Background: an optimization exercise with open tools, aiming at small area and a short achievable clock period. Do not read the settings as production practice. Where RTL was checked, it was by simulation tests only, not by an equivalence proof against the original. Some runs may be left out. An edit can pass the tests and still lose a function that they never use. Only the layout flow was run in run 2; the RTL was not checked for function there.

**design/flow/config.mk**
```make
export PLATFORM = sky130hd
export DESIGN_NAME = CPU
export DESIGN_NICKNAME = CPU
export VERILOG_FILES = /design/flow/design.v
export SDC_FILE = /design/flow/constraint.sdc
export NUM_CORES = 4
export LEC_CHECK = 0
export CAP_MARGIN = 20
export CORE_MARGIN = 2
export CORE_UTILIZATION = 40
export PLACE_DENSITY = 0.6
export SLEW_MARGIN = 20
```
**design/flow/constraint.sdc**
```tcl
create_clock -name core_clock -period 4.3 [get_ports {clk}]
set_input_delay 0.8600 -clock core_clock [delete_from_list [all_inputs] [get_ports {clk}]]
set_output_delay 0.8600 -clock core_clock [all_outputs]
set_load 0.01 [all_outputs]
```
**design/flow/design.v**
```verilog
`timescale 1ns / 1ps
module CPU(clk, rst, pc, instr, wb_we, wb_rd, wb_data, st_we, st_addr, st_data);
    input clk;
    input rst;
    output [8:0] pc;           
    input [31:0] instr;        
    output wb_we;              
    output [4:0] wb_rd;
    output [31:0] wb_data;
    output st_we;              
    output [4:0] st_addr;
    output [31:0] st_data;
    wire [8:0] PC_in_x;
    wire [8:0] PC_out_x;
    wire [31:0] IF_ID_out_x;
    wire wreg_x;
    wire mem2reg_x;
    wire wmem_x;
    wire [3:0] aluc_x;
    wire aluimm_x;
    wire regrt_x;
    wire [4:0] rd_or_rt_x;
    wire [31:0] rs_x;
    wire [31:0] rt_x;
    wire [31:0] extender_x;
    wire wreg_EX;
    wire mem2reg_EX;
    wire wmem_EX;
    wire [3:0] aluc_EX;
    wire aluimm_EX;
    wire [4:0] rd_or_rt_EX;
    wire [31:0] rs_EX;
    wire [31:0] rt_EX;
    wire [31:0] extender_EX;
    wire [31:0] Sign_or_RT_out;
    wire [31:0] ALU_out;
    wire wreg_ExMem;
    wire m2reg_ExMem;
    wire wmem_ExMem;
    wire [4:0] rd_rt_ExMem;
    wire [31:0] ALU_ExMem;
    wire [31:0] rt_ExMem;
    wire [31:0] MemFile_out;
    wire wreg_MemW;
    wire m2reg_MemW;
    wire [4:0] rd_rt_MemW;
    wire [31:0] ALU_MemW;
    wire [31:0] MemFile_MemW;
    wire [31:0] WB_mux;
    wire [1:0] fwdb;
    wire [1:0] fwda;
    wire [31:0] forwardA_out;
    wire [31:0] forwardB_out;
    PC PC_x(PC_in_x, PC_out_x, clk, rst);
    Adder Adder_x(PC_out_x, PC_in_x);
    IF_ID IF_ID_x(instr, IF_ID_out_x, clk, rst);
    ControlUnit ControlUnit_x(IF_ID_out_x, wreg_x, mem2reg_x, wmem_x, aluc_x, aluimm_x, regrt_x, rd_rt_ExMem, m2reg_ExMem, wreg_ExMem, rd_or_rt_EX, mem2reg_EX, wreg_EX, fwdb, fwda);
    rd_rt_mux rd_rt_mux_x(regrt_x, IF_ID_out_x, rd_or_rt_x);
    RegFile RegFile_x(clk, rst, IF_ID_out_x, wreg_MemW, rd_rt_MemW, WB_mux, rs_x, rt_x);
    forwardA forwardA_x(fwda, rs_x, ALU_out, ALU_ExMem, MemFile_out, forwardA_out);
    forwardB forwardB_x(fwdb, rt_x, ALU_out, ALU_ExMem, MemFile_out, forwardB_out);
    Extender Extender_x(IF_ID_out_x, extender_x);
    ID_EXE ID_EXE_x(clk, rst, wreg_x, mem2reg_x, wmem_x, aluc_x, aluimm_x, rd_or_rt_x, forwardA_out, forwardB_out, extender_x, wreg_EX, mem2reg_EX, wmem_EX, aluc_EX, aluimm_EX, rd_or_rt_EX, rs_EX, rt_EX, extender_EX);
    Sign_or_RT Sign_or_RT_x(aluimm_EX, extender_EX, rt_EX, Sign_or_RT_out);
    ALU ALU_x(aluc_EX, rs_EX, Sign_or_RT_out, ALU_out);
    EXE_MEM EXE_MEM_x(clk, rst, wreg_EX, mem2reg_EX, wmem_EX, rd_or_rt_EX, ALU_out, rt_EX, wreg_ExMem, m2reg_ExMem, wmem_ExMem, rd_rt_ExMem, ALU_ExMem, rt_ExMem);
    MEMORY_FILE MEMORY_FILE_x(clk, rst, wmem_ExMem, ALU_ExMem, rt_ExMem, MemFile_out);
    MEM_WB MEM_WB_x(clk, rst, wreg_ExMem, m2reg_ExMem, rd_rt_ExMem, ALU_ExMem, MemFile_out, wreg_MemW, m2reg_MemW, rd_rt_MemW, ALU_MemW, MemFile_MemW);
    Mux_ALU_MEM Mux_ALU_MEM_x(ALU_MemW, MemFile_MemW, m2reg_MemW, WB_mux);
    assign pc = PC_out_x;
    assign wb_we = wreg_MemW;
    assign wb_rd = rd_rt_MemW;
    assign wb_data = WB_mux;
    assign st_we = wmem_ExMem;
    assign st_addr = ALU_ExMem[4:0];
    assign st_data = rt_ExMem;
endmodule
module PC(PC_in,PC_out,clk,rst);
    input clk;
    input rst;
    input [8:0] PC_in;    
    output reg [8:0] PC_out;  
    always @(posedge clk) begin
        if (rst)
            PC_out <= 9'd100;   
        else
            PC_out <= PC_in;     
    end
endmodule
module Adder(adder_in,adder_out);       
    input [8:0] adder_in;
    output [8:0] adder_out;
    assign adder_out = adder_in + 9'd4;
endmodule
module IF_ID(IF_ID_in,IF_ID_out,clk,rst);  
    input clk;
    input rst;
    input [31:0] IF_ID_in;
    output reg [31:0] IF_ID_out;
    always @(posedge clk) begin
        if (rst)
            IF_ID_out <= 32'h00000000;    
        else
            IF_ID_out <= IF_ID_in;
    end
endmodule
module ControlUnit(CU_in,wreg,mem2reg,wmem,aluc,aluimm,regrt, mrn, mm2reg, mwreg, ern, em2reg, ewreg, fwdb, fwda);
    input [31:0] CU_in;  
    input [4:0] mrn;
    input mm2reg;
    input mwreg;
    input [4:0] ern;
    input em2reg;
    input ewreg;
    output reg [1:0] fwdb;
    output reg [1:0] fwda;
    output reg wreg;
    output reg mem2reg;
    output reg wmem;
    output reg [3:0] aluc;
    output reg aluimm;
    output reg regrt;
    always @(*) begin
        wreg = 0;
        mem2reg = 0;
        wmem = 0;
        aluc = 0;
        aluimm = 0;
        regrt = 0;
        if (CU_in[31:26] == 6'b100011) begin  
            wreg = 1;
            mem2reg = 1;
            wmem = 0;
            aluc = 2;
            aluimm = 1;
            regrt = 1;
        end
        else if (CU_in[31:26] == 6'b101011) begin  
            wreg = 0;
            mem2reg = 1;  
            wmem = 1;
            aluc = 2;
            aluimm = 1;
            regrt = 1;  
        end
        else if (CU_in[31:26] == 6'b000000) begin  
            case(CU_in[5:0])
                6'b100000 : begin    
                             wreg = 1;
                             mem2reg = 0;
                             wmem = 0;
                             aluc = 2;
                             aluimm = 0;
                             regrt = 0;
                             end
                6'b100010 : begin    
                             wreg = 1;
                             mem2reg = 0;
                             wmem = 0;
                             aluc = 6;
                             aluimm = 0;
                             regrt = 0;
                             end
                 6'b100101 : begin    
                             wreg = 1;
                             mem2reg = 0;
                             wmem = 0;
                             aluc = 1;
                             aluimm = 0;
                             regrt = 0;
                             end
                 6'b100110 : begin    
                             wreg = 1;
                             mem2reg = 0;
                             wmem = 0;
                             aluc = 7;
                             aluimm = 0;
                             regrt = 0;
                             end
                 6'b100100 : begin    
                             wreg = 1;
                             mem2reg = 0;
                             wmem = 0;
                             aluc = 0;
                             aluimm = 0;
                             regrt = 0;
                             end
                 default :   begin    
                              wreg = 0;
                              mem2reg = 0;
                              wmem = 0;
                              aluc = 0;
                              aluimm = 0;
                              regrt = 0;
                              end
            endcase
        end
        if(ern == CU_in [25:21] & ewreg == 1) begin  
            fwda = 1;
        end
        else if (mrn == CU_in [25:21] & mwreg == 1 & mm2reg == 0) begin  
            fwda = 2;
        end
        else if (mrn == CU_in [25:21] & mwreg == 1 & mm2reg == 1) begin  
            fwda = 3;
        end
        else begin
            fwda = 0;
        end
        if(ern == CU_in [20:16] & ewreg == 1) begin  
            fwdb = 1;
        end
        else if (mrn == CU_in [20:16] & mwreg == 1 & mm2reg == 0) begin  
            fwdb = 2;
        end
        else if (mrn == CU_in [20:16] & mwreg == 1 & mm2reg == 1) begin  
            fwdb = 3;
        end
        else begin
            fwdb = 0;
        end
    end
endmodule
module rd_rt_mux(regrt,rd_or_rt_in,rd_or_rt);
    input regrt;                              
    input [31:0] rd_or_rt_in;                   
    output reg [4:0] rd_or_rt;
    always @(*) begin
        if(regrt) begin
            rd_or_rt = rd_or_rt_in[20:16];  
        end
        else begin
            rd_or_rt = rd_or_rt_in[15:11];  
        end
    end
endmodule
module RegFile(clk, rst, RegFile_in, wreg, write, data, rs, rt);
    integer i;
    reg [31:0] regs [0:31];          
    input clk;
    input rst;
    input [31:0] RegFile_in;       
    input wreg;
    input [4:0] write;
    input [31:0] data;
    output [31:0] rs;
    output [31:0] rt;
    always @(posedge clk) begin
        if (rst) begin
            regs[0] <= 32'h00000000;
            regs[1] <= 32'hA00000AA;
            regs[2] <= 32'h10000011;
            regs[3] <= 32'h20000022;
            regs[4] <= 32'h30000033;
            regs[5] <= 32'h40000044;
            regs[6] <= 32'h50000055;
            regs[7] <= 32'h60000066;
            regs[8] <= 32'h70000077;
            regs[9] <= 32'h80000088;
            regs[10] <= 32'h90000099;
            for (i=11; i<32; i = i + 1) begin
                regs[i] <= 0;
            end
        end
        else if (wreg) begin
            regs[write] <= data;
        end
    end
    assign rs = (wreg && write == RegFile_in[25:21]) ? data : regs[RegFile_in[25:21]];
    assign rt = (wreg && write == RegFile_in[20:16]) ? data : regs[RegFile_in[20:16]];
endmodule
module forwardA(fwda, rs, ealu, malu, mfile, forwardA);
    input [1:0] fwda;
    input [31:0] rs;
    input [31:0] ealu;
    input [31:0] malu;
    input [31:0] mfile;
    output reg [31:0] forwardA;
    always @(*) begin
        case(fwda)
                0 : begin
                     forwardA = rs;
                     end
                1 : begin
                     forwardA = ealu;
                     end
                2 : begin
                     forwardA = malu;
                     end
                3 : begin
                     forwardA = mfile;
                     end
                default : begin
                            forwardA = rs;
                            end
        endcase
    end
endmodule
module forwardB(fwdb, rt, ealu, malu, mfile, forwardB);
    input [1:0] fwdb;
    input [31:0] rt;
    input [31:0] ealu;
    input [31:0] malu;
    input [31:0] mfile;
    output reg [31:0] forwardB;
    always @(*) begin
        case(fwdb)
                0 : begin
                     forwardB = rt;
                     end
                1 : begin
                     forwardB = ealu;
                     end
                2 : begin
                     forwardB = malu;
                     end
                3 : begin
                     forwardB = mfile;
                     end
                default : begin
                            forwardB = rt;
                            end
        endcase
    end
endmodule
module Extender(extender_in, extender);
    input [31:0] extender_in;                   
    output [31:0] extender;
    assign extender = {16'h0000,extender_in[15:0]};
endmodule
module ID_EXE(clk, rst, wreg_in, mem2reg_in, wmem_in, aluc_in, aluimm_in, rd_rt_in, read_rs_in , read_rt_in, extender_in2, wreg, mem2reg, wmem, aluc, aluimm, rd_rt, read_rs, read_rt, extender2);
    input clk;
    input rst;
    input wreg_in;
    input mem2reg_in;
    input wmem_in;
    input [3:0] aluc_in;
    input aluimm_in;
    input [4:0] rd_rt_in;
    input [31:0] read_rs_in;
    input [31:0] read_rt_in;
    input [31:0] extender_in2;
    output reg wreg;
    output reg mem2reg;
    output reg wmem;
    output reg [3:0] aluc;
    output reg aluimm;
    output reg [4:0] rd_rt;
    output reg [31:0] read_rs;
    output reg [31:0] read_rt;
    output reg [31:0] extender2;
    always @(posedge clk) begin
        if (rst) begin
            wreg <= 0;
            wmem <= 0;
        end
        else begin
            wreg <= wreg_in;
            wmem <= wmem_in;
        end
        mem2reg <= mem2reg_in;
        aluc <= aluc_in;
        aluimm <= aluimm_in;
        rd_rt <= rd_rt_in;
        read_rs <= read_rs_in;
        read_rt <= read_rt_in;
        extender2 <= extender_in2;
    end
endmodule
module Sign_or_RT(ealuimm,sign,RT,Sign_or_RT_out);
    input ealuimm;
    input [31:0] sign;  
    input [31:0] RT;    
    output reg [31:0] Sign_or_RT_out;
    always @(*) begin
          if (ealuimm) begin  
            Sign_or_RT_out = sign;
          end
          else begin
            Sign_or_RT_out = RT;
          end
    end
endmodule
module ALU(ealuc,RS, Sign_RT, ALU_out);
    input [3:0] ealuc;
    input [31:0] RS;          
    input [31:0] Sign_RT;     
    output reg [31:0] ALU_out;
    always@(*) begin
        if (ealuc == 2) begin
            ALU_out = RS + Sign_RT;  
        end
        else if (ealuc == 6) begin
            ALU_out = RS - Sign_RT;  
        end
        else if (ealuc == 1) begin
            ALU_out = RS | Sign_RT;  
        end
        else if (ealuc == 7) begin
            ALU_out = RS ^ Sign_RT;  
        end
        else begin
            ALU_out = RS & Sign_RT;  
        end
    end
endmodule
module EXE_MEM(clk,rst,wreg_in,m2reg_in,wmem_in,rd_rt_in,ALU_in,rt_in,wreg,m2reg,wmem,rd_rt,ALU,rt);
    input clk;
    input rst;
    input wreg_in;
    input m2reg_in;
    input wmem_in;
    input [4:0] rd_rt_in;
    input [31:0] ALU_in;
    input [31:0] rt_in;
    output reg wreg;
    output reg m2reg;
    output reg wmem;
    output reg [4:0] rd_rt;
    output reg [31:0] ALU;
    output reg [31:0] rt;
    always@(posedge clk)begin
        if (rst) begin
            wreg <= 0;
            wmem <= 0;
        end
        else begin
            wreg <= wreg_in;
            wmem <= wmem_in;
        end
        m2reg <= m2reg_in;
        rd_rt <= rd_rt_in;
        ALU <= ALU_in;
        rt <= rt_in;
    end
endmodule
module MEMORY_FILE(clk, rst, wmem, address, write_data, MemFile_out);
    integer i;
    reg [31:0] MemFile [0:31];
    input clk;
    input rst;
    input wmem;
    input [31:0] address;       
    input [31:0] write_data;
    output [31:0] MemFile_out;
    always@(posedge clk)begin
        if (rst) begin
            for (i=0; i<32; i = i + 1) begin
                MemFile[i] <= 0;
            end
            MemFile[0] <= 32'hA00000AA;
            MemFile[4] <= 32'h10000011;
            MemFile[8] <= 32'h20000022;
            MemFile[12] <= 32'h30000033;
            MemFile[16] <= 32'h40000044;
            MemFile[20] <= 32'h50000055;
            MemFile[24] <= 32'h60000066;
            MemFile[28] <= 32'h70000077;
        end
        else if(wmem == 1)begin  
            MemFile[address[4:0]] <= write_data;
        end
    end
    assign MemFile_out = MemFile[address[4:0]];
endmodule
module MEM_WB(clk,rst,wreg_in,m2reg_in,rd_rt_in,ALU_in,MemFile_in,wreg,mem2reg,rd_rt,ALU,MemFile);
    input clk;
    input rst;
    input wreg_in;
    input m2reg_in;
    input [4:0] rd_rt_in;
    input [31:0] ALU_in;
    input [31:0] MemFile_in;
    output reg wreg;
    output reg mem2reg;
    output reg [4:0] rd_rt;
    output reg [31:0] ALU;
    output reg [31:0] MemFile;
    always@(posedge clk)begin
        if (rst)
            wreg <= 0;
        else
            wreg <= wreg_in;
        mem2reg <= m2reg_in;
        rd_rt <= rd_rt_in;
        ALU <= ALU_in;
        MemFile <= MemFile_in;
    end
endmodule
module Mux_ALU_MEM(ALU, MemFile, m2reg, MuxOut);
    input [31:0 ]ALU;
    input [31:0] MemFile;
    input m2reg;
    output reg [31:0] MuxOut;
    always@(*)begin
        if (m2reg) begin
            MuxOut = MemFile;
        end
        else begin
            MuxOut = ALU;
        end
    end
endmodule
```
**design/flow/run.sh**
```bash
#!/bin/bash
# synth_recipe.tcl (not shown) runs the flow's synth.tcl, then flattens the netlist and writes it again
# the make line also repeats each setting of config.mk as NAME=value (left out here)
make -C /OpenROAD-flow-scripts/flow DESIGN_CONFIG=/design/flow/config.mk WORK_HOME=/design/flow/orfs CLKGATE_MAP_FILE= SYNTH_SCRIPT=/design/flow/synth_recipe.tcl finish
```
==> run_1/wires.png <==
The bar under the picture is 200 µm long.
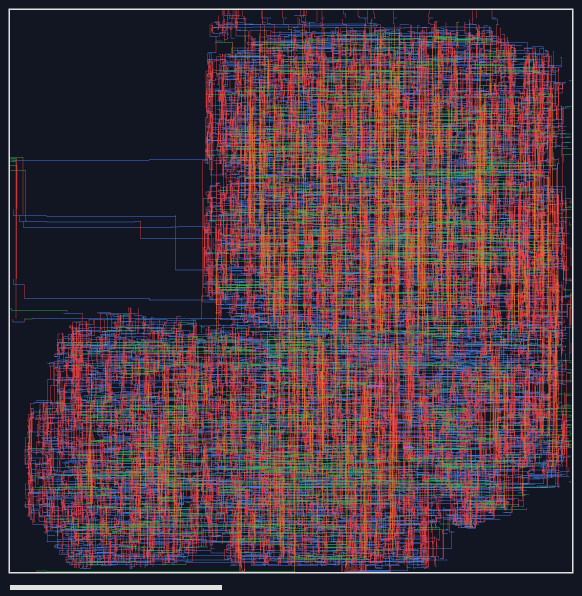
legend:
  red:
    layer: metal 2
    wire_length: 176 mm
  orange:
    layer: metal 4
    wire_length: 21.4 mm
  green:
    layer: metal 3
    wire_length: 45.5 mm
  purple:
    layer: metal 5
    wire_length: 22.1 µm
  blue:
    layer: metal 1
    wire_length: 145 mm
total via count after detailed routing: 73400
wire length per cell after detailed routing: 32.7 µm
global-route usage over all layers: 27.5%

==> run_1/io_fan.png <==
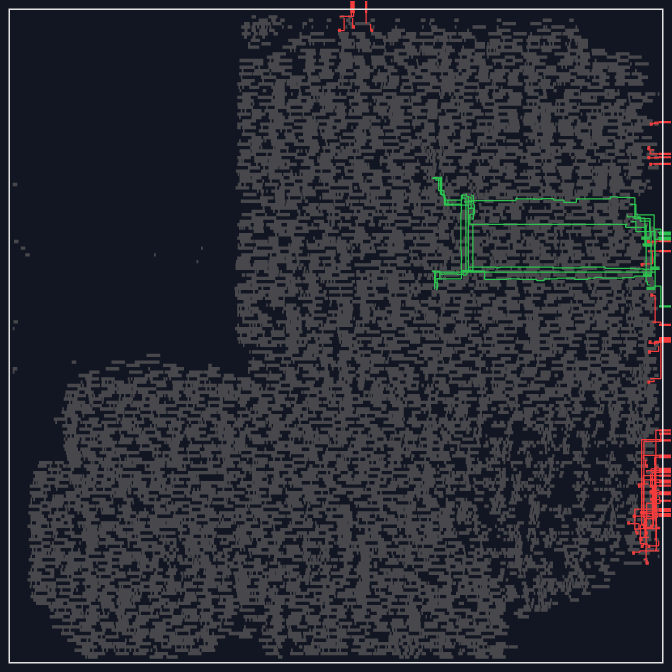
legend:
  red:
    port: instr
    direction: input
    end_cells: 32
    buffers: 32
    wire: 1260 µm
  green:
    port: wb_rd
    direction: output
    end_cells: 5
    buffers: 6
    wire: 1770 µm
I/O Buffers: 116
I/O pin total: 119

==> run_1/congestion.png <==
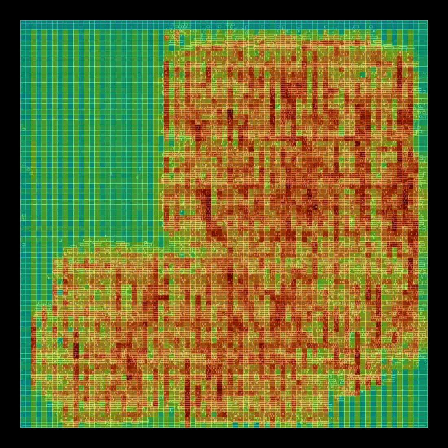
met2 Track Usage GR: 42.2%
GR met3 Demand/Resource: 6.09%
met1 global-route usage: 37.3%

==> run_1/clk_routes.png <==
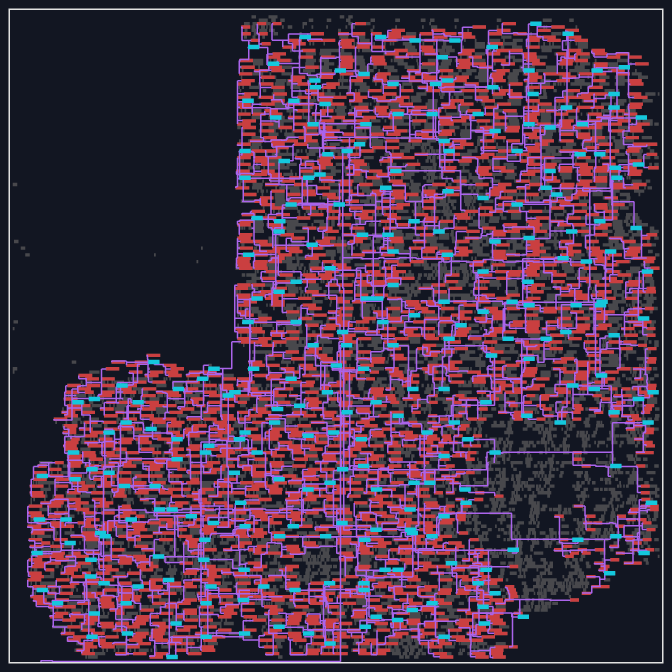
legend:
  red:
    item: flip-flops
    count: 2321
  cyan:
    item: clock drivers
    count: 263
  purple:
    item: clock wires
    length: 30.1 mm
flops lie: spread over the die
routed clock nets: 264
worst clock skew: 53.2 ps
insertion delay of the later-clocked pin in the worst-skew pair: 910 ps

==> impl_metrics.py, run 1 <==
metrics = {
    "final_layout": {
        "stdcell_count": 11900,
        "fill_cells": 23900,
        "multi_input_area_share_pct": 32.2,
        "final-seq-area_mm2": 0.0664,
        "final_net_count": 8131,
        "drive_above_1_share_pct": 24.7,
        "finalInstanceArea_mm2": 0.127,
        "mostFrequentLayoutCells": "sky130_fd_sc_hd__nor2_1 (2097), sky130_fd_sc_hd__edfxtp_1 (1984), sky130_fd_sc_hd__mux4_2 (960), sky130_fd_sc_hd__buf_4 (383), sky130_fd_sc_hd__dfxtp_1 (318)",
        "finish.utilization_pct": 46.3,
        "n_multi_input_combinational_cell": 4647,
        "antenna_cells": 7,
        "final_common_cell": "sky130_fd_sc_hd__nor2_1",
        "largestClassByArea": "sequential cells",
        "multi_input_comb_area_mm2": 0.0409,
        "areaGrowthSynthToFinish_pct": 15.1,
    },
    "sta": {
        "period_share_pct": 95.4,
        "finalMaxSlewViolations": 0,
        "report.final.setup_viol": 0,
        "fmax_mhz": 244,
        "max_slew.worst_pin.slew_ps": 1120,
        "timing_hold_violations_final": 0,
        "final.min_clock_period_ps": 4100,
    },
    "floorplanning": {
        "rows": 192,
        "floorplan.core_area_mm2": 0.274,
        "floorplan.die.height_um": 529,
        "tapCellCount": 3686,
        "floorplan.die_area_mm2": 0.280,
        "die_width_um": 529,
    },
    "logic_synthesis": {
        "synth_enable_flop_cells": 1984,
        "post_synth_inst_count": 7899,
        "async_flop_share_pct": 0,
        "synthTopCellsByArea": "sky130_fd_sc_hd__edfxtp_1 (54%), sky130_fd_sc_hd__mux4_2 (20%), sky130_fd_sc_hd__nor2_1 (7.1%)",
        "postSynthRegisterBits": 2321,
        "number_of_distinct_library_cells_after_synthesis": 83,
        "mappedNetlistArea_mm2": 0.110,
        "synth_warnings": 14,
        "syn_area_per_cell_um2": 14.0,
    },
    "cts": {
        "post_cts_gate_resize_count": 1,
        "cts.reportedPaths.clkPinSlew_ps": 60,
        "cts-buffers-inserted": 263,
        "cts_tree": "done",
        "buffer_count_from_post_cts_setup_fixing": 0,
        "cts_htree_levels": 5,
        "cts_buffer_depth": 4,
        "clockRootBuffer": "sky130_fd_sc_hd__clkbuf_16",
        "holdBufCountCts": 0,
        "tritoncts_num_sinks": 2321,
    },
    "setup_path": {
        "setup.worst_path.start_class": "register",
        "critical_path.reg2reg.endpoint": "ID_EXE_x.read_rs[28]$_DFF_P_",
        "crit_type": "register to register",
        "path_delay_family": "compound AO/OA/AOI/OAI gates",
        "critPathMaxFanout": 19,
        "worst_setup_path_startpoint": "ID_EXE_x.aluimm$_DFF_P_",
        "worst-path-buf-inv": 3,
        "slowest_delay_ps": 460,
        "reg2reg_depth": 13,
        "worstSetupEndpointType": "register",
        "timing.critical_path.to": "ID_EXE_x.read_rs[28]$_DFF_P_",
        "cp_slowest_cell": "sky130_fd_sc_hd__o311ai_2",
        "timing.rr.start": "ID_EXE_x.aluimm$_DFF_P_",
    },
    "place": {
        "placed_cells": 11400,
        "globalplace.congestion": 0.922,
        "pre_cts_ws_ps": 31.5,
        "area_after_dpl_mm2": 0.119,
    },
    "worst_hold_path": {
        "hold-path-endpoint": "MEM_WB_x.ALU[8]$_DFF_P_",
        "timing.hold.worst.class": "register to register",
        "whs_path_depth": 0,
    },
    "detailed_routing": {
        "iteration_0_drc_markers": 10800,
        "detailed_route_drc_error_count": 0,
        "detailroute.wirelength.met3_mm": 45.5,
        "drtPass1Iterations": 6,
        "met2_wl_post_dr_mm": 176,
        "dr.max_layer_used": "met5",
        "postRouteAntennaNets": 0,
        "wirelength_met1_mm": 145,
    },
    "global_routing": {
        "gr-total-overflow": 0,
        "largest_net_degree_at_the_start_of_global_routing": 84,
    },
    "job": {
        "max_cap_viol_count": 0,
    },
    "status": {
        "status": "finished clean",
    },
}
[run 1: cells by family (layout without fill, tap and decap cells)]
group | count (synthesis) | count (layout) | synth area share, %
AOI/OAI and AO/OA | 668 | 668 | 4.00
xor gates and xnor gates | 54 | 54 | 0.429
adders and majority gates | 98 | 98 | 1.12
buffers and inverters | 932 | 1240 | 3.39
DFF | 2321 | 2321 | 60.1
muxes | 1096 | 1096 | 20.9
other | 1 | 9 | 0.00340
and+or+nand+nor | 2729 | 2729 | 10.1
[run 1: synthesized netlist by cell type (15+ instances only)]
| master | instances |
|---|---|
| sky130_fd_sc_hd__clkbuf_1 | 604 |
| sky130_fd_sc_hd__nand2_1 | 284 |
| sky130_fd_sc_hd__edfxtp_1 | 1984 |
| sky130_fd_sc_hd__xor2_1 | 30 |
| sky130_fd_sc_hd__o22ai_1 | 29 |
| sky130_fd_sc_hd__mux2i_1 | 74 |
| sky130_fd_sc_hd__buf_4 | 21 |
| sky130_fd_sc_hd__a211o_1 | 18 |
| sky130_fd_sc_hd__a211oi_1 | 167 |
| sky130_fd_sc_hd__nor3_1 | 30 |
| sky130_fd_sc_hd__inv_1 | 165 |
| sky130_fd_sc_hd__and3_1 | 17 |
| sky130_fd_sc_hd__mux4_2 | 960 |
| sky130_fd_sc_hd__a21oi_1 | 191 |
| sky130_fd_sc_hd__buf_1 | 44 |
| sky130_fd_sc_hd__nand3_1 | 16 |
| sky130_fd_sc_hd__nor2b_1 | 110 |
| sky130_fd_sc_hd__nor4_1 | 20 |
| sky130_fd_sc_hd__a31oi_1 | 25 |
| sky130_fd_sc_hd__dfxtp_1 | 337 |
| sky130_fd_sc_hd__o21ai_0 | 91 |
| sky130_fd_sc_hd__mux2_2 | 60 |
| sky130_fd_sc_hd__nor2_1 | 2101 |
| sky130_fd_sc_hd__nand2b_1 | 91 |
| sky130_fd_sc_hd__xnor2_1 | 24 |
| sky130_fd_sc_hd__ha_1 | 96 |
| sky130_fd_sc_hd__buf_2 | 86 |
| sky130_fd_sc_hd__o31ai_1 | 15 |
==> run_1/flops_by_reg.png <==
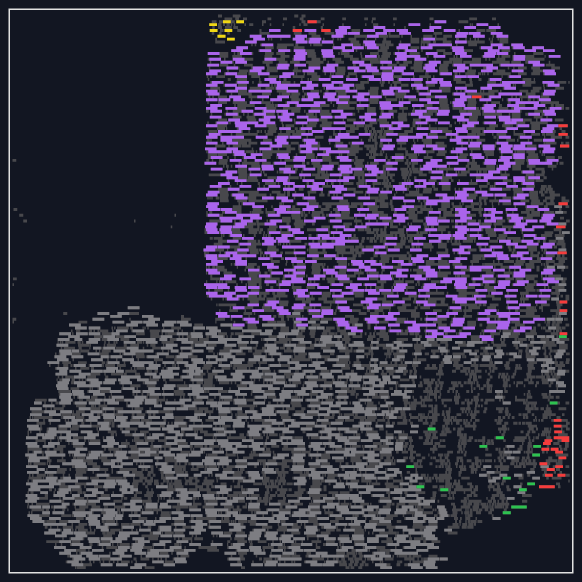

--- run 2 (changed files replaced; the others as in run 1) ---
==> design/flow/design.v <==
`timescale 1ns / 1ps
module CPU(clk, rst, pc, instr, wb_we, wb_rd, wb_data, st_we, st_addr, st_data);
    input clk;
    input rst;
    output [8:0] pc;           
    input [31:0] instr;        
    output wb_we;              
    output [4:0] wb_rd;
    output [31:0] wb_data;
    output st_we;              
    output [4:0] st_addr;
    output [31:0] st_data;
    integer k;
    reg [6:0] pc_q;            
    always @(posedge clk) begin
        if (rst) pc_q <= 7'd25;    
        else     pc_q <= pc_q + 7'd1;
    end
    assign pc = {pc_q, 2'b00};
    wire [5:0] f_op = instr[31:26];
    wire [5:0] f_fn = instr[5:0];
    wire f_r   = (f_op == 6'b000000);
    wire f_add = f_r & (f_fn == 6'b100000);
    wire f_sub = f_r & (f_fn == 6'b100010);
    wire f_or  = f_r & (f_fn == 6'b100101);
    wire f_xor = f_r & (f_fn == 6'b100110);
    wire f_and = f_r & (f_fn == 6'b100100);
    wire f_lw  = (f_op == 6'b100011);
    wire f_sw  = (f_op == 6'b101011);
    reg d_wreg, d_wmem;        
    reg d_lw, d_sub, d_or, d_xor, d_and;
    reg [4:0] d_rs, d_rt;
    reg [15:0] d_imm;
    always @(posedge clk) begin
        if (rst) begin
            d_wreg <= 1'b0;
            d_wmem <= 1'b0;
        end else begin
            d_wreg <= f_add | f_sub | f_or | f_xor | f_and | f_lw;
            d_wmem <= f_sw;
        end
        d_lw  <= f_lw;
        d_sub <= f_sub;
        d_or  <= f_or;
        d_xor <= f_xor;
        d_and <= f_and;
        d_rs  <= instr[25:21];
        d_rt  <= instr[20:16];
        d_imm <= instr[15:0];
    end
    function [31:0] rf_init(input integer i);
        case (i)
            1:  rf_init = 32'hA00000AA;
            2:  rf_init = 32'h10000011;
            3:  rf_init = 32'h20000022;
            4:  rf_init = 32'h30000033;
            5:  rf_init = 32'h40000044;
            6:  rf_init = 32'h50000055;
            7:  rf_init = 32'h60000066;
            8:  rf_init = 32'h70000077;
            9:  rf_init = 32'h80000088;
            10: rf_init = 32'h90000099;
            default: rf_init = 32'h00000000;
        endcase
    endfunction
    function [31:0] mem_init(input integer i);
        case (i)
            0:  mem_init = 32'hA00000AA;
            4:  mem_init = 32'h10000011;
            8:  mem_init = 32'h20000022;
            12: mem_init = 32'h30000033;
            16: mem_init = 32'h40000044;
            20: mem_init = 32'h50000055;
            24: mem_init = 32'h60000066;
            28: mem_init = 32'h70000077;
            default: mem_init = 32'h00000000;
        endcase
    endfunction
    reg [31:0] rf [0:31];      
    reg [31:0] rf_ok;          
    reg [31:0] mem [0:31];     
    reg [31:0] mem_ok;
    reg        e_wreg, e_wmem, e_lw, e_sub, e_or, e_xor, e_and;
    reg  [4:0] e_dest;
    reg        m_wreg, m_wmem, m_lw;
    reg  [4:0] m_dest;
    reg [31:0] m_alu, m_st;
    reg        w_we;
    reg  [4:0] w_rd;
    reg [31:0] w_res;
    wire [4:0] d_dest = d_lw ? d_rt : d_imm[15:11];
    wire d_aluimm = d_lw | d_wmem;
    wire [31:0] rs_dec = 32'd1 << d_rs;
    wire [31:0] rt_dec = 32'd1 << d_rt;
    reg [31:0] rs_rf, rt_rf;
    always @(*) begin
        rs_rf = 32'h00000000;
        rt_rf = 32'h00000000;
        for (k = 0; k < 32; k = k + 1) begin
            rs_rf = rs_rf | ({32{rs_dec[k] &  rf_ok[k]}} & rf[k])
                          | ({32{rs_dec[k] & ~rf_ok[k]}} & rf_init(k));
            rt_rf = rt_rf | ({32{rt_dec[k] &  rf_ok[k]}} & rf[k])
                          | ({32{rt_dec[k] & ~rf_ok[k]}} & rf_init(k));
        end
    end
    wire [31:0] rs_val = (w_we && w_rd == d_rs) ? w_res : rs_rf;
    wire [31:0] rt_val = (w_we && w_rd == d_rt) ? w_res : rt_rf;
    wire a1 = e_wreg && e_dest == d_rs;
    wire a2 = !a1 && m_wreg && m_dest == d_rs;
    wire b1 = e_wreg && e_dest == d_rt;
    wire b2 = !b1 && m_wreg && m_dest == d_rt;
    reg [31:0] e_a, e_b;
    reg [15:0] e_imm;
    reg e_a1, e_a2, e_a0;      
    reg e_b1, e_b2, e_b0, e_bi;  
    reg e_s1, e_s2, e_s0;      
    always @(posedge clk) begin
        if (rst) begin
            e_wreg <= 1'b0;
            e_wmem <= 1'b0;
        end else begin
            e_wreg <= d_wreg;
            e_wmem <= d_wmem;
        end
        e_lw   <= d_lw;
        e_sub  <= d_sub;
        e_or   <= d_or;
        e_xor  <= d_xor;
        e_and  <= d_and;
        e_dest <= d_dest;
        e_a    <= rs_val;
        e_b    <= rt_val;
        e_imm  <= d_imm;
        e_a1   <= a1;
        e_a2   <= a2;
        e_a0   <= !a1 && !a2;
        e_b1   <= b1 && !d_aluimm;
        e_b2   <= b2 && !d_aluimm;
        e_b0   <= !b1 && !b2 && !d_aluimm;
        e_bi   <= d_aluimm;
        e_s1   <= b1;
        e_s2   <= b2;
        e_s0   <= !b1 && !b2;
    end
    wire [31:0] opa = ({32{e_a1}} & m_alu) | ({32{e_a2}} & w_res) | ({32{e_a0}} & e_a);
    wire [31:0] opb = ({32{e_b1}} & m_alu) | ({32{e_b2}} & w_res) | ({32{e_b0}} & e_b)
                    | ({32{e_bi}} & {16'h0000, e_imm});
    wire [31:0] sdat = ({32{e_s1}} & m_alu) | ({32{e_s2}} & w_res) | ({32{e_s0}} & e_b);
    wire [31:0] sum = opa + (opb ^ {32{e_sub}}) + {31'd0, e_sub};
    wire e_sum = !(e_or | e_xor | e_and);
    wire [31:0] res = ({32{e_sum}} & sum) | ({32{e_or}} & (opa | opb))
                    | ({32{e_xor}} & (opa ^ opb)) | ({32{e_and}} & (opa & opb));
    always @(posedge clk) begin
        if (rst) begin
            m_wreg <= 1'b0;
            m_wmem <= 1'b0;
        end else begin
            m_wreg <= e_wreg;
            m_wmem <= e_wmem;
        end
        m_lw   <= e_lw;
        m_dest <= e_dest;
        m_alu  <= res;
        m_st   <= sdat;
    end
    wire [4:0] m_addr = m_alu[4:0];
    wire [31:0] m_dec = 32'd1 << m_addr;
    reg [31:0] mem_rd;
    always @(*) begin
        mem_rd = 32'h00000000;
        for (k = 0; k < 32; k = k + 1)
            mem_rd = mem_rd | ({32{m_dec[k] &  mem_ok[k]}} & mem[k])
                            | ({32{m_dec[k] & ~mem_ok[k]}} & mem_init(k));
    end
    always @(posedge clk) begin
        for (k = 0; k < 32; k = k + 1)
            if (m_wmem && m_dec[k]) mem[k] <= m_st;
        if (rst)         mem_ok <= 32'h00000000;
        else if (m_wmem) mem_ok <= mem_ok | m_dec;
    end
    always @(posedge clk) begin
        if (rst) w_we <= 1'b0;
        else     w_we <= m_wreg;
        w_rd  <= m_dest;
        w_res <= m_lw ? mem_rd : m_alu;
    end
    wire [31:0] w_dec = 32'd1 << w_rd;
    always @(posedge clk) begin
        for (k = 0; k < 32; k = k + 1)
            if (w_we && w_dec[k]) rf[k] <= w_res;
        if (rst)       rf_ok <= 32'h00000000;
        else if (w_we) rf_ok <= rf_ok | w_dec;
    end
    assign wb_we   = w_we;
    assign wb_rd   = w_rd;
    assign wb_data = w_res;
    assign st_we   = m_wmem;
    assign st_addr = m_addr;
    assign st_data = m_st;
endmodule
==> run_2/flops_by_reg.png <==
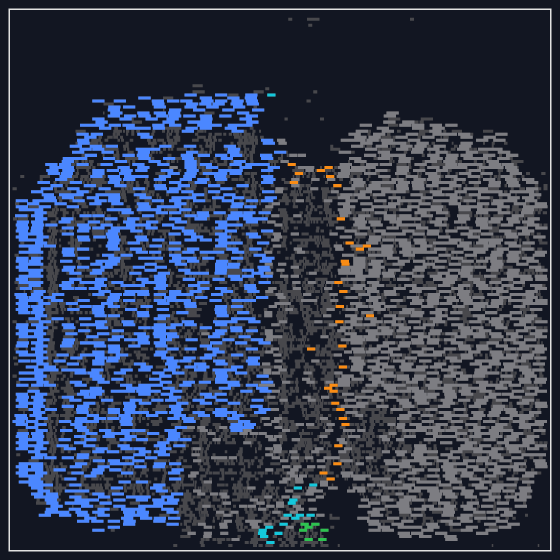
legend:
  cyan:
    netlist_name: d_imm
    placed_flops: 16
    where: bottom middle
  orange:
    netlist_name: m_st
    placed_flops: 32
  green:
    netlist_name: pc_q
    placed_flops: 7
    where: bottom middle
  blue:
    netlist_name: rf
    placed_flops: 1024
not colored: 1285
area used by sequential logic in the layout: 0.0678 mm²
register fraction of the total cell area: 62.7%

==> impl_metrics.py, run 2 <==
metrics = {
    "status": {
        "status": "failed layout checks",
        "checkFailReasons": "setup timing",
    },
    "setup_path": {
        "crit_type": "register to register",
        "setup.worst_path.start_class": "register",
        "worst_setup_path_startpoint": "d_rt[3]$_DFF_P_",
        "slowest_delay_ps": 980,
        "cp_slowest_cell": "sky130_fd_sc_hd__and3_2",
        "critPathMaxFanout": 20,
    },
    "place": {
        "portBuffers": 116,
        "placed_cells": 9241,
        "globalplace.congestion": 0.975,
    },
    "cts": {
        "clkLatencyLatePin_ps": 900,
        "cts_htree_levels": 4,
        "cts-buffers-inserted": 225,
        "buffer_count_from_post_cts_setup_fixing": 0,
        "cts_tree": "done",
        "clockRootBuffer": "sky130_fd_sc_hd__clkbuf_16",
        "cts_buffer_depth": 3,
    },
    "floorplanning": {
        "die_width_um": 486,
        "rows": 176,
        "floorplan.die_area_mm2": 0.236,
        "floorplan.core_area_mm2": 0.230,
    },
    "final_layout": {
        "drive_above_1_share_pct": 14.4,
        "final_net_count": 6574,
        "stdcell_count": 9676,
        "final_common_cell": "sky130_fd_sc_hd__edfxtp_1",
        "finalInstanceArea_mm2": 0.108,
    },
    "detailed_routing": {
        "postRouteAntennaNets": 0,
        "detailed_route_drc_error_count": 0,
        "drtPass1Iterations": 14,
        "iteration_0_drc_markers": 15600,
        "vias": 69800,
    },
    "logic_synthesis": {
        "async_flop_share_pct": 0,
        "top_cell_types_by_occurrence_after_synthesis": "sky130_fd_sc_hd__edfxtp_1 (2048), sky130_fd_sc_hd__a22oi_1 (889), sky130_fd_sc_hd__clkbuf_1 (421)",
        "syn_area_per_cell_um2": 15.1,
        "synth_warnings": 3,
        "number_of_distinct_library_cells_after_synthesis": 70,
        "mappedNetlistArea_mm2": 0.0928,
    },
    "sta": {
        "postLayoutSetupSlackWorst_ps": -136,
        "max_slew.worst_pin.slew_ps": 1360,
        "worst_clock_skew_ps": 68.9,
        "report.final.setup_viol": 1,
        "final.min_clock_period_ps": 4440,
    },
    "global_routing": {
        "gr-usage-all-layers_pct": 33.8,
        "largest_net_degree_at_the_start_of_global_routing": 54,
        "gr-total-overflow": 0,
        "grtUsageMet2_pct": 51.1,
    },
}
==> run_2/congestion.png <==
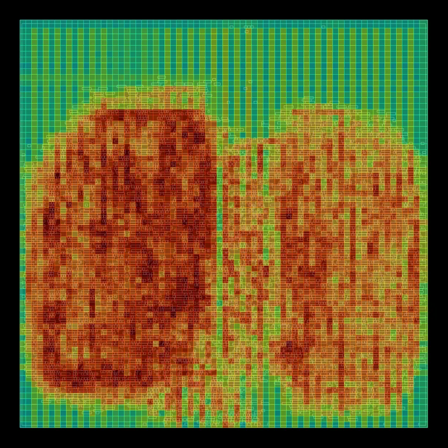
most crowded layer after global routing: met2
GR met3 Demand/Resource: 12.1%
met1 global-route usage: 42.2%

run 2: changes by cell type after synthesis, moves of 162 or more:
cell                       previous run  this run
sky130_fd_sc_hd__a211oi_1           167         5
sky130_fd_sc_hd__a221oi_1            11       279
sky130_fd_sc_hd__a222oi_1             8       176
sky130_fd_sc_hd__a22o_1               2       272
sky130_fd_sc_hd__a22oi_1              7       889
sky130_fd_sc_hd__clkbuf_1           604       421
sky130_fd_sc_hd__mux4_2             960         0
sky130_fd_sc_hd__nand2_1            284       100
sky130_fd_sc_hd__nand4_1              7       224
sky130_fd_sc_hd__nor2_1            2101       333
run 2: worst paths after layout:
path / endpoint / slack (ps) / depth (start not counted)
hold / removal: e_xor$_DFF_P_ / 330 / 0
setup / recovery: e_b[16]$_DFF_P_ / -140 / 8
setup reg to reg: e_b[16]$_DFF_P_ / -140 / 8
hold reg to reg: e_xor$_DFF_P_ / 330 / 0
run 2: kinds of logic (layout without fill, tap and decap cells):
kind of cell             count (synthesis)  in the layout  share of synthesized area (%)
XOR/XNOR                                96             96                          0.906
AND/OR/NAND/NOR                       1071           1071                           5.85
AO/OA/AOI/OAI                         1890           1890                           16.1
buffers and inverters                  636           1104                           2.64
flip-flops                            2364           2364                           73.1
other                                    1             18                        0.00404
multiplexers                            11             11                          0.127
adder cells (fa/ha/maj)                 96             96                           1.30
run 2: worst max-delay path: cells and delay by family (launching register included):
| kind | cells | cell delay, ps |
|---|---|---|
| buf+inv | 1 | 470 |
| simple gates | 4 | 2010 |
| flops | 1 | 470 |
| compound gates | 3 | 1220 |
run 2: repair_timing:
item                       4_1_cts  5_1_grt
hold buffers                     0        0
setup endpoints to repair        0        1
resized for setup                0        1
run 2: routing by layer:
| layer | wire, µm | part of all wire [%] |
|---|---|---|
| met5 | 152 | 0.037 |
| met4 | 29700 | 7.2 |
| met3 | 63400 | 15 |
| met2 | 178000 | 43 |
| met1 | 140000 | 34 |
run 2: area by class of cell:
cell class / count / area (µm²)
clock inverters: 138 / 1470
flip-flops and latches: 2364 / 67800
inverters: 140 / 526
repair buffers: 547 / 5240
well taps: 3026 / 3790
clock buffers: 279 / 6030
fillers: 19600 / 122000
multi-input cells: 3166 / 23200
diodes: 16 / 40.0
==> run_2/wires.png <==
The bar under the picture is 100 µm long.
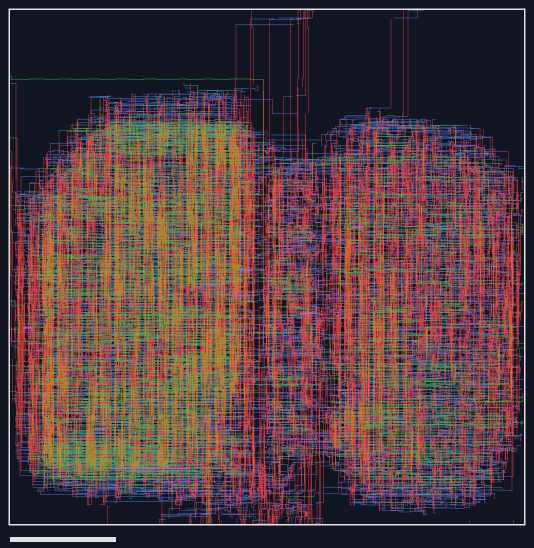

==> run 2 -> run 3 <==
--- a/design/flow/design.v
+++ b/design/flow/design.v
@@ -112,7 +112,7 @@
     reg [31:0] e_a, e_b;
     reg [15:0] e_imm;
     reg e_a1, e_a2, e_a0;      
-    reg e_b1, e_b2, e_b0, e_bi;  
+    reg e_b1, e_b2, e_b0, e_bi, e_b1n, e_b2n;  
     reg e_s1, e_s2, e_s0;      
     always @(posedge clk) begin
         if (rst) begin
@@ -129,13 +129,15 @@
         e_and  <= d_and;
         e_dest <= d_dest;
         e_a    <= rs_val;
-        e_b    <= rt_val;
+        e_b    <= rt_val ^ {32{d_sub}};    
         e_imm  <= d_imm;
         e_a1   <= a1;
         e_a2   <= a2;
         e_a0   <= !a1 && !a2;
-        e_b1   <= b1 && !d_aluimm;
-        e_b2   <= b2 && !d_aluimm;
+        e_b1   <= b1 && !d_aluimm && !d_sub;
+        e_b2   <= b2 && !d_aluimm && !d_sub;
+        e_b1n  <= b1 && d_sub;
+        e_b2n  <= b2 && d_sub;
         e_b0   <= !b1 && !b2 && !d_aluimm;
         e_bi   <= d_aluimm;
         e_s1   <= b1;
@@ -144,12 +146,35 @@
     end
     wire [31:0] opa = ({32{e_a1}} & m_alu) | ({32{e_a2}} & w_res) | ({32{e_a0}} & e_a);
     wire [31:0] opb = ({32{e_b1}} & m_alu) | ({32{e_b2}} & w_res) | ({32{e_b0}} & e_b)
+                    | ({32{e_b1n}} & ~m_alu) | ({32{e_b2n}} & ~w_res)
                     | ({32{e_bi}} & {16'h0000, e_imm});
     wire [31:0] sdat = ({32{e_s1}} & m_alu) | ({32{e_s2}} & w_res) | ({32{e_s0}} & e_b);
-    wire [31:0] sum = opa + (opb ^ {32{e_sub}}) + {31'd0, e_sub};
+    wire [31:0] pp = opa ^ opb;
+    wire [31:0] gg = opa & opb;
+    wire [31:0] pl [0:5];
+    wire [31:0] gl [0:5];
+    assign pl[0] = pp;
+    assign gl[0] = {gg[31:1], gg[0] | (pp[0] & e_sub)};
+    genvar s, j;
+    generate
+        for (s = 0; s < 5; s = s + 1) begin : ks
+            for (j = 0; j < 32; j = j + 1) begin : kb
+                if (j >= (1 << s)) begin : op
+                    assign gl[s+1][j] = gl[s][j] | (pl[s][j] & gl[s][j - (1 << s)]);
+                    assign pl[s+1][j] = pl[s][j] & pl[s][j - (1 << s)];
+                end else begin : pass
+                    assign gl[s+1][j] = gl[s][j];
+                    assign pl[s+1][j] = pl[s][j];
+                end
+            end
+        end
+    endgenerate
+    wire [31:0] cin = {gl[5][30:0], e_sub};    
+    wire [31:0] lres = ({32{e_xor}} & pp) | ({32{e_and}} & gg) | ({32{e_or}} & (pp | gg));
     wire e_sum = !(e_or | e_xor | e_and);
-    wire [31:0] res = ({32{e_sum}} & sum) | ({32{e_or}} & (opa | opb))
-                    | ({32{e_xor}} & (opa ^ opb)) | ({32{e_and}} & (opa & opb));
+    wire [31:0] res0 = e_sum ? pp : lres;      
+    wire [31:0] res1 = e_sum ? ~pp : lres;     
+    wire [31:0] res = (cin & res1) | (~cin & res0);
     always @(posedge clk) begin
         if (rst) begin
             m_wreg <= 1'b0;
--- a/design/flow/config.mk
+++ b/design/flow/config.mk
@@ -9,4 +9,5 @@
 export CORE_MARGIN = 2
 export CORE_UTILIZATION = 40
 export PLACE_DENSITY = 0.6
+export SETUP_SLACK_MARGIN = 1.0
 export SLEW_MARGIN = 20
==> run_3/wires.png <==
The bar under the picture is 100 µm long.
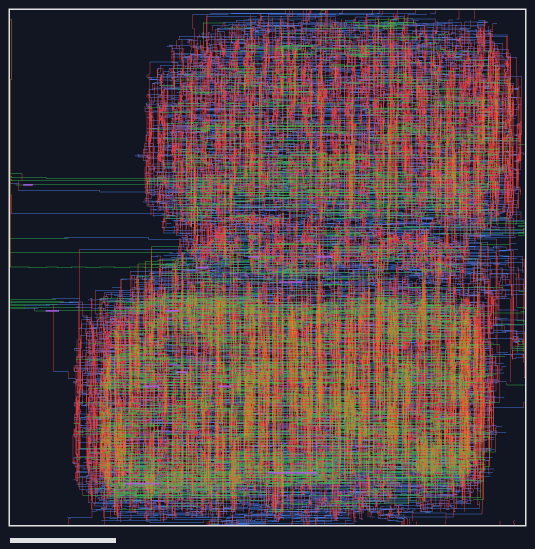
legend:
  green:
    layer: metal 3
    wire_length: 67.8 mm
  red:
    layer: metal 2
    wire_length: 171 mm
  orange:
    layer: metal 4
    wire_length: 31.2 mm
  purple:
    layer: metal 5
    wire_length: 193 µm
  blue:
    layer: metal 1
    wire_length: 151 mm
Detailed Route WL: 421 mm
wire length per cell after detailed routing: 43.5 µm
global-route usage over all layers: 34.4%
total via count after detailed routing: 70800

==> impl_metrics.py, run 3 <==
metrics = {
    "floorplanning": {
        "floorplan.io_pins": 119,
        "rows": 177,
        "floorplan.die_area_mm2": 0.237,
        "die_width_um": 487,
        "floorplan.core_area_mm2": 0.232,
        "tapCellCount": 3043,
        "floorplan.die.height_um": 487,
    },
    "detailed_routing": {
        "dr.max_layer_used": "met5",
        "met2_wl_post_dr_mm": 171,
        "postRouteAntennaNets": 0,
        "iteration_0_drc_markers": 16800,
        "via_density": 7.32,
        "detailed_route_drc_error_count": 0,
        "drtPass1Iterations": 14,
        "detailroute.wirelength.met3_mm": 67.8,
        "wirelength_met1_mm": 151,
    },
    "final_layout": {
        "final_net_count": 6509,
        "inverters": 144,
        "multi_input_comb_area_mm2": 0.0236,
        "clock_buffer_count": 296,
        "mostFrequentLayoutCells": "sky130_fd_sc_hd__edfxtp_1 (2048), sky130_fd_sc_hd__a22oi_1 (610), sky130_fd_sc_hd__a22o_1 (385), sky130_fd_sc_hd__a221oi_1 (380), sky130_fd_sc_hd__buf_4 (372)",
        "areaGrowthSynthToFinish_pct": 17.0,
        "n_multi_input_combinational_cell": 3097,
        "drive_above_1_share_pct": 16.3,
        "signal_buffer_area_fraction_pct": 5.00,
        "layout.non_clock_buffers": 574,
        "fill_cells": 19700,
        "antenna_cells": 19,
        "largest_registers": "mem (1024), rf (1024)",
        "clk_share_pct": 7.02,
        "multi_input_area_share_pct": 21.6,
        "largestClassByArea": "sequential cells",
        "sequential_cell_total": 2366,
        "final_common_cell": "sky130_fd_sc_hd__edfxtp_1",
    },
    "setup_path": {
        "critPathArrivalTime_ps": 4260,
        "crit_type": "register to register",
        "path_delay_family": "simple AND/OR/NAND/NOR gates",
        "critPathMaxFanout": 16,
        "slowest_delay_ps": 850,
        "worst-path-buf-inv": 1,
        "required_time_worst_endpoint_ps": 5040,
        "cp_slowest_cell": "sky130_fd_sc_hd__and3_2",
        "crit_path_cell_trace": "and3b_1, and3_2, buf_4, a22oi_1, nand4_1, o22ai_1, xnor2_2",
        "worstSetupEndpointType": "register",
        "setup.worst_path.start_class": "register",
    },
    "sta": {
        "final.min_clock_period_ps": 3510,
        "max_slew.worst_pin.slew_ps": 1290,
        "finalMaxSlewViolations": 0,
        "report.final.setup_viol": 0,
        "rsz0062_at_grt": "yes",
        "period_share_pct": 81.7,
        "fmax_mhz": 285,
        "worst_clock_skew_ps": 65.4,
        "timing_hold_violations_final": 0,
    },
    "logic_synthesis": {
        "async_flop_share_pct": 0,
        "synthMostInstantiatedCell": "sky130_fd_sc_hd__edfxtp_1",
        "post_synth_inst_count": 6109,
        "mappedNetlistArea_mm2": 0.0932,
        "synth_largest_type_area_fraction_pct": 66.0,
        "top_cell_types_by_occurrence_after_synthesis": "sky130_fd_sc_hd__edfxtp_1 (2048), sky130_fd_sc_hd__a22oi_1 (610), sky130_fd_sc_hd__a22o_1 (385)",
        "synth_warnings": 3,
        "number_of_distinct_library_cells_after_synthesis": 70,
        "synth_sequential_area_ratio_pct": 72.8,
        "syn_area_per_cell_um2": 15.3,
        "post-synth-top-area-cell": "sky130_fd_sc_hd__edfxtp_1",
        "postSynthRegisterBits": 2366,
        "synthTopCellsByArea": "sky130_fd_sc_hd__edfxtp_1 (66%), sky130_fd_sc_hd__dfxtp_1 (6.8%), sky130_fd_sc_hd__a22oi_1 (4.9%)",
        "synth_enable_flop_cells": 2048,
    },
    "global_routing": {
        "grt_first_pass_wirelength_mm": 559,
        "largest_net_degree_at_the_start_of_global_routing": 54,
        "via_count_of_the_first_global_routing_pass": 65400,
        "grt_antenna_before_repair": 25,
        "gr-total-overflow": 0,
    },
    "cts": {
        "cts_htree_levels": 4,
        "cts_tree": "done",
        "tritoncts_num_sinks": 2366,
        "clkLatencyLatePin_ps": 930,
        "cts-buffers-inserted": 227,
        "clockRootBuffer": "sky130_fd_sc_hd__clkbuf_16",
        "cts_buffer_depth": 3,
        "holdBufCountCts": 0,
        "cts.reportedPaths.clkPinSlew_ps": 60,
    },
    "worst_hold_path": {
        "timing.hold.worst.class": "register to register",
    },
    "status": {
        "status": "finished clean",
    },
    "job": {
        "max_cap_viol_count": 0,
    },
    "place": {
        "globalplace.congestion": 0.997,
        "portBuffers": 116,
    },
}
==> run_3/flops_by_reg.png <==
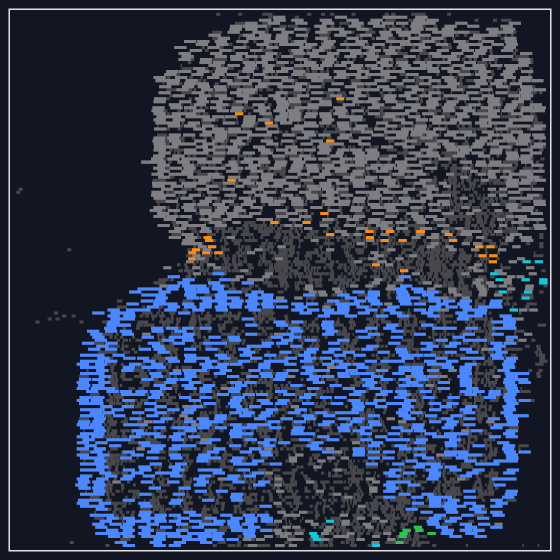
legend:
  orange:
    netlist_name: m_st
    placed_flops: 32
  green:
    netlist_name: pc_q
    placed_flops: 7
    where: bottom right
  blue:
    netlist_name: rf
    placed_flops: 1024
  cyan:
    netlist_name: d_imm
    placed_flops: 16
area used by sequential logic in the layout: 0.0679 mm²
register fraction of the total cell area: 62.3%
utilization after layout: 47.0%

==> run 3: cell count changes in the layout (fill, tap and decap cells not counted), sizes merged, moves of 19 or more <==
cell and change:
o32a +29, a22oi -279, nor2 -52, a221oi +109, xor2 -20, a21oi -78, mux2i +51, nor4 -29
nand2 +66, nand2b +19, a22o +113, buf +26, nand4 +54, ha -30
==> run 3: metrics by stage <==
stage | cells | cell area (µm²) | hold WS [ps] | util, % | setup slack (ps)
detailed placement | 9166 | 100000 | 316 | 43.2 | 468
global placement | 9165 | 100000 | 316 | 43.2 | 468
floorplan | 6110 | 93200 | 310 | - | 1040
global route | 9655 | 109000 | 333 | 46.9 | 816
finish | 9672 | 109000 | 329 | 47.0 | 785
CTS | 9629 | 108000 | 331 | 46.7 | 967
==> run 3: what timing repair did <==
item                                    4_1_cts  5_1_grt
pin swaps                                     7       37
setup buffers                                34       22
gates resized for setup                      73       74
endpoints found under the setup margin       76       69
endpoints found under the hold margin         0        0
cloned                                        0        1
==> run 3: path summary, 6_finish.rpt <==
kind	start	to	slack (ps)	cells past startpoint
worst max-delay path	d_rt[4]$_DFF_P_	e_b[7]$_DFF_P_	790	7
worst min-delay path	d_imm[2]$_DFF_P_	e_imm[2]$_DFF_P_	330	0
worst max register to register	d_rt[4]$_DFF_P_	e_b[7]$_DFF_P_	790	7
worst min register to register	d_imm[2]$_DFF_P_	e_imm[2]$_DFF_P_	330	0
==> run 3: logic make-up (layout without fill, tap and decap cells) <==
logic type,after synthesis,count (layout),synth area share [%]
other cells,1,21,0.00403
buf+inv,647,1147,2.99
xor+xnor,86,86,0.808
mux,61,61,0.662
flops,2366,2366,72.8
fa+ha+maj,65,65,0.873
simple gates,1092,1092,5.98
compound gates,1791,1791,15.8
==> run 3: per-layer routing <==
layer / vias to the layer above / track usage [%]
met5: - / 0.0612
met4: 24 / 20.0
met3: 1901 / 13.0
met2: 7458 / 47.9
met1: 35400 / 45.6
li1: 26000 / -
==> run_3/io_fan.png <==
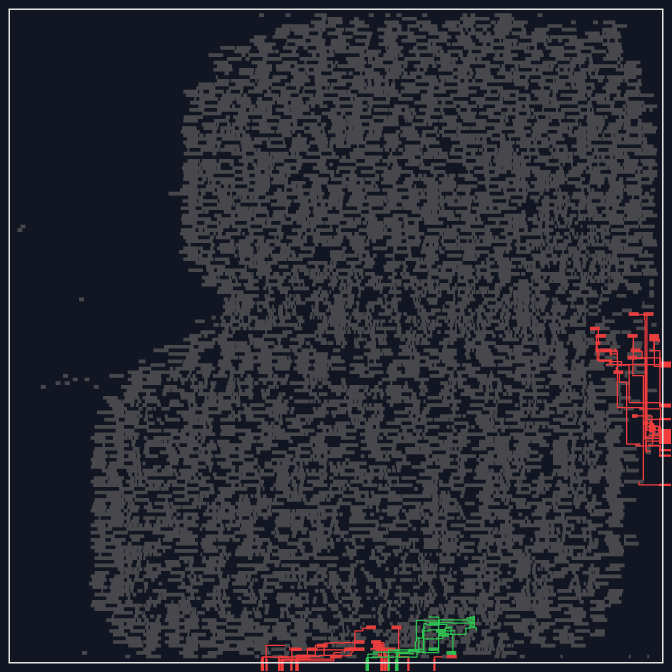

==> run 3 -> run 4 <==
--- a/design/flow/design.v
+++ b/design/flow/design.v
@@ -30,6 +30,7 @@
     reg d_wreg, d_wmem;        
     reg d_lw, d_sub, d_or, d_xor, d_and;
     reg [4:0] d_rs, d_rt;
+    reg [31:0] d_rsd, d_rtd;   
     reg [15:0] d_imm;
     always @(posedge clk) begin
         if (rst) begin
@@ -46,6 +47,8 @@
         d_and <= f_and;
         d_rs  <= instr[25:21];
         d_rt  <= instr[20:16];
+        d_rsd <= 32'd1 << instr[25:21];
+        d_rtd <= 32'd1 << instr[20:16];
         d_imm <= instr[15:0];
     end
     function [31:0] rf_init(input integer i);
@@ -85,13 +88,16 @@
     reg        m_wreg, m_wmem, m_lw;
     reg  [4:0] m_dest;
     reg [31:0] m_alu, m_st;
+    reg [31:0] m_dec;          
     reg        w_we;
     reg  [4:0] w_rd;
     reg [31:0] w_res;
+    reg [31:0] m_fwn, w_fwn;
+    reg [31:0] m_stn;          
     wire [4:0] d_dest = d_lw ? d_rt : d_imm[15:11];
     wire d_aluimm = d_lw | d_wmem;
-    wire [31:0] rs_dec = 32'd1 << d_rs;
-    wire [31:0] rt_dec = 32'd1 << d_rt;
+    wire [31:0] rs_dec = d_rsd;
+    wire [31:0] rt_dec = d_rtd;
     reg [31:0] rs_rf, rt_rf;
     always @(*) begin
         rs_rf = 32'h00000000;
@@ -144,9 +150,9 @@
         e_s2   <= b2;
         e_s0   <= !b1 && !b2;
     end
-    wire [31:0] opa = ({32{e_a1}} & m_alu) | ({32{e_a2}} & w_res) | ({32{e_a0}} & e_a);
-    wire [31:0] opb = ({32{e_b1}} & m_alu) | ({32{e_b2}} & w_res) | ({32{e_b0}} & e_b)
-                    | ({32{e_b1n}} & ~m_alu) | ({32{e_b2n}} & ~w_res)
+    wire [31:0] opa = ({32{e_a1}} & ~m_fwn) | ({32{e_a2}} & ~w_fwn) | ({32{e_a0}} & e_a);
+    wire [31:0] opb = ({32{e_b1}} & ~m_fwn) | ({32{e_b2}} & ~w_fwn) | ({32{e_b0}} & e_b)
+                    | ({32{e_b1n}} & m_fwn) | ({32{e_b2n}} & w_fwn)
                     | ({32{e_bi}} & {16'h0000, e_imm});
     wire [31:0] sdat = ({32{e_s1}} & m_alu) | ({32{e_s2}} & w_res) | ({32{e_s0}} & e_b);
     wire [31:0] pp = opa ^ opb;
@@ -186,10 +192,12 @@
         m_lw   <= e_lw;
         m_dest <= e_dest;
         m_alu  <= res;
+        m_fwn  <= ~res;
+        m_dec  <= 32'd1 << res[4:0];
         m_st   <= sdat;
+        m_stn  <= ~sdat;
     end
     wire [4:0] m_addr = m_alu[4:0];
-    wire [31:0] m_dec = 32'd1 << m_addr;
     reg [31:0] mem_rd;
     always @(*) begin
         mem_rd = 32'h00000000;
@@ -199,7 +207,7 @@
     end
     always @(posedge clk) begin
         for (k = 0; k < 32; k = k + 1)
-            if (m_wmem && m_dec[k]) mem[k] <= m_st;
+            if (m_wmem && m_dec[k]) mem[k] <= ~m_stn;
         if (rst)         mem_ok <= 32'h00000000;
         else if (m_wmem) mem_ok <= mem_ok | m_dec;
     end
@@ -208,6 +216,7 @@
         else     w_we <= m_wreg;
         w_rd  <= m_dest;
         w_res <= m_lw ? mem_rd : m_alu;
+        w_fwn <= ~(m_lw ? mem_rd : m_alu);
     end
     wire [31:0] w_dec = 32'd1 << w_rd;
     always @(posedge clk) begin
@@ -218,7 +227,7 @@
     end
     assign wb_we   = w_we;
     assign wb_rd   = w_rd;
-    assign wb_data = w_res;
+    assign wb_data = ~w_fwn;
     assign st_we   = m_wmem;
     assign st_addr = m_addr;
     assign st_data = m_st;
==> design/flow/flow/run.sh (new file) <==
#!/bin/bash
# Own flow: the standard layout, with the synthesis step run through
# flow/my_synth.tcl (the standard synthesis script with a two-part ABC
# mapping, see there). Each step's output goes to a log file here.
set -euo pipefail
W=$(pwd)
export MY_WORK_DIR=$W
export MY_FLOW_DIR=$W/flow
bash standard.sh SYNTH_SCRIPT=$W/flow/my_synth.tcl synth > $W/synth.log 2>&1
bash standard.sh finish > $W/layout.log 2>&1
ls -la $W/out/final.def
==> design/flow/flow/alu_abc.script (new file) <==
strash
dch
map -B 0.9
topo
stime -c
buffer -c
upsize -c
dnsize -c
==> design/flow/flow/my_synth.tcl (new file) <==
# The standard synthesis (synth_recipe.tcl), except that the technology
# mapping of the execute stage's logic (the cone feeding the m_alu
# registers, stopped at registers) is done first with ABC's delay-oriented
# classic mapper; the rest is then mapped with ORFS's usual ABC script.
# Registers are untouched: they are mapped before ABC runs.
proc abc {args} {
  set i [lsearch $args -script]
  set alu_args $args
  lset alu_args [expr {$i + 1}] $::env(MY_FLOW_DIR)/alu_abc.script
  yosys select -set my_dw {c:m_alu*} {c:m_fwn*} {%ci1:+sky130_fd_sc_hd__dfxtp_1[D]} {c:m_alu*} {c:m_fwn*} {%d}
  yosys select -set my_alu {@my_dw} {%ci*:-sky130_fd_sc_hd__dfxtp_1,sky130_fd_sc_hd__edfxtp_1} {t:$_*} {%i}
  yosys select -count {@my_alu}
  yosys abc {*}$alu_args {@my_alu}
  yosys select -clear
  yosys abc {*}$args
}
source $::env(MY_WORK_DIR)/synth_recipe.tcl
==> design/flow/standard.sh (new file) <==
#!/bin/bash
# synth_recipe.tcl (not shown) runs the flow's synth.tcl, then flattens the netlist and writes it again
# the make line also repeats each setting of config.mk as NAME=value (left out here)
make -C /OpenROAD-flow-scripts/flow DESIGN_CONFIG=/design/flow/config.mk WORK_HOME=/design/flow/orfs CLKGATE_MAP_FILE= SYNTH_SCRIPT=/design/flow/synth_recipe.tcl "${@:-finish}"
--- a/design/flow/config.mk
+++ b/design/flow/config.mk
@@ -9,5 +9,5 @@
 export CORE_MARGIN = 2
 export CORE_UTILIZATION = 40
 export PLACE_DENSITY = 0.6
-export SETUP_SLACK_MARGIN = 1.0
+export SETUP_SLACK_MARGIN = 1.6
 export SLEW_MARGIN = 20
removed: design/flow/run.sh
==> run_4/io_fan.png <==
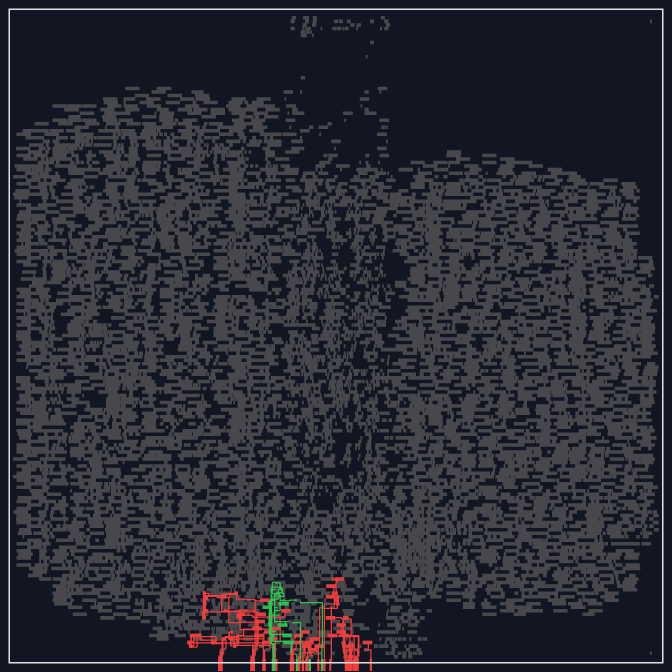
legend:
  red:
    port: instr
    direction: input
    end_cells: 64
    buffers: 32
    wire: 1720 µm
  green:
    port: wb_rd
    direction: output
    end_cells: 5
    buffers: 5
    wire: 501 µm

==> impl_metrics.py, run 4 <==
metrics = {
    "status": {
        "status": "finished clean",
    },
    "worst_hold_path": {
        "timing.hold.worst.class": "register to register",
        "whs_path_depth": 0,
        "worst_hold_startpoint": "d_and$_DFF_P_",
    },
    "detailed_routing": {
        "met2_wl_post_dr_mm": 192,
        "vias": 74900,
        "detailed_route_wl_mm": 439,
        "dr.max_layer_used": "met5",
        "via_density": 6.86,
        "wirelength_met1_mm": 145,
        "drt-wirelength-per-cell_um": 40.2,
        "detailed_route_drc_error_count": 0,
        "postRouteAntennaNets": 0,
        "drtPass1Iterations": 19,
        "iteration_0_drc_markers": 15600,
        "detailroute.wirelength.met3_mm": 65.7,
    },
    "global_routing": {
        "gr-usage-all-layers_pct": 33.5,
        "via_count_of_the_first_global_routing_pass": 69900,
        "grt_antenna_before_repair": 28,
        "grt_first_pass_wirelength_mm": 582,
        "largest_net_degree_at_the_start_of_global_routing": 85,
    },
    "setup_path": {
        "critical_path.reg2reg.endpoint": "e_b[7]$_DFF_P_",
        "path_delay_family": "simple AND/OR/NAND/NOR gates",
        "slowest_delay_ps": 680,
        "setup.worst_path.start_class": "register",
        "worst_setup_path_startpoint": "rf_ok[6]$_SDFFE_PP0P_",
        "critPathMaxFanout": 16,
        "crit_type": "register to register",
        "timing.rr.start": "rf_ok[6]$_SDFFE_PP0P_",
        "r2r_setup_slack_ps": 1420,
        "worst-path-buf-inv": 0,
        "worstSetupEndpointType": "register",
        "crit_path_cell_trace": "and2_2, a22o_1, a221oi_1, nand4_1, o311a_1, nor3_2",
        "reg2reg_depth": 6,
        "critPathArrivalTime_ps": 3700,
    },
    "final_layout": {
        "final-seq-area_mm2": 0.0719,
        "largest_registers": "mem (1024), rf (1024)",
        "areaGrowthSynthToFinish_pct": 16.9,
        "mostFrequentLayoutCells": "sky130_fd_sc_hd__edfxtp_1 (2048), sky130_fd_sc_hd__a22oi_1 (932), sky130_fd_sc_hd__nand2_1 (466), sky130_fd_sc_hd__dfxtp_1 (451), sky130_fd_sc_hd__inv_1 (357)",
        "final_net_count": 7473,
        "fill_cells": 21500,
        "final_common_cell": "sky130_fd_sc_hd__edfxtp_1",
        "multi_input_comb_area_mm2": 0.0263,
    },
    "sta": {
        "final.min_clock_period_ps": 2880,
        "postLayoutSetupSlackWorst_ps": 1420,
        "max_slew.worst_pin.slew_ps": 1270,
        "rsz0062_at_grt": "yes",
        "timing_hold_violations_final": 0,
        "report.final.setup_viol": 0,
        "finalMaxSlewViolations": 0,
        "period_share_pct": 67.1,
        "fmax_mhz": 347,
    },
    "floorplanning": {
        "rows": 182,
        "floorplan.die.height_um": 502,
        "die_width_um": 502,
        "floorplan.io_pins": 119,
        "floorplan.die_area_mm2": 0.252,
        "floorplan.core_area_mm2": 0.246,
    },
    "logic_synthesis": {
        "number_of_distinct_library_cells_after_synthesis": 70,
        "post-synth-top-area-cell": "sky130_fd_sc_hd__edfxtp_1",
        "post_synth_inst_count": 7117,
        "mappedNetlistArea_mm2": 0.0994,
        "synth_enable_flop_cells": 2048,
        "synth_largest_type_area_fraction_pct": 61.9,
        "synthTopCellsByArea": "sky130_fd_sc_hd__edfxtp_1 (62%), sky130_fd_sc_hd__dfxtp_1 (10%), sky130_fd_sc_hd__a22oi_1 (7.0%)",
        "synth_sequential_area_ratio_pct": 72.2,
        "async_flop_share_pct": 0,
        "synth_warnings": 3,
        "synthMostInstantiatedCell": "sky130_fd_sc_hd__edfxtp_1",
        "syn_area_per_cell_um2": 14.0,
        "postSynthRegisterBits": 2558,
        "top_cell_types_by_occurrence_after_synthesis": "sky130_fd_sc_hd__edfxtp_1 (2048), sky130_fd_sc_hd__a22oi_1 (932), sky130_fd_sc_hd__nand2_1 (539)",
    },
    "place": {
        "globalplace.congestion": 0.960,
        "portBuffers": 116,
    },
    "cts": {
        "cts_htree_levels": 4,
        "cts-buffers-inserted": 241,
        "tritoncts_num_sinks": 2558,
        "cts_tree": "done",
        "clkLatencyLatePin_ps": 950,
        "cts.reportedPaths.clkPinSlew_ps": 70,
        "cts_buffer_depth": 3,
        "clockRootBuffer": "sky130_fd_sc_hd__clkbuf_16",
    },
    "job": {
        "max_cap_viol_count": 0,
    },
}
==> run_4/clk_routes.png <==
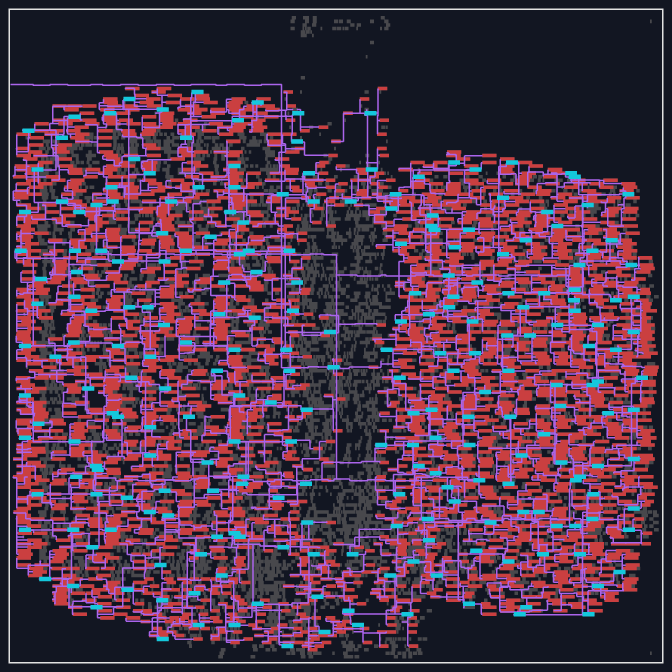
legend:
  cyan:
    item: clock drivers
    count: 241
  purple:
    item: clock wires
    length: 29.1 mm
  red:
    item: flip-flops
    count: 2558
flops lie: spread over the die
routed clock nets: 242
worst clock skew: 83.1 ps

-- run 4: changes by cell type after synthesis, sizes merged, moves of 107 or more --
cell | previous run | this run
and2 | 6 | 130
a22o | 385 | 278
a222oi | 173 | 40
dfxtp | 318 | 510
a221oi | 388 | 276
nand2 | 166 | 550
nor2 | 281 | 394
a22oi | 610 | 932
inv | 144 | 377
-- run 4: metal layers --
metal	vias up	GRT usage, %
met5	-	0.228
met2	7397	51.3
met1	36900	40.5
li1	28500	-
met3	2116	12.1
met4	20	19.9
-- run 4: cell type report --
class                           count  share of cell area (%)
Antenna cell                       22                  0.0474
Clock buffer                      329                    5.72
Clock inverter                    127                    1.07
Inverter                          378                    1.25
Multi-Input combinational cell   3730                    22.6
Sequential cell                  2558                    61.8
Tap cell                         3312                    3.57
Timing Repair Buffer              464                    3.87
Timing Repair inverter              1                 0.00646
-- run 4: what timing repair did --
action / CTS / global route
setup buffers: 25 / 60
setup endpoints to repair: 336 / 229
pin swaps: 17 / 61
gates cloned: 3 / 7
hold endpoints to repair: 0 / 0
hold buffers: 0 / 0
resized for setup: 269 / 274
-- run 4: cells by family (layout without fill, tap and decap cells) --
group / Yosys count / count (layout) / share of synthesized area (%)
AOI/OAI and AO/OA: 1861 / 1861 / 14.6
xor gates and xnor gates: 65 / 65 / 0.573
adders and majority gates: 65 / 65 / 0.818
buffers and inverters: 833 / 1299 / 3.37
DFF: 2558 / 2558 / 72.2
muxes: 5 / 5 / 0.0567
other: 1 / 24 / 0.00377
and+or+nand+nor: 1729 / 1732 / 8.39
-- run 4: stage by stage --
| step | util, % | std cells | cell area (µm²) |
|---|---|---|---|
| after floorplan | - | 7118 | 99400 |
| after global placement | 42.8 | 10300 | 106000 |
| after detailed placement | 42.8 | 10300 | 106000 |
| after CTS | 46.4 | 10800 | 114000 |
| after global routing | 47.1 | 10900 | 116000 |
| final | 47.2 | 10900 | 116000 |
-- run 4: worst max path at each step --
stage                           end  slack [ps]  cells past startpoint
5_1_grt         m_dec[2]$_SDFF_PN0_        1500                     17
3_3_place_gp   m_dec[16]$_SDFF_PP0_         840                     17
4_1_cts                       st_we        1490                      1
6_report             e_b[7]$_DFF_P_        1420                      6
3_5_place_dp   m_dec[18]$_SDFF_PP0_         870                     17
2_1_floorplan   rf[18][0]$_DFFE_PP_        1600                      3
==> run_4/flops_by_reg.png <==
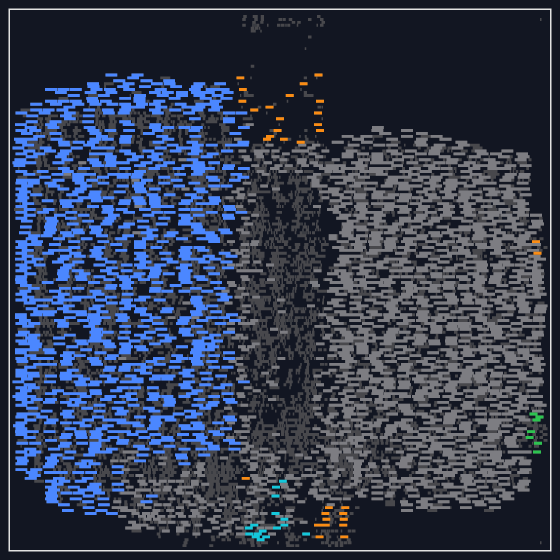

==> run 4 -> run 5 <==
==> design/flow/flow/run.sh (replaced) <==
#!/bin/bash
# Own flow: the standard layout (standard.sh) with these changes:
#  - synthesis runs flow/my_synth.tcl: the standard synthesis script with a
#    two-part ABC mapping (see there); registers are the standard ones;
#  - port buffers are buf_2 cells, and repairs may resize a cell to any
#    footprint (MATCH_CELL_FOOTPRINT=0);
#  - clock tree: sinks clustered 24 at most, 80 um across, no dummy loads.
# Each step's output goes to a log file in this folder.
set -euo pipefail
W=$(pwd)
export MY_WORK_DIR=$W
export MY_FLOW_DIR=$W/flow
bash standard.sh SYNTH_SCRIPT=$W/flow/my_synth.tcl synth > $W/synth.log 2>&1
bash standard.sh MATCH_CELL_FOOTPRINT=0 \
  "BUFFER_PORTS_ARGS=-buffer_cell sky130_fd_sc_hd__buf_2" \
  "CTS_ARGS=-sink_clustering_enable -repair_clock_nets -sink_clustering_size 24 -sink_clustering_max_diameter 80 -dont_use_dummy_load" \
  finish > $W/layout.log 2>&1
ls -la $W/out/final.def
--- a/design/flow/config.mk
+++ b/design/flow/config.mk
@@ -9,5 +9,5 @@
 export CORE_MARGIN = 2
 export CORE_UTILIZATION = 40
 export PLACE_DENSITY = 0.6
-export SETUP_SLACK_MARGIN = 1.6
+export SETUP_SLACK_MARGIN = 1.7
 export SLEW_MARGIN = 20
==> run_5/flops_by_reg.png <==
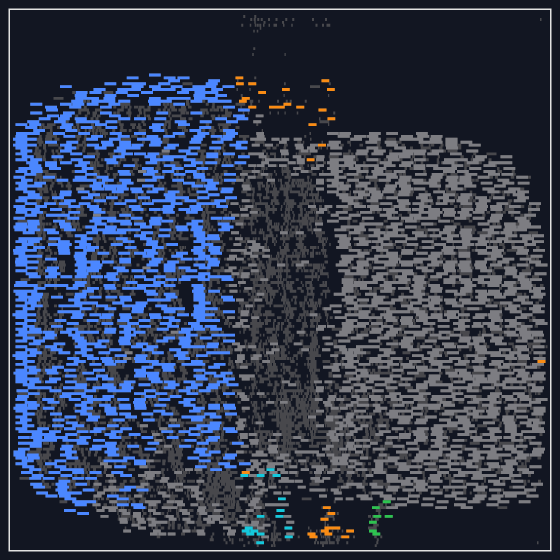
area used by sequential logic in the layout: 0.0718 mm²
utilization after layout: 45.6%
register fraction of the total cell area: 63.9%

==> impl_metrics.py, run 5 <==
metrics = {
    "status": {
        "status": "finished clean",
    },
    "floorplanning": {
        "die_width_um": 502,
        "floorplan.core_area_mm2": 0.246,
        "floorplan.die.height_um": 502,
        "floorplan.io_pins": 119,
        "initial_utilization_pct": 40.3,
        "floorplan.die_area_mm2": 0.252,
        "rows": 182,
    },
    "logic_synthesis": {
        "synthMostInstantiatedCell": "sky130_fd_sc_hd__edfxtp_1",
        "async_flop_share_pct": 0,
        "post_synth_inst_count": 7117,
        "number_of_distinct_library_cells_after_synthesis": 70,
        "post-synth-top-area-cell": "sky130_fd_sc_hd__edfxtp_1",
        "synth_warnings": 3,
        "postSynthRegisterBits": 2558,
        "synth_enable_flop_cells": 2048,
        "top_cell_types_by_occurrence_after_synthesis": "sky130_fd_sc_hd__edfxtp_1 (2048), sky130_fd_sc_hd__a22oi_1 (932), sky130_fd_sc_hd__nand2_1 (539)",
        "mappedNetlistArea_mm2": 0.0994,
        "synthTopCellsByArea": "sky130_fd_sc_hd__edfxtp_1 (62%), sky130_fd_sc_hd__dfxtp_1 (10%), sky130_fd_sc_hd__a22oi_1 (7.0%)",
        "syn_area_per_cell_um2": 14.0,
        "synth-main-ff-cell": "sky130_fd_sc_hd__edfxtp_1",
        "synth_sequential_area_ratio_pct": 72.2,
        "synth_largest_type_area_fraction_pct": 61.9,
    },
    "global_routing": {
        "largest_net_degree_at_the_start_of_global_routing": 50,
        "busiest_layer": "met2",
        "via_count_of_the_first_global_routing_pass": 68400,
        "grt_first_pass_wirelength_mm": 581,
        "gr-total-overflow": 0,
        "grtUsageMet2_pct": 52.0,
        "globalRouteMet3Util_pct": 11.1,
        "grt_util_met1_pct": 40.7,
        "grt_antenna_before_repair": 24,
    },
    "sta": {
        "postLayoutSetupSlackWorst_ps": 1550,
        "rsz0062_at_grt": "yes",
        "period_share_pct": 64.1,
        "finalMaxSlewViolations": 0,
        "worst_slew_margin_rel_pct": 16.7,
        "fmax_mhz": 363,
        "setup_tns_ps": 0,
        "timing_hold_violations_final": 0,
        "hold_slack_ps": 93.1,
        "worst_clock_skew_ps": 99.7,
        "report.final.setup_viol": 0,
        "max_slew.worst_pin.slew_ps": 1250,
        "final.min_clock_period_ps": 2750,
    },
    "cts": {
        "cts-buffers-inserted": 133,
        "clockRootBuffer": "sky130_fd_sc_hd__clkbuf_16",
        "cts_htree_levels": 4,
        "clkLatencyLatePin_ps": 880,
        "tritoncts_num_sinks": 2558,
        "cts_tree": "done",
        "cts.reportedPaths.clkPinSlew_ps": 90,
        "cts_buffer_depth": 3,
    },
    "detailed_routing": {
        "drtPass1Iterations": 10,
        "detailed_route_drc_error_count": 0,
        "postRouteAntennaNets": 0,
        "via_density": 6.96,
        "iteration_0_drc_markers": 15500,
        "dr.max_layer_used": "met5",
        "wirelength_met1_mm": 146,
        "detailroute.wirelength.met3_mm": 64.1,
        "met2_wl_post_dr_mm": 196,
    },
    "place": {
        "hpwlAfterDp_mm": 247,
        "globalplace.congestion": 0.960,
        "pre_cts_ws_ps": 1030,
        "portBuffers": 116,
    },
    "setup_path": {
        "critPathArrivalTime_ps": 3430,
        "crit_path_cell_trace": "and2_4, buf_4, a22oi_1, nand4_1, nor2_1, a31oi_2, xor2_1",
        "slowest_delay_ps": 600,
        "setup.worst_path.start_class": "register",
        "crit_type": "register to register",
        "required_time_worst_endpoint_ps": 4980,
        "critPathMaxFanout": 16,
        "worstSetupEndpointType": "register",
    },
    "final_layout": {
        "final_common_cell": "sky130_fd_sc_hd__edfxtp_1",
        "areaGrowthSynthToFinish_pct": 13.0,
        "mostFrequentLayoutCells": "sky130_fd_sc_hd__edfxtp_1 (2048), sky130_fd_sc_hd__a22oi_1 (932), sky130_fd_sc_hd__dfxtp_1 (474), sky130_fd_sc_hd__nand2_1 (436), sky130_fd_sc_hd__inv_1 (345)",
        "largest_registers": "mem (1024), rf (1024)",
        "final_net_count": 7431,
    },
    "job": {
        "max_cap_viol_count": 0,
    },
    "worst_hold_path": {
        "timing.hold.worst.class": "primary input to register",
    },
}
==> run_5/wires.png <==
The bar under the picture is 200 µm long.
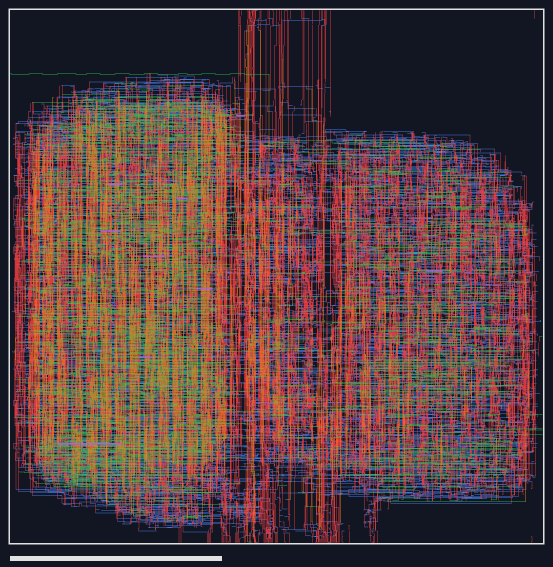
Detailed Route WL: 444 mm
wire length per cell after detailed routing: 41.7 µm
global-route usage over all layers: 33.6%
total via count after detailed routing: 74200

-- run 5: final timing paths --
check                    startpoint                to  slack (ps)  cells after the start
max          rf_ok[10]$_SDFFE_PP0P_    e_b[9]$_DFF_P_        1550                      7
min                        instr[8]  d_imm[8]$_DFF_P_          90                      1
max reg2reg  rf_ok[10]$_SDFFE_PP0P_    e_b[9]$_DFF_P_        1550                      7
min reg2reg        d_imm[7]$_DFF_P_  e_imm[7]$_DFF_P_         330                      0
-- run 5: final cells by class --
class | count | area (µm²)
Tap cell | 3312 | 4140
Antenna cell | 18 | 45.0
Inverter | 378 | 1450
Multi-Input combinational cell | 3734 | 26900
Clock buffer | 133 | 3330
Fill cell | 21800 | 134000
Timing Repair Buffer | 527 | 4650
Sequential cell | 2558 | 71800
-- run 5: timing repair --
action | CTS | global route
gates resized for setup | 273 | 310
hold buffers | 0 | 0
buffers inserted | 64 | 78
gates cloned | 7 | 11
pin swaps | 33 | 104
setup endpoints to repair | 618 | 475
-- run 5: kinds of logic after synthesis --
group                      Yosys count  synth area share [%]
xor gates and xnor gates            65                 0.573
DFF                               2558                  72.2
AOI/OAI and AO/OA                 1861                  14.6
muxes                                5                0.0567
and+or+nand+nor                   1729                  8.39
other                                1               0.00377
buffers and inverters              833                  3.37
adders and majority gates           65                 0.818
-- run 5: through the flow --
step / cell area (µm²) / std cells / util [%]
floorplan: 99400 / 7118 / -
global placement: 105000 / 10300 / 42.5
detailed placement: 105000 / 10300 / 42.6
CTS: 110000 / 10600 / 44.6
global route: 112000 / 10600 / 45.6
finish: 112000 / 10700 / 45.6
-- run 5: worst max-delay path: cells and delay by family (launching register included) --
| kind | cells | cell delay [ps] |
|---|---|---|
| buffers and inverters | 1 | 400 |
| XOR/XNOR | 1 | 130 |
| flip-flops | 1 | 530 |
| AO/OA/AOI/OAI | 2 | 660 |
| AND/OR/NAND/NOR | 3 | 820 |
==> run_5/clk_routes.png <==
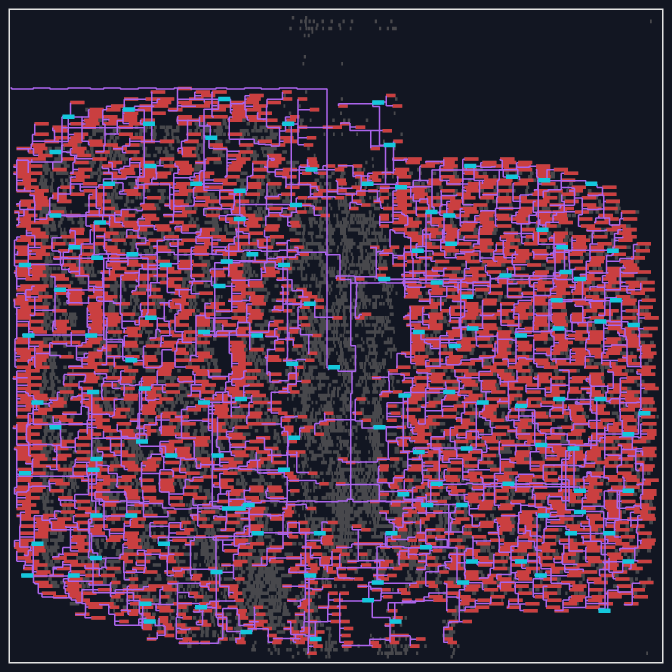

==> run 5 -> run 6 <==
--- a/design/flow/design.v
+++ b/design/flow/design.v
@@ -193,7 +193,7 @@
         m_dest <= e_dest;
         m_alu  <= res;
         m_fwn  <= ~res;
-        m_dec  <= 32'd1 << res[4:0];
+        m_dec  <= 32'd1 << (opa[4:0] + e_imm[4:0]);    
         m_st   <= sdat;
         m_stn  <= ~sdat;
     end
==> run_6/clk_routes.png <==
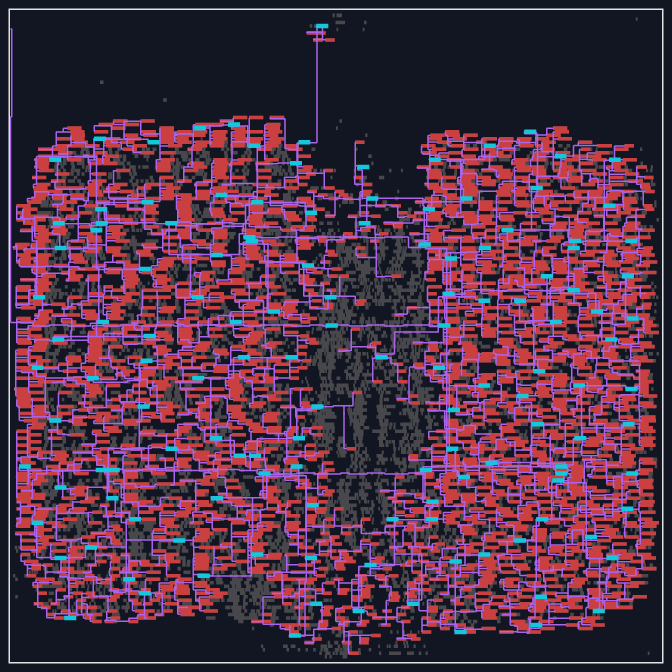
legend:
  purple:
    item: clock wires
    length: 26.5 mm
  red:
    item: flip-flops
    count: 2558
  cyan:
    item: clock drivers
    count: 135
routed clock nets: 136
insertion delay of the later-clocked pin in the worst-skew pair: 870 ps
worst clock skew: 115 ps

==> run_6/wires.png <==
The bar under the picture is 200 µm long.
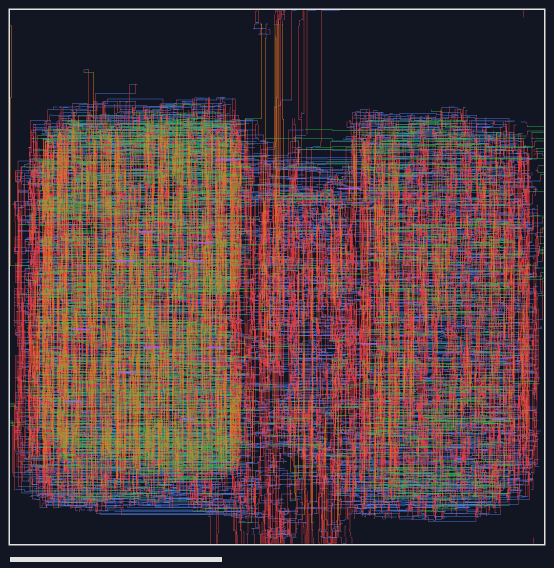
global-route usage over all layers: 33.3%
Detailed Route WL: 439 mm

==> impl_metrics.py, run 6 <==
metrics = {
    "status": {
        "status": "finished clean",
    },
    "logic_synthesis": {
        "synth_largest_type_area_fraction_pct": 61.7,
        "syn_area_per_cell_um2": 13.9,
        "post_synth_inst_count": 7157,
        "synth-main-ff-cell": "sky130_fd_sc_hd__edfxtp_1",
        "synth_warnings": 3,
        "number_of_distinct_library_cells_after_synthesis": 69,
        "synth_enable_flop_cells": 2048,
        "postSynthRegisterBits": 2558,
    },
    "setup_path": {
        "worstSetupEndpointType": "register",
        "timing.rr.start": "rf_ok[5]$_SDFFE_PP0P_",
        "reg2reg_depth": 7,
        "worst_setup_path_startpoint": "rf_ok[5]$_SDFFE_PP0P_",
        "timing.critical_path.to": "e_b[14]$_DFF_P_",
        "critPathArrivalTime_ps": 3650,
        "path_delay_family": "compound AO/OA/AOI/OAI gates",
        "r2r_setup_slack_ps": 1320,
        "worst-path-buf-inv": 1,
        "critical_path.reg2reg.endpoint": "e_b[14]$_DFF_P_",
        "crit_path_cell_trace": "and2_4, buf_4, a22oi_1, nand4_1, nor2_1, a31oi_1, xor2_1",
        "setup.worst_path.start_class": "register",
    },
    "worst_hold_path": {
        "whs_path_depth": 1,
        "hold-path-endpoint": "d_imm[15]$_DFF_P_",
    },
    "detailed_routing": {
        "drtPass1Iterations": 10,
        "vias": 74300,
        "iteration_0_drc_markers": 15600,
        "drt-wirelength-per-cell_um": 41.1,
        "postRouteAntennaNets": 0,
        "detailed_route_drc_error_count": 0,
        "via_density": 6.95,
    },
    "cts": {
        "clockRootBuffer": "sky130_fd_sc_hd__clkbuf_16",
        "cts_tree": "done",
        "holdBufCountCts": 0,
        "cts_htree_levels": 4,
        "cts-buffers-inserted": 135,
    },
    "final_layout": {
        "finish.utilization_pct": 45.1,
        "largest_registers": "mem (1024), rf (1024)",
        "final_net_count": 7454,
        "stdcell_count": 10700,
        "mostFrequentLayoutCells": "sky130_fd_sc_hd__edfxtp_1 (2048), sky130_fd_sc_hd__a22oi_1 (997), sky130_fd_sc_hd__dfxtp_1 (478), sky130_fd_sc_hd__nand2_1 (431), sky130_fd_sc_hd__nor2_1 (356)",
        "areaGrowthSynthToFinish_pct": 12.2,
    },
    "global_routing": {
        "grt_first_pass_wirelength_mm": 579,
        "largest_net_degree_at_the_start_of_global_routing": 86,
        "via_count_of_the_first_global_routing_pass": 69300,
        "gr-total-overflow": 0,
        "grt_antenna_before_repair": 21,
    },
    "sta": {
        "max_slew.worst_pin.slew_ps": 1280,
        "final.min_clock_period_ps": 2980,
        "worst_slew_margin_rel_pct": 14.4,
        "finalMaxSlewViolations": 0,
        "rsz0062_at_grt": "yes",
        "report.final.setup_viol": 0,
        "period_share_pct": 69.2,
        "fmax_mhz": 336,
        "postLayoutSetupSlackWorst_ps": 1320,
    },
    "place": {
        "globalplace.congestion": 0.942,
        "portBuffers": 116,
        "pre_cts_ws_ps": 912,
        "hpwlAfterDp_mm": 249,
        "placed_cells": 10400,
    },
    "floorplanning": {
        "die_width_um": 503,
        "initial_utilization_pct": 40.2,
        "floorplan.die.height_um": 503,
        "floorplan.io_pins": 119,
        "rows": 183,
    },
}
## run 6: changes by cell type after synthesis, moves of 7 or more
cell and delta:
sky130_fd_sc_hd__a22oi_1 +65, sky130_fd_sc_hd__a22o_1 -38, sky130_fd_sc_hd__a221oi_1 -32, sky130_fd_sc_hd__nor2_1 +24
sky130_fd_sc_hd__buf_6 +20, sky130_fd_sc_hd__nand4_1 +15, sky130_fd_sc_hd__buf_1 -13, sky130_fd_sc_hd__a21oi_1 +10
sky130_fd_sc_hd__buf_2 +10, sky130_fd_sc_hd__nand2_2 -8, sky130_fd_sc_hd__nand3_1 -7
## run 6: kinds of logic (layout without fill, tap and decap cells)
logic type / Yosys count / in the layout / synth area share, %
compound gates: 1871 / 1871 / 14.6
xor+xnor: 74 / 74 / 0.650
fa+ha+maj: 70 / 70 / 0.886
buf+inv: 845 / 1027 / 3.55
flops: 2558 / 2558 / 71.9
mux: 5 / 5 / 0.0565
other cells: 1 / 12 / 0.00376
simple gates: 1733 / 1741 / 8.31
## run 6: final cells by class
cell class              instances  area (µm²)
repair buffers                513        4410
multi-input cells            3763       26700
clock buffers                 135        3380
flip-flops and latches       2558       71800
well taps                    3330        4170
diodes                         10        25.0
inverters                     379        1450
fillers                     22100      136000
## run 6: timing repair
| action | 4_1_cts | 5_1_grt |
|---|---|---|
| resized for setup | 215 | 308 |
| hold endpoints to repair | 0 | 0 |
| cloned | 1 | 9 |
| pin swaps | 30 | 96 |
| endpoints found under the setup margin | 621 | 253 |
| setup buffers | 56 | 57 |
## run 6: metrics by stage
step / area, µm² / hold WS (ps)
final: 112000 / 116
after global routing: 112000 / 86.7
after CTS: 110000 / 82.7
after detailed placement: 105000 / 312
after global placement: 105000 / 317
after floorplan: 99700 / 310
## run 6: per-layer routing
| metal | up-vias | global-route usage, % | routed length (µm) |
|---|---|---|---|
| met4 | 28 | 19.7 | 35400 |
| met3 | 1922 | 10.4 | 64400 |
| met1 | 36900 | 41.0 | 147000 |
| met5 | - | 0 | 207 |
| met2 | 7171 | 51.4 | 192000 |
| li1 | 28200 | - | - |
==> run_6/io_fan.png <==
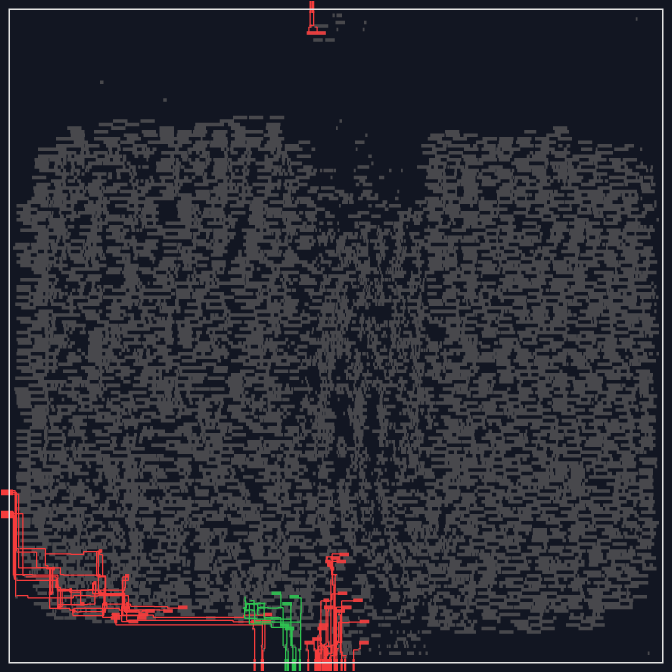

==> run 6 -> run 7 <==
--- a/design/flow/design.v
+++ b/design/flow/design.v
@@ -30,7 +30,7 @@
     reg d_wreg, d_wmem;        
     reg d_lw, d_sub, d_or, d_xor, d_and;
     reg [4:0] d_rs, d_rt;
-    reg [31:0] d_rsd, d_rtd;   
+    reg d_byps, d_bypt;        
     reg [15:0] d_imm;
     always @(posedge clk) begin
         if (rst) begin
@@ -47,8 +47,8 @@
         d_and <= f_and;
         d_rs  <= instr[25:21];
         d_rt  <= instr[20:16];
-        d_rsd <= 32'd1 << instr[25:21];
-        d_rtd <= 32'd1 << instr[20:16];
+        d_byps <= !rst && m_wreg && m_dest == instr[25:21];
+        d_bypt <= !rst && m_wreg && m_dest == instr[20:16];
         d_imm <= instr[15:0];
     end
     function [31:0] rf_init(input integer i);
@@ -96,21 +96,28 @@
     reg [31:0] m_stn;          
     wire [4:0] d_dest = d_lw ? d_rt : d_imm[15:11];
     wire d_aluimm = d_lw | d_wmem;
-    wire [31:0] rs_dec = d_rsd;
-    wire [31:0] rt_dec = d_rtd;
+    wire [31:0] w_dec = 32'd1 << w_rd;
+    wire [31:0] rf_nx = rst ? 32'h00000000 : w_we ? (rf_ok | w_dec) : rf_ok;
+    wire [31:0] f_rsd = 32'd1 << instr[25:21];
+    wire [31:0] f_rtd = 32'd1 << instr[20:16];
+    reg [31:0] d_rsv, d_rtv, d_rsi, d_rti;
+    always @(posedge clk) begin
+        d_rsv <= f_rsd & rf_nx;
+        d_rtv <= f_rtd & rf_nx;
+        d_rsi <= f_rsd & ~rf_nx;
+        d_rti <= f_rtd & ~rf_nx;
+    end
     reg [31:0] rs_rf, rt_rf;
     always @(*) begin
         rs_rf = 32'h00000000;
         rt_rf = 32'h00000000;
         for (k = 0; k < 32; k = k + 1) begin
-            rs_rf = rs_rf | ({32{rs_dec[k] &  rf_ok[k]}} & rf[k])
-                          | ({32{rs_dec[k] & ~rf_ok[k]}} & rf_init(k));
-            rt_rf = rt_rf | ({32{rt_dec[k] &  rf_ok[k]}} & rf[k])
-                          | ({32{rt_dec[k] & ~rf_ok[k]}} & rf_init(k));
-        end
-    end
-    wire [31:0] rs_val = (w_we && w_rd == d_rs) ? w_res : rs_rf;
-    wire [31:0] rt_val = (w_we && w_rd == d_rt) ? w_res : rt_rf;
+            rs_rf = rs_rf | ({32{d_rsv[k]}} & rf[k]) | ({32{d_rsi[k]}} & rf_init(k));
+            rt_rf = rt_rf | ({32{d_rtv[k]}} & rf[k]) | ({32{d_rti[k]}} & rf_init(k));
+        end
+    end
+    wire [31:0] rs_val = d_byps ? w_res : rs_rf;
+    wire [31:0] rt_val = d_bypt ? w_res : rt_rf;
     wire a1 = e_wreg && e_dest == d_rs;
     wire a2 = !a1 && m_wreg && m_dest == d_rs;
     wire b1 = e_wreg && e_dest == d_rt;
@@ -218,7 +225,6 @@
         w_res <= m_lw ? mem_rd : m_alu;
         w_fwn <= ~(m_lw ? mem_rd : m_alu);
     end
-    wire [31:0] w_dec = 32'd1 << w_rd;
     always @(posedge clk) begin
         for (k = 0; k < 32; k = k + 1)
             if (w_we && w_dec[k]) rf[k] <= w_res;
==> run_7/io_fan.png <==
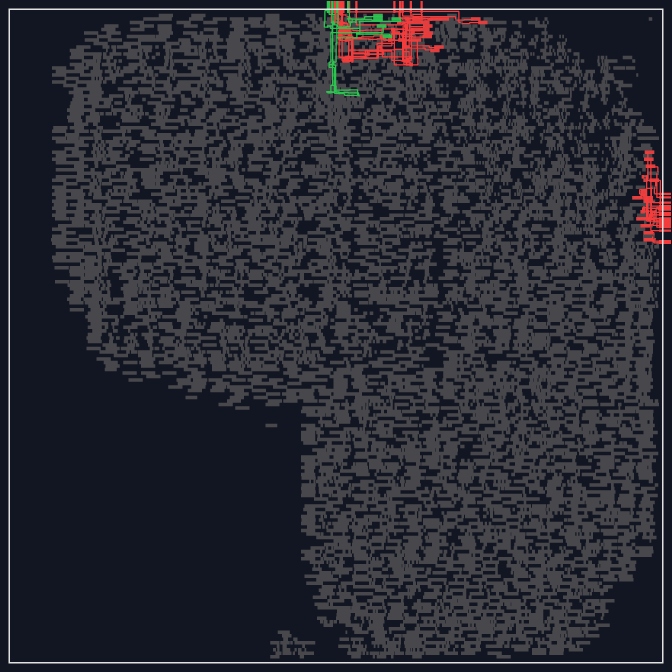
legend:
  green:
    port: wb_rd
    direction: output
    end_cells: 5
    buffers: 5
    wire: 591 µm
  red:
    port: instr
    direction: input
    end_cells: 77
    buffers: 32
    wire: 2140 µm

==> run_7/congestion.png <==
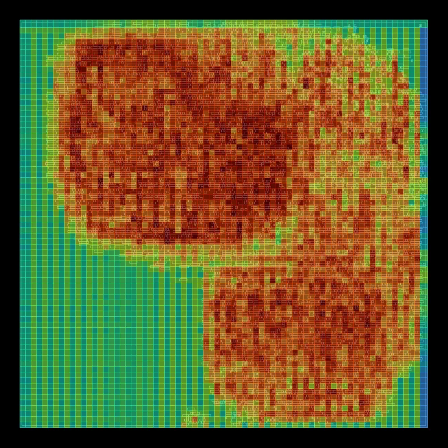
met2 Track Usage GR: 49.7%
met1 global-route usage: 44.1%

==> impl_metrics.py, run 7 <==
metrics = {
    "sta": {
        "max_slew.worst_pin.slew_ps": 1250,
        "fmax_mhz": 358,
        "period_share_pct": 64.9,
        "report.final.setup_viol": 0,
        "final.min_clock_period_ps": 2790,
        "rsz0062_at_grt": "yes",
        "finalMaxSlewViolations": 0,
        "worst_slew_margin_rel_pct": 16.8,
        "setup_tns_ps": 0,
        "timing_hold_violations_final": 0,
        "worst_clock_skew_ps": 106,
        "hold_slack_ps": 117,
    },
    "place": {
        "globalplace.congestion": 1.01,
        "hpwlAfterDp_mm": 288,
        "portBuffers": 116,
    },
    "status": {
        "status": "finished clean",
    },
    "job": {
        "max_cap_viol_count": 0,
    },
    "setup_path": {
        "worst-path-buf-inv": 1,
        "cp_slowest_cell": "sky130_fd_sc_hd__dfxtp_2",
        "worstSetupEndpointType": "register",
        "worst_setup_path_startpoint": "d_rsv[3]$_DFF_P_",
        "path_delay_family": "flip-flops",
        "slowest_delay_ps": 1060,
        "setup.worst_path.start_class": "register",
        "critPathArrivalTime_ps": 3450,
        "critPathMaxFanout": 17,
        "timing.rr.start": "d_rsv[3]$_DFF_P_",
        "crit_path_cell_trace": "buf_4, a221oi_1, nand4_1, nor3_1, a32oi_1",
        "crit_type": "register to register",
        "required_time_worst_endpoint_ps": 4960,
    },
    "global_routing": {
        "grt_antenna_before_repair": 35,
        "largest_net_degree_at_the_start_of_global_routing": 64,
        "grt_first_pass_wirelength_mm": 627,
        "gr-usage-all-layers_pct": 35.6,
        "via_count_of_the_first_global_routing_pass": 73700,
        "gr-total-overflow": 0,
    },
    "logic_synthesis": {
        "syn_area_per_cell_um2": 13.4,
        "post_synth_inst_count": 7509,
        "synth-main-ff-cell": "sky130_fd_sc_hd__edfxtp_1",
        "top_cell_types_by_occurrence_after_synthesis": "sky130_fd_sc_hd__edfxtp_1 (2048), sky130_fd_sc_hd__a22oi_1 (715), sky130_fd_sc_hd__nand3_1 (687)",
        "mappedNetlistArea_mm2": 0.101,
        "number_of_distinct_library_cells_after_synthesis": 65,
        "synth_warnings": 3,
        "synth_largest_type_area_fraction_pct": 61.0,
        "synth_enable_flop_cells": 2048,
        "synth_sequential_area_ratio_pct": 71.5,
        "postSynthRegisterBits": 2580,
        "synthTopCellsByArea": "sky130_fd_sc_hd__edfxtp_1 (61%), sky130_fd_sc_hd__dfxtp_1 (11%), sky130_fd_sc_hd__a22oi_1 (5.3%)",
        "async_flop_share_pct": 0,
    },
    "worst_hold_path": {
        "worst_hold_startpoint": "instr[7]",
        "timing.hold.worst.class": "primary input to register",
    },
    "detailed_routing": {
        "detailed_route_drc_error_count": 0,
        "drt-wirelength-per-cell_um": 42.3,
        "detailed_route_wl_mm": 472,
        "iteration_0_drc_markers": 18100,
        "drtPass1Iterations": 19,
        "vias": 79700,
        "postRouteAntennaNets": 0,
        "via_density": 7.14,
    },
    "final_layout": {
        "mostFrequentLayoutCells": "sky130_fd_sc_hd__edfxtp_1 (2048), sky130_fd_sc_hd__a22oi_1 (715), sky130_fd_sc_hd__nand3_1 (674), sky130_fd_sc_hd__nand2_1 (482), sky130_fd_sc_hd__dfxtp_1 (439)",
        "areaGrowthSynthToFinish_pct": 12.9,
        "largest_registers": "mem (1024), rf (1024)",
        "final_common_cell": "sky130_fd_sc_hd__edfxtp_1",
        "drive_above_1_share_pct": 15.9,
        "final_net_count": 7885,
    },
    "cts": {
        "cts_htree_levels": 4,
        "clockRootBuffer": "sky130_fd_sc_hd__clkbuf_16",
        "cts_tree": "done",
        "cts-buffers-inserted": 135,
        "clkLatencyLatePin_ps": 890,
        "tritoncts_num_sinks": 2580,
        "holdBufCountCts": 0,
    },
    "floorplanning": {
        "initial_utilization_pct": 40.2,
        "die_width_um": 506,
        "floorplan.io_pins": 119,
        "floorplan.die.height_um": 506,
        "rows": 184,
    },
}
[run 7: worst paths after layout]
check | slack (ps) | endpoint | cells past startpoint
worst max-delay path | 1510 | e_a[7]$_DFF_P_ | 5
worst min-delay path | 120 | d_imm[7]$_DFF_P_ | 1
worst max register to register | 1510 | e_a[7]$_DFF_P_ | 5
worst min register to register | 290 | e_imm[1]$_DFF_P_ | 0
[run 7: area by class of cell]
type,instances,area [µm²]
timing repair buffer,616,5180
inverter,407,1550
clock buffer,135,3380
timing repair inverter,1,7.51
antenna,27,67.6
multi-input combinational,4040,27200
sequential,2580,72400
tap,3348,4190
fill,22300,137000
[run 7: cells by family after synthesis]
family / count (synthesis) / share of synthesized area (%)
DFF: 2580 / 71.5
and+or+nand+nor: 2317 / 11.3
AOI/OAI and AO/OA: 1568 / 12.1
buffers and inverters: 890 / 3.42
xor gates and xnor gates: 78 / 0.677
adders and majority gates: 70 / 0.876
muxes: 5 / 0.0558
other: 1 / 0.00372
[run 7: timing repair]
item | in CTS | in global routing
pin swaps | 25 | 30
gates resized for setup | 224 | 203
hold endpoints to repair | 0 | 0
buffers inserted | 48 | 33
setup endpoints to repair | 439 | 157
cloned | 2 | 6
[run 7: worst register-to-register path: cells and delay by family, from the launching register on]
kind | cells | cell delay [ps]
compound gates | 2 | 800
simple gates | 2 | 290
buf+inv | 1 | 470
flops | 1 | 1060
[run 7: per-stage QoR]
stage / instance area [µm²] / utilization (%) / worst slack [ps] / instances
floorplan: 101000 / - / 1270 / 7510
global placement: 108000 / 43.0 / 977 / 10900
detailed placement: 108000 / 43.0 / 1090 / 10900
CTS: 113000 / 44.9 / 1580 / 11100
global route: 114000 / 45.4 / 1540 / 11100
finish: 114000 / 45.4 / 1510 / 11200
[run 7: layer usage]
metal	routed length (µm)	vias up	share of wire [%]	GRT usage (%)
met5	477	-	0.10	0.370
met3	79400	2299	17	15.3
met2	190000	8495	40	49.7
met1	158000	39200	33	44.1
met4	43900	33	9.3	25.1
li1	-	29600	-	-
==> run_7/flops_by_reg.png <==
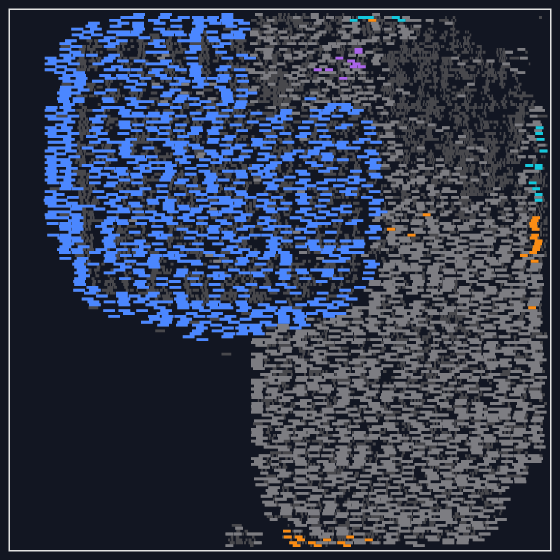

==> run 7 -> run 8 <==
==> design/flow/flow/run.sh (replaced) <==
#!/bin/bash
# Own flow: the standard layout (standard.sh) with these changes:
#  - synthesis runs flow/my_synth.tcl: the standard synthesis script with a
#    two-part ABC mapping (see there), and without the full/half adder cell
#    extraction (ADDER_MAP_FILE empty), so ABC maps adders as plain logic;
#    registers are the standard ones;
#  - port buffers are buf_2 cells, and repairs may resize a cell to any
#    footprint (MATCH_CELL_FOOTPRINT=0);
#  - clock tree: sinks clustered 24 at most, 80 um across, no dummy loads.
# Each step's output goes to a log file in this folder.
set -euo pipefail
W=$(pwd)
export MY_WORK_DIR=$W
export MY_FLOW_DIR=$W/flow
bash standard.sh SYNTH_SCRIPT=$W/flow/my_synth.tcl ADDER_MAP_FILE= synth > $W/synth.log 2>&1
bash standard.sh MATCH_CELL_FOOTPRINT=0 \
  "BUFFER_PORTS_ARGS=-buffer_cell sky130_fd_sc_hd__buf_2" \
  "CTS_ARGS=-sink_clustering_enable -repair_clock_nets -sink_clustering_size 24 -sink_clustering_max_diameter 80 -dont_use_dummy_load" \
  finish > $W/layout.log 2>&1
ls -la $W/out/final.def
==> run_8/flops_by_reg.png <==
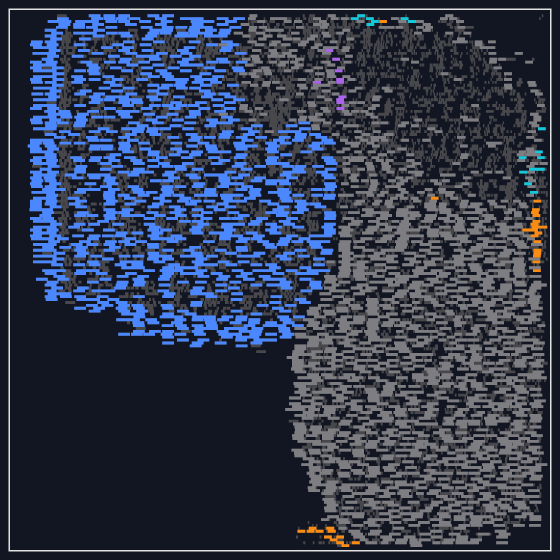
legend:
  blue:
    netlist_name: rf
    placed_flops: 1024
  cyan:
    netlist_name: d_imm
    placed_flops: 16
  purple:
    netlist_name: d_rsi
    placed_flops: 10
    where: top middle
  orange:
    netlist_name: m_st
    placed_flops: 32
not colored: 1498
area used by sequential logic in the layout: 0.0724 mm²
register fraction of the total cell area: 63.9%

==> run_8/clk_routes.png <==
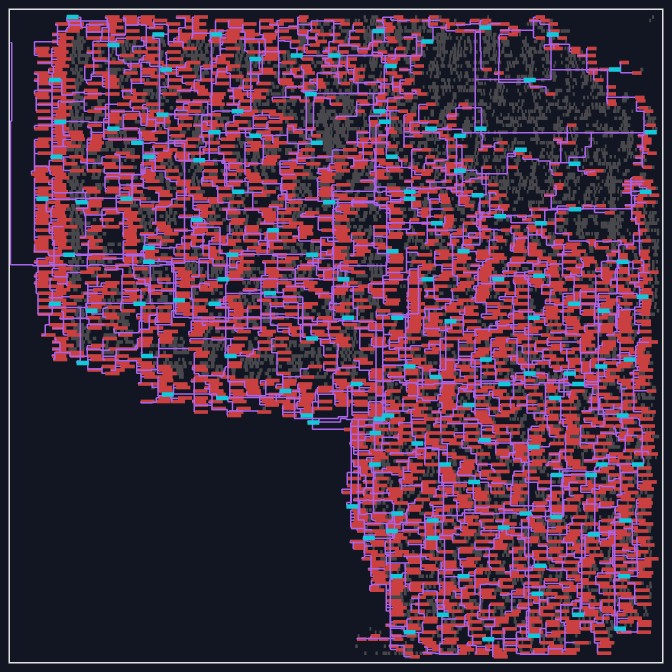
legend:
  red:
    item: flip-flops
    count: 2580
  purple:
    item: clock wires
    length: 27.0 mm
  cyan:
    item: clock drivers
    count: 136
flops lie: spread over the die
worst clock skew: 110 ps

==> impl_metrics.py, run 8 <==
metrics = {
    "logic_synthesis": {
        "syn_area_per_cell_um2": 13.2,
        "synth_sequential_area_ratio_pct": 71.2,
        "post_synth_inst_count": 7700,
        "synthTopCellsByArea": "sky130_fd_sc_hd__edfxtp_1 (61%), sky130_fd_sc_hd__dfxtp_1 (11%), sky130_fd_sc_hd__a22oi_1 (4.5%)",
        "mappedNetlistArea_mm2": 0.101,
        "top_cell_types_by_occurrence_after_synthesis": "sky130_fd_sc_hd__edfxtp_1 (2048), sky130_fd_sc_hd__nand3_1 (794), sky130_fd_sc_hd__a22oi_1 (612)",
        "async_flop_share_pct": 0,
        "synth-main-ff-cell": "sky130_fd_sc_hd__edfxtp_1",
        "synthMostInstantiatedCell": "sky130_fd_sc_hd__edfxtp_1",
        "number_of_distinct_library_cells_after_synthesis": 68,
        "post-synth-top-area-cell": "sky130_fd_sc_hd__edfxtp_1",
        "postSynthRegisterBits": 2580,
        "synth_largest_type_area_fraction_pct": 60.7,
        "synth_warnings": 3,
        "synth_enable_flop_cells": 2048,
    },
    "floorplanning": {
        "floorplan.io_pins": 119,
        "floorplan.core_area_mm2": 0.252,
        "die_width_um": 507,
        "rows": 184,
        "floorplan.die_area_mm2": 0.257,
        "initial_utilization_pct": 40.3,
        "floorplan.die.height_um": 507,
    },
    "final_layout": {
        "finalInstanceArea_mm2": 0.113,
        "areaGrowthSynthToFinish_pct": 11.7,
        "drive_above_1_share_pct": 14.4,
        "largest_registers": "mem (1024), rf (1024)",
        "mostFrequentLayoutCells": "sky130_fd_sc_hd__edfxtp_1 (2048), sky130_fd_sc_hd__nand3_1 (788), sky130_fd_sc_hd__a22oi_1 (611), sky130_fd_sc_hd__nand2_1 (590), sky130_fd_sc_hd__dfxtp_1 (429)",
        "final_common_cell": "sky130_fd_sc_hd__edfxtp_1",
        "stdcell_count": 11300,
        "final_net_count": 7972,
    },
    "detailed_routing": {
        "drtPass1Iterations": 13,
        "detailed_route_drc_error_count": 0,
        "postRouteAntennaNets": 0,
        "iteration_0_drc_markers": 19000,
        "via_density": 7.18,
        "detailed_route_wl_mm": 482,
        "vias": 81300,
        "drt-wirelength-per-cell_um": 42.6,
    },
    "cts": {
        "tritoncts_num_sinks": 2580,
        "buffer_count_from_post_cts_setup_fixing": 27,
        "post_cts_gate_resize_count": 125,
        "cts.reportedPaths.clkPinSlew_ps": 100,
        "cts_tree": "done",
        "cts-buffers-inserted": 136,
        "holdBufCountCts": 0,
        "clkLatencyLatePin_ps": 870,
        "clockRootBuffer": "sky130_fd_sc_hd__clkbuf_16",
        "cts_buffer_depth": 3,
        "cts_htree_levels": 4,
    },
    "global_routing": {
        "largest_net_degree_at_the_start_of_global_routing": 65,
        "grt_antenna_before_repair": 37,
        "via_count_of_the_first_global_routing_pass": 74600,
        "grt_first_pass_wirelength_mm": 637,
        "gr-total-overflow": 0,
        "gr-usage-all-layers_pct": 36.1,
    },
    "setup_path": {
        "critPathMaxFanout": 18,
        "crit_path_cell_trace": "buf_4, a22o_1, a221oi_1, nand4_1, nor3_4, a21oi_1",
        "crit_type": "register to register",
        "slowest_delay_ps": 720,
        "setup.worst_path.start_class": "register",
        "worstSetupEndpointType": "register",
        "cp_slowest_cell": "sky130_fd_sc_hd__dfxtp_2",
        "critPathArrivalTime_ps": 3510,
        "required_time_worst_endpoint_ps": 4940,
    },
    "sta": {
        "report.final.setup_viol": 0,
        "setup_tns_ps": 0,
        "finalMaxSlewViolations": 0,
        "final.min_clock_period_ps": 2870,
        "hold_slack_ps": 103,
        "timing_hold_violations_final": 0,
        "fmax_mhz": 349,
        "worst_slew_margin_rel_pct": 17.4,
        "rsz0062_at_grt": "yes",
        "max_slew.worst_pin.slew_ps": 1240,
        "period_share_pct": 66.6,
    },
    "place": {
        "area_after_dpl_mm2": 0.108,
        "portBuffers": 116,
        "placed_cells": 11100,
        "hpwlAfterDp_mm": 295,
        "globalplace.congestion": 0.997,
    },
    "worst_hold_path": {
        "timing.hold.worst.class": "primary input to register",
    },
    "status": {
        "status": "finished clean",
    },
    "job": {
        "max_cap_viol_count": 0,
    },
}
run 8: cell count changes in the layout (fill, tap and decap cells not counted), moves of 40 or more:
cell / previous run / this run
sky130_fd_sc_hd__nor2_1: 262 / 322
sky130_fd_sc_hd__nand3_1: 674 / 788
sky130_fd_sc_hd__o22ai_1: 53 / 13
sky130_fd_sc_hd__a22oi_1: 715 / 611
sky130_fd_sc_hd__nand2_1: 482 / 590
sky130_fd_sc_hd__o21ai_0: 25 / 103
sky130_fd_sc_hd__a22o_1: 228 / 273
run 8: critical path: cells and delay by family, from the launching register on:
kind | cells | cell delay (ps)
compound gates | 3 | 970
flops | 1 | 720
simple gates | 2 | 290
buf+inv | 1 | 620
run 8: worst paths after layout:
kind / cells after the start / from / to / slack [ps]
min: 1 / instr[15] / d_imm[15]$_DFF_P_ / 100
max: 6 / d_rsv[7]$_DFF_P_ / e_a[22]$_DFF_P_ / 1430
max reg2reg: 6 / d_rsv[7]$_DFF_P_ / e_a[22]$_DFF_P_ / 1430
min reg2reg: 0 / d_imm[8]$_DFF_P_ / e_imm[8]$_DFF_P_ / 320
run 8: cell type report:
type,instances,area [µm²]
multi-input cells,4247,26800
diodes,29,72.6
fillers,22500,138000
flip-flops and latches,2580,72400
well taps,3348,4190
clock buffers,136,3400
inverters,399,1540
repair buffers,574,4800
run 8: stage by stage:
stage	setup WS (ps)	utilization [%]
after floorplan	1030	-
after global placement	1090	43.0
after detailed placement	1130	43.0
after CTS	1440	44.7
after global routing	1690	45.0
final	1430	45.0
run 8: layer usage:
layer,global-route usage [%],share of wire [%],wire [µm]
met5,0.444,0.099,479
met1,45.2,33,161000
met3,15.1,17,83700
met2,51.1,41,196000
met4,24.0,8.6,41600
run 8: cell families (layout without fill, tap and decap cells):
family	count (synthesis)	in the layout	share of synthesized area, %
buf+inv	874	1109	3.39
other cells	1	31	0.00370
mux	5	5	0.0556
compound gates	1620	1620	12.3
flops	2580	2580	71.2
xor+xnor	71	71	0.614
simple gates	2549	2549	12.4

==> screenshots <==
Signal wires by layer.
The bar under the picture is 200 µm long.
Plate I
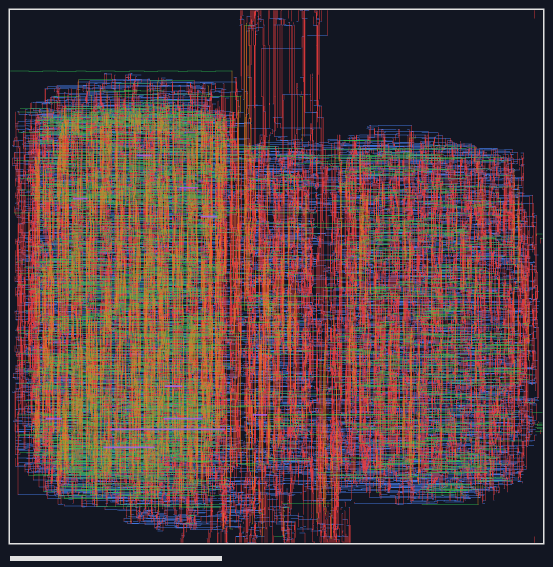
Plate II
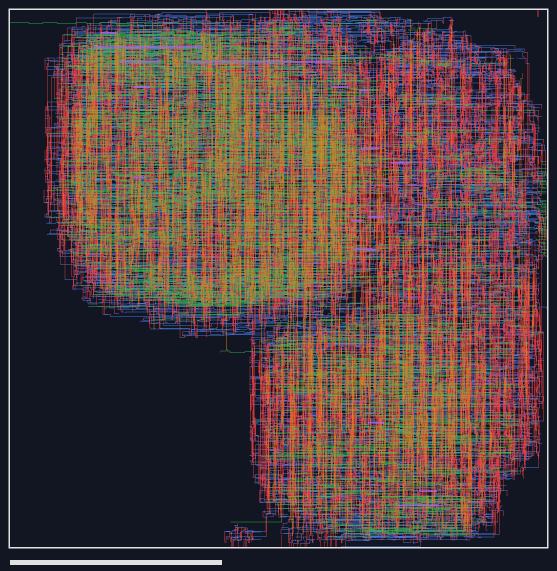
- Plate II = run 7
- Plate I = run 4

Key to Plate I:
legend:
  purple:
    layer: metal 5
    wire_length: 283 µm
  red:
    layer: metal 2
    wire_length: 192 mm
  blue:
    layer: metal 1
    wire_length: 145 mm
  green:
    layer: metal 3
    wire_length: 65.7 mm
  orange:
    layer: metal 4
    wire_length: 35.9 mm

[port drivers added, routing unchanged]
No port has a modelled driver above. Below, the same layouts with a new extraction and two added sets of constraints. Step 1, drivers: a clkbuf_16 drives clk and a buf_2 each remaining input, both assumed. Step 2, shift: input delay + t, output delay - t, t = (earliest + latest rising clock arrival at the registers) / 2. This alone moves slack from input paths to output paths. Three values: ideal, step 1, step 2; two values: the first two.
| run | t, ns | slack for setup (ns) | slew at the worst register clock pin (ns) |
|---|---|---|---|
| run 1 | 0.976 | 0.198 / 0.153 / 0.198 | 0.07 / 0.07 |
| run 2 | 0.955 | -0.136 / -0.136 / -0.136 | 0.07 / 0.07 |
| run 3 | 0.988 | 0.785 / 0.785 / 0.785 | 0.07 / 0.07 |
| run 4 | 1.003 | 1.415 / 1.415 / 1.415 | 0.08 / 0.08 |
| run 5 | 0.914 | 1.546 / 1.546 / 1.546 | 0.11 / 0.11 |
| run 6 | 0.907 | 1.325 / 1.325 / 1.325 | 0.10 / 0.10 |
| run 7 | 0.930 | 1.510 / 1.510 / 1.510 | 0.11 / 0.11 |
| run 8 | 0.931 | 1.435 / 1.435 / 1.435 | 0.11 / 0.11 |
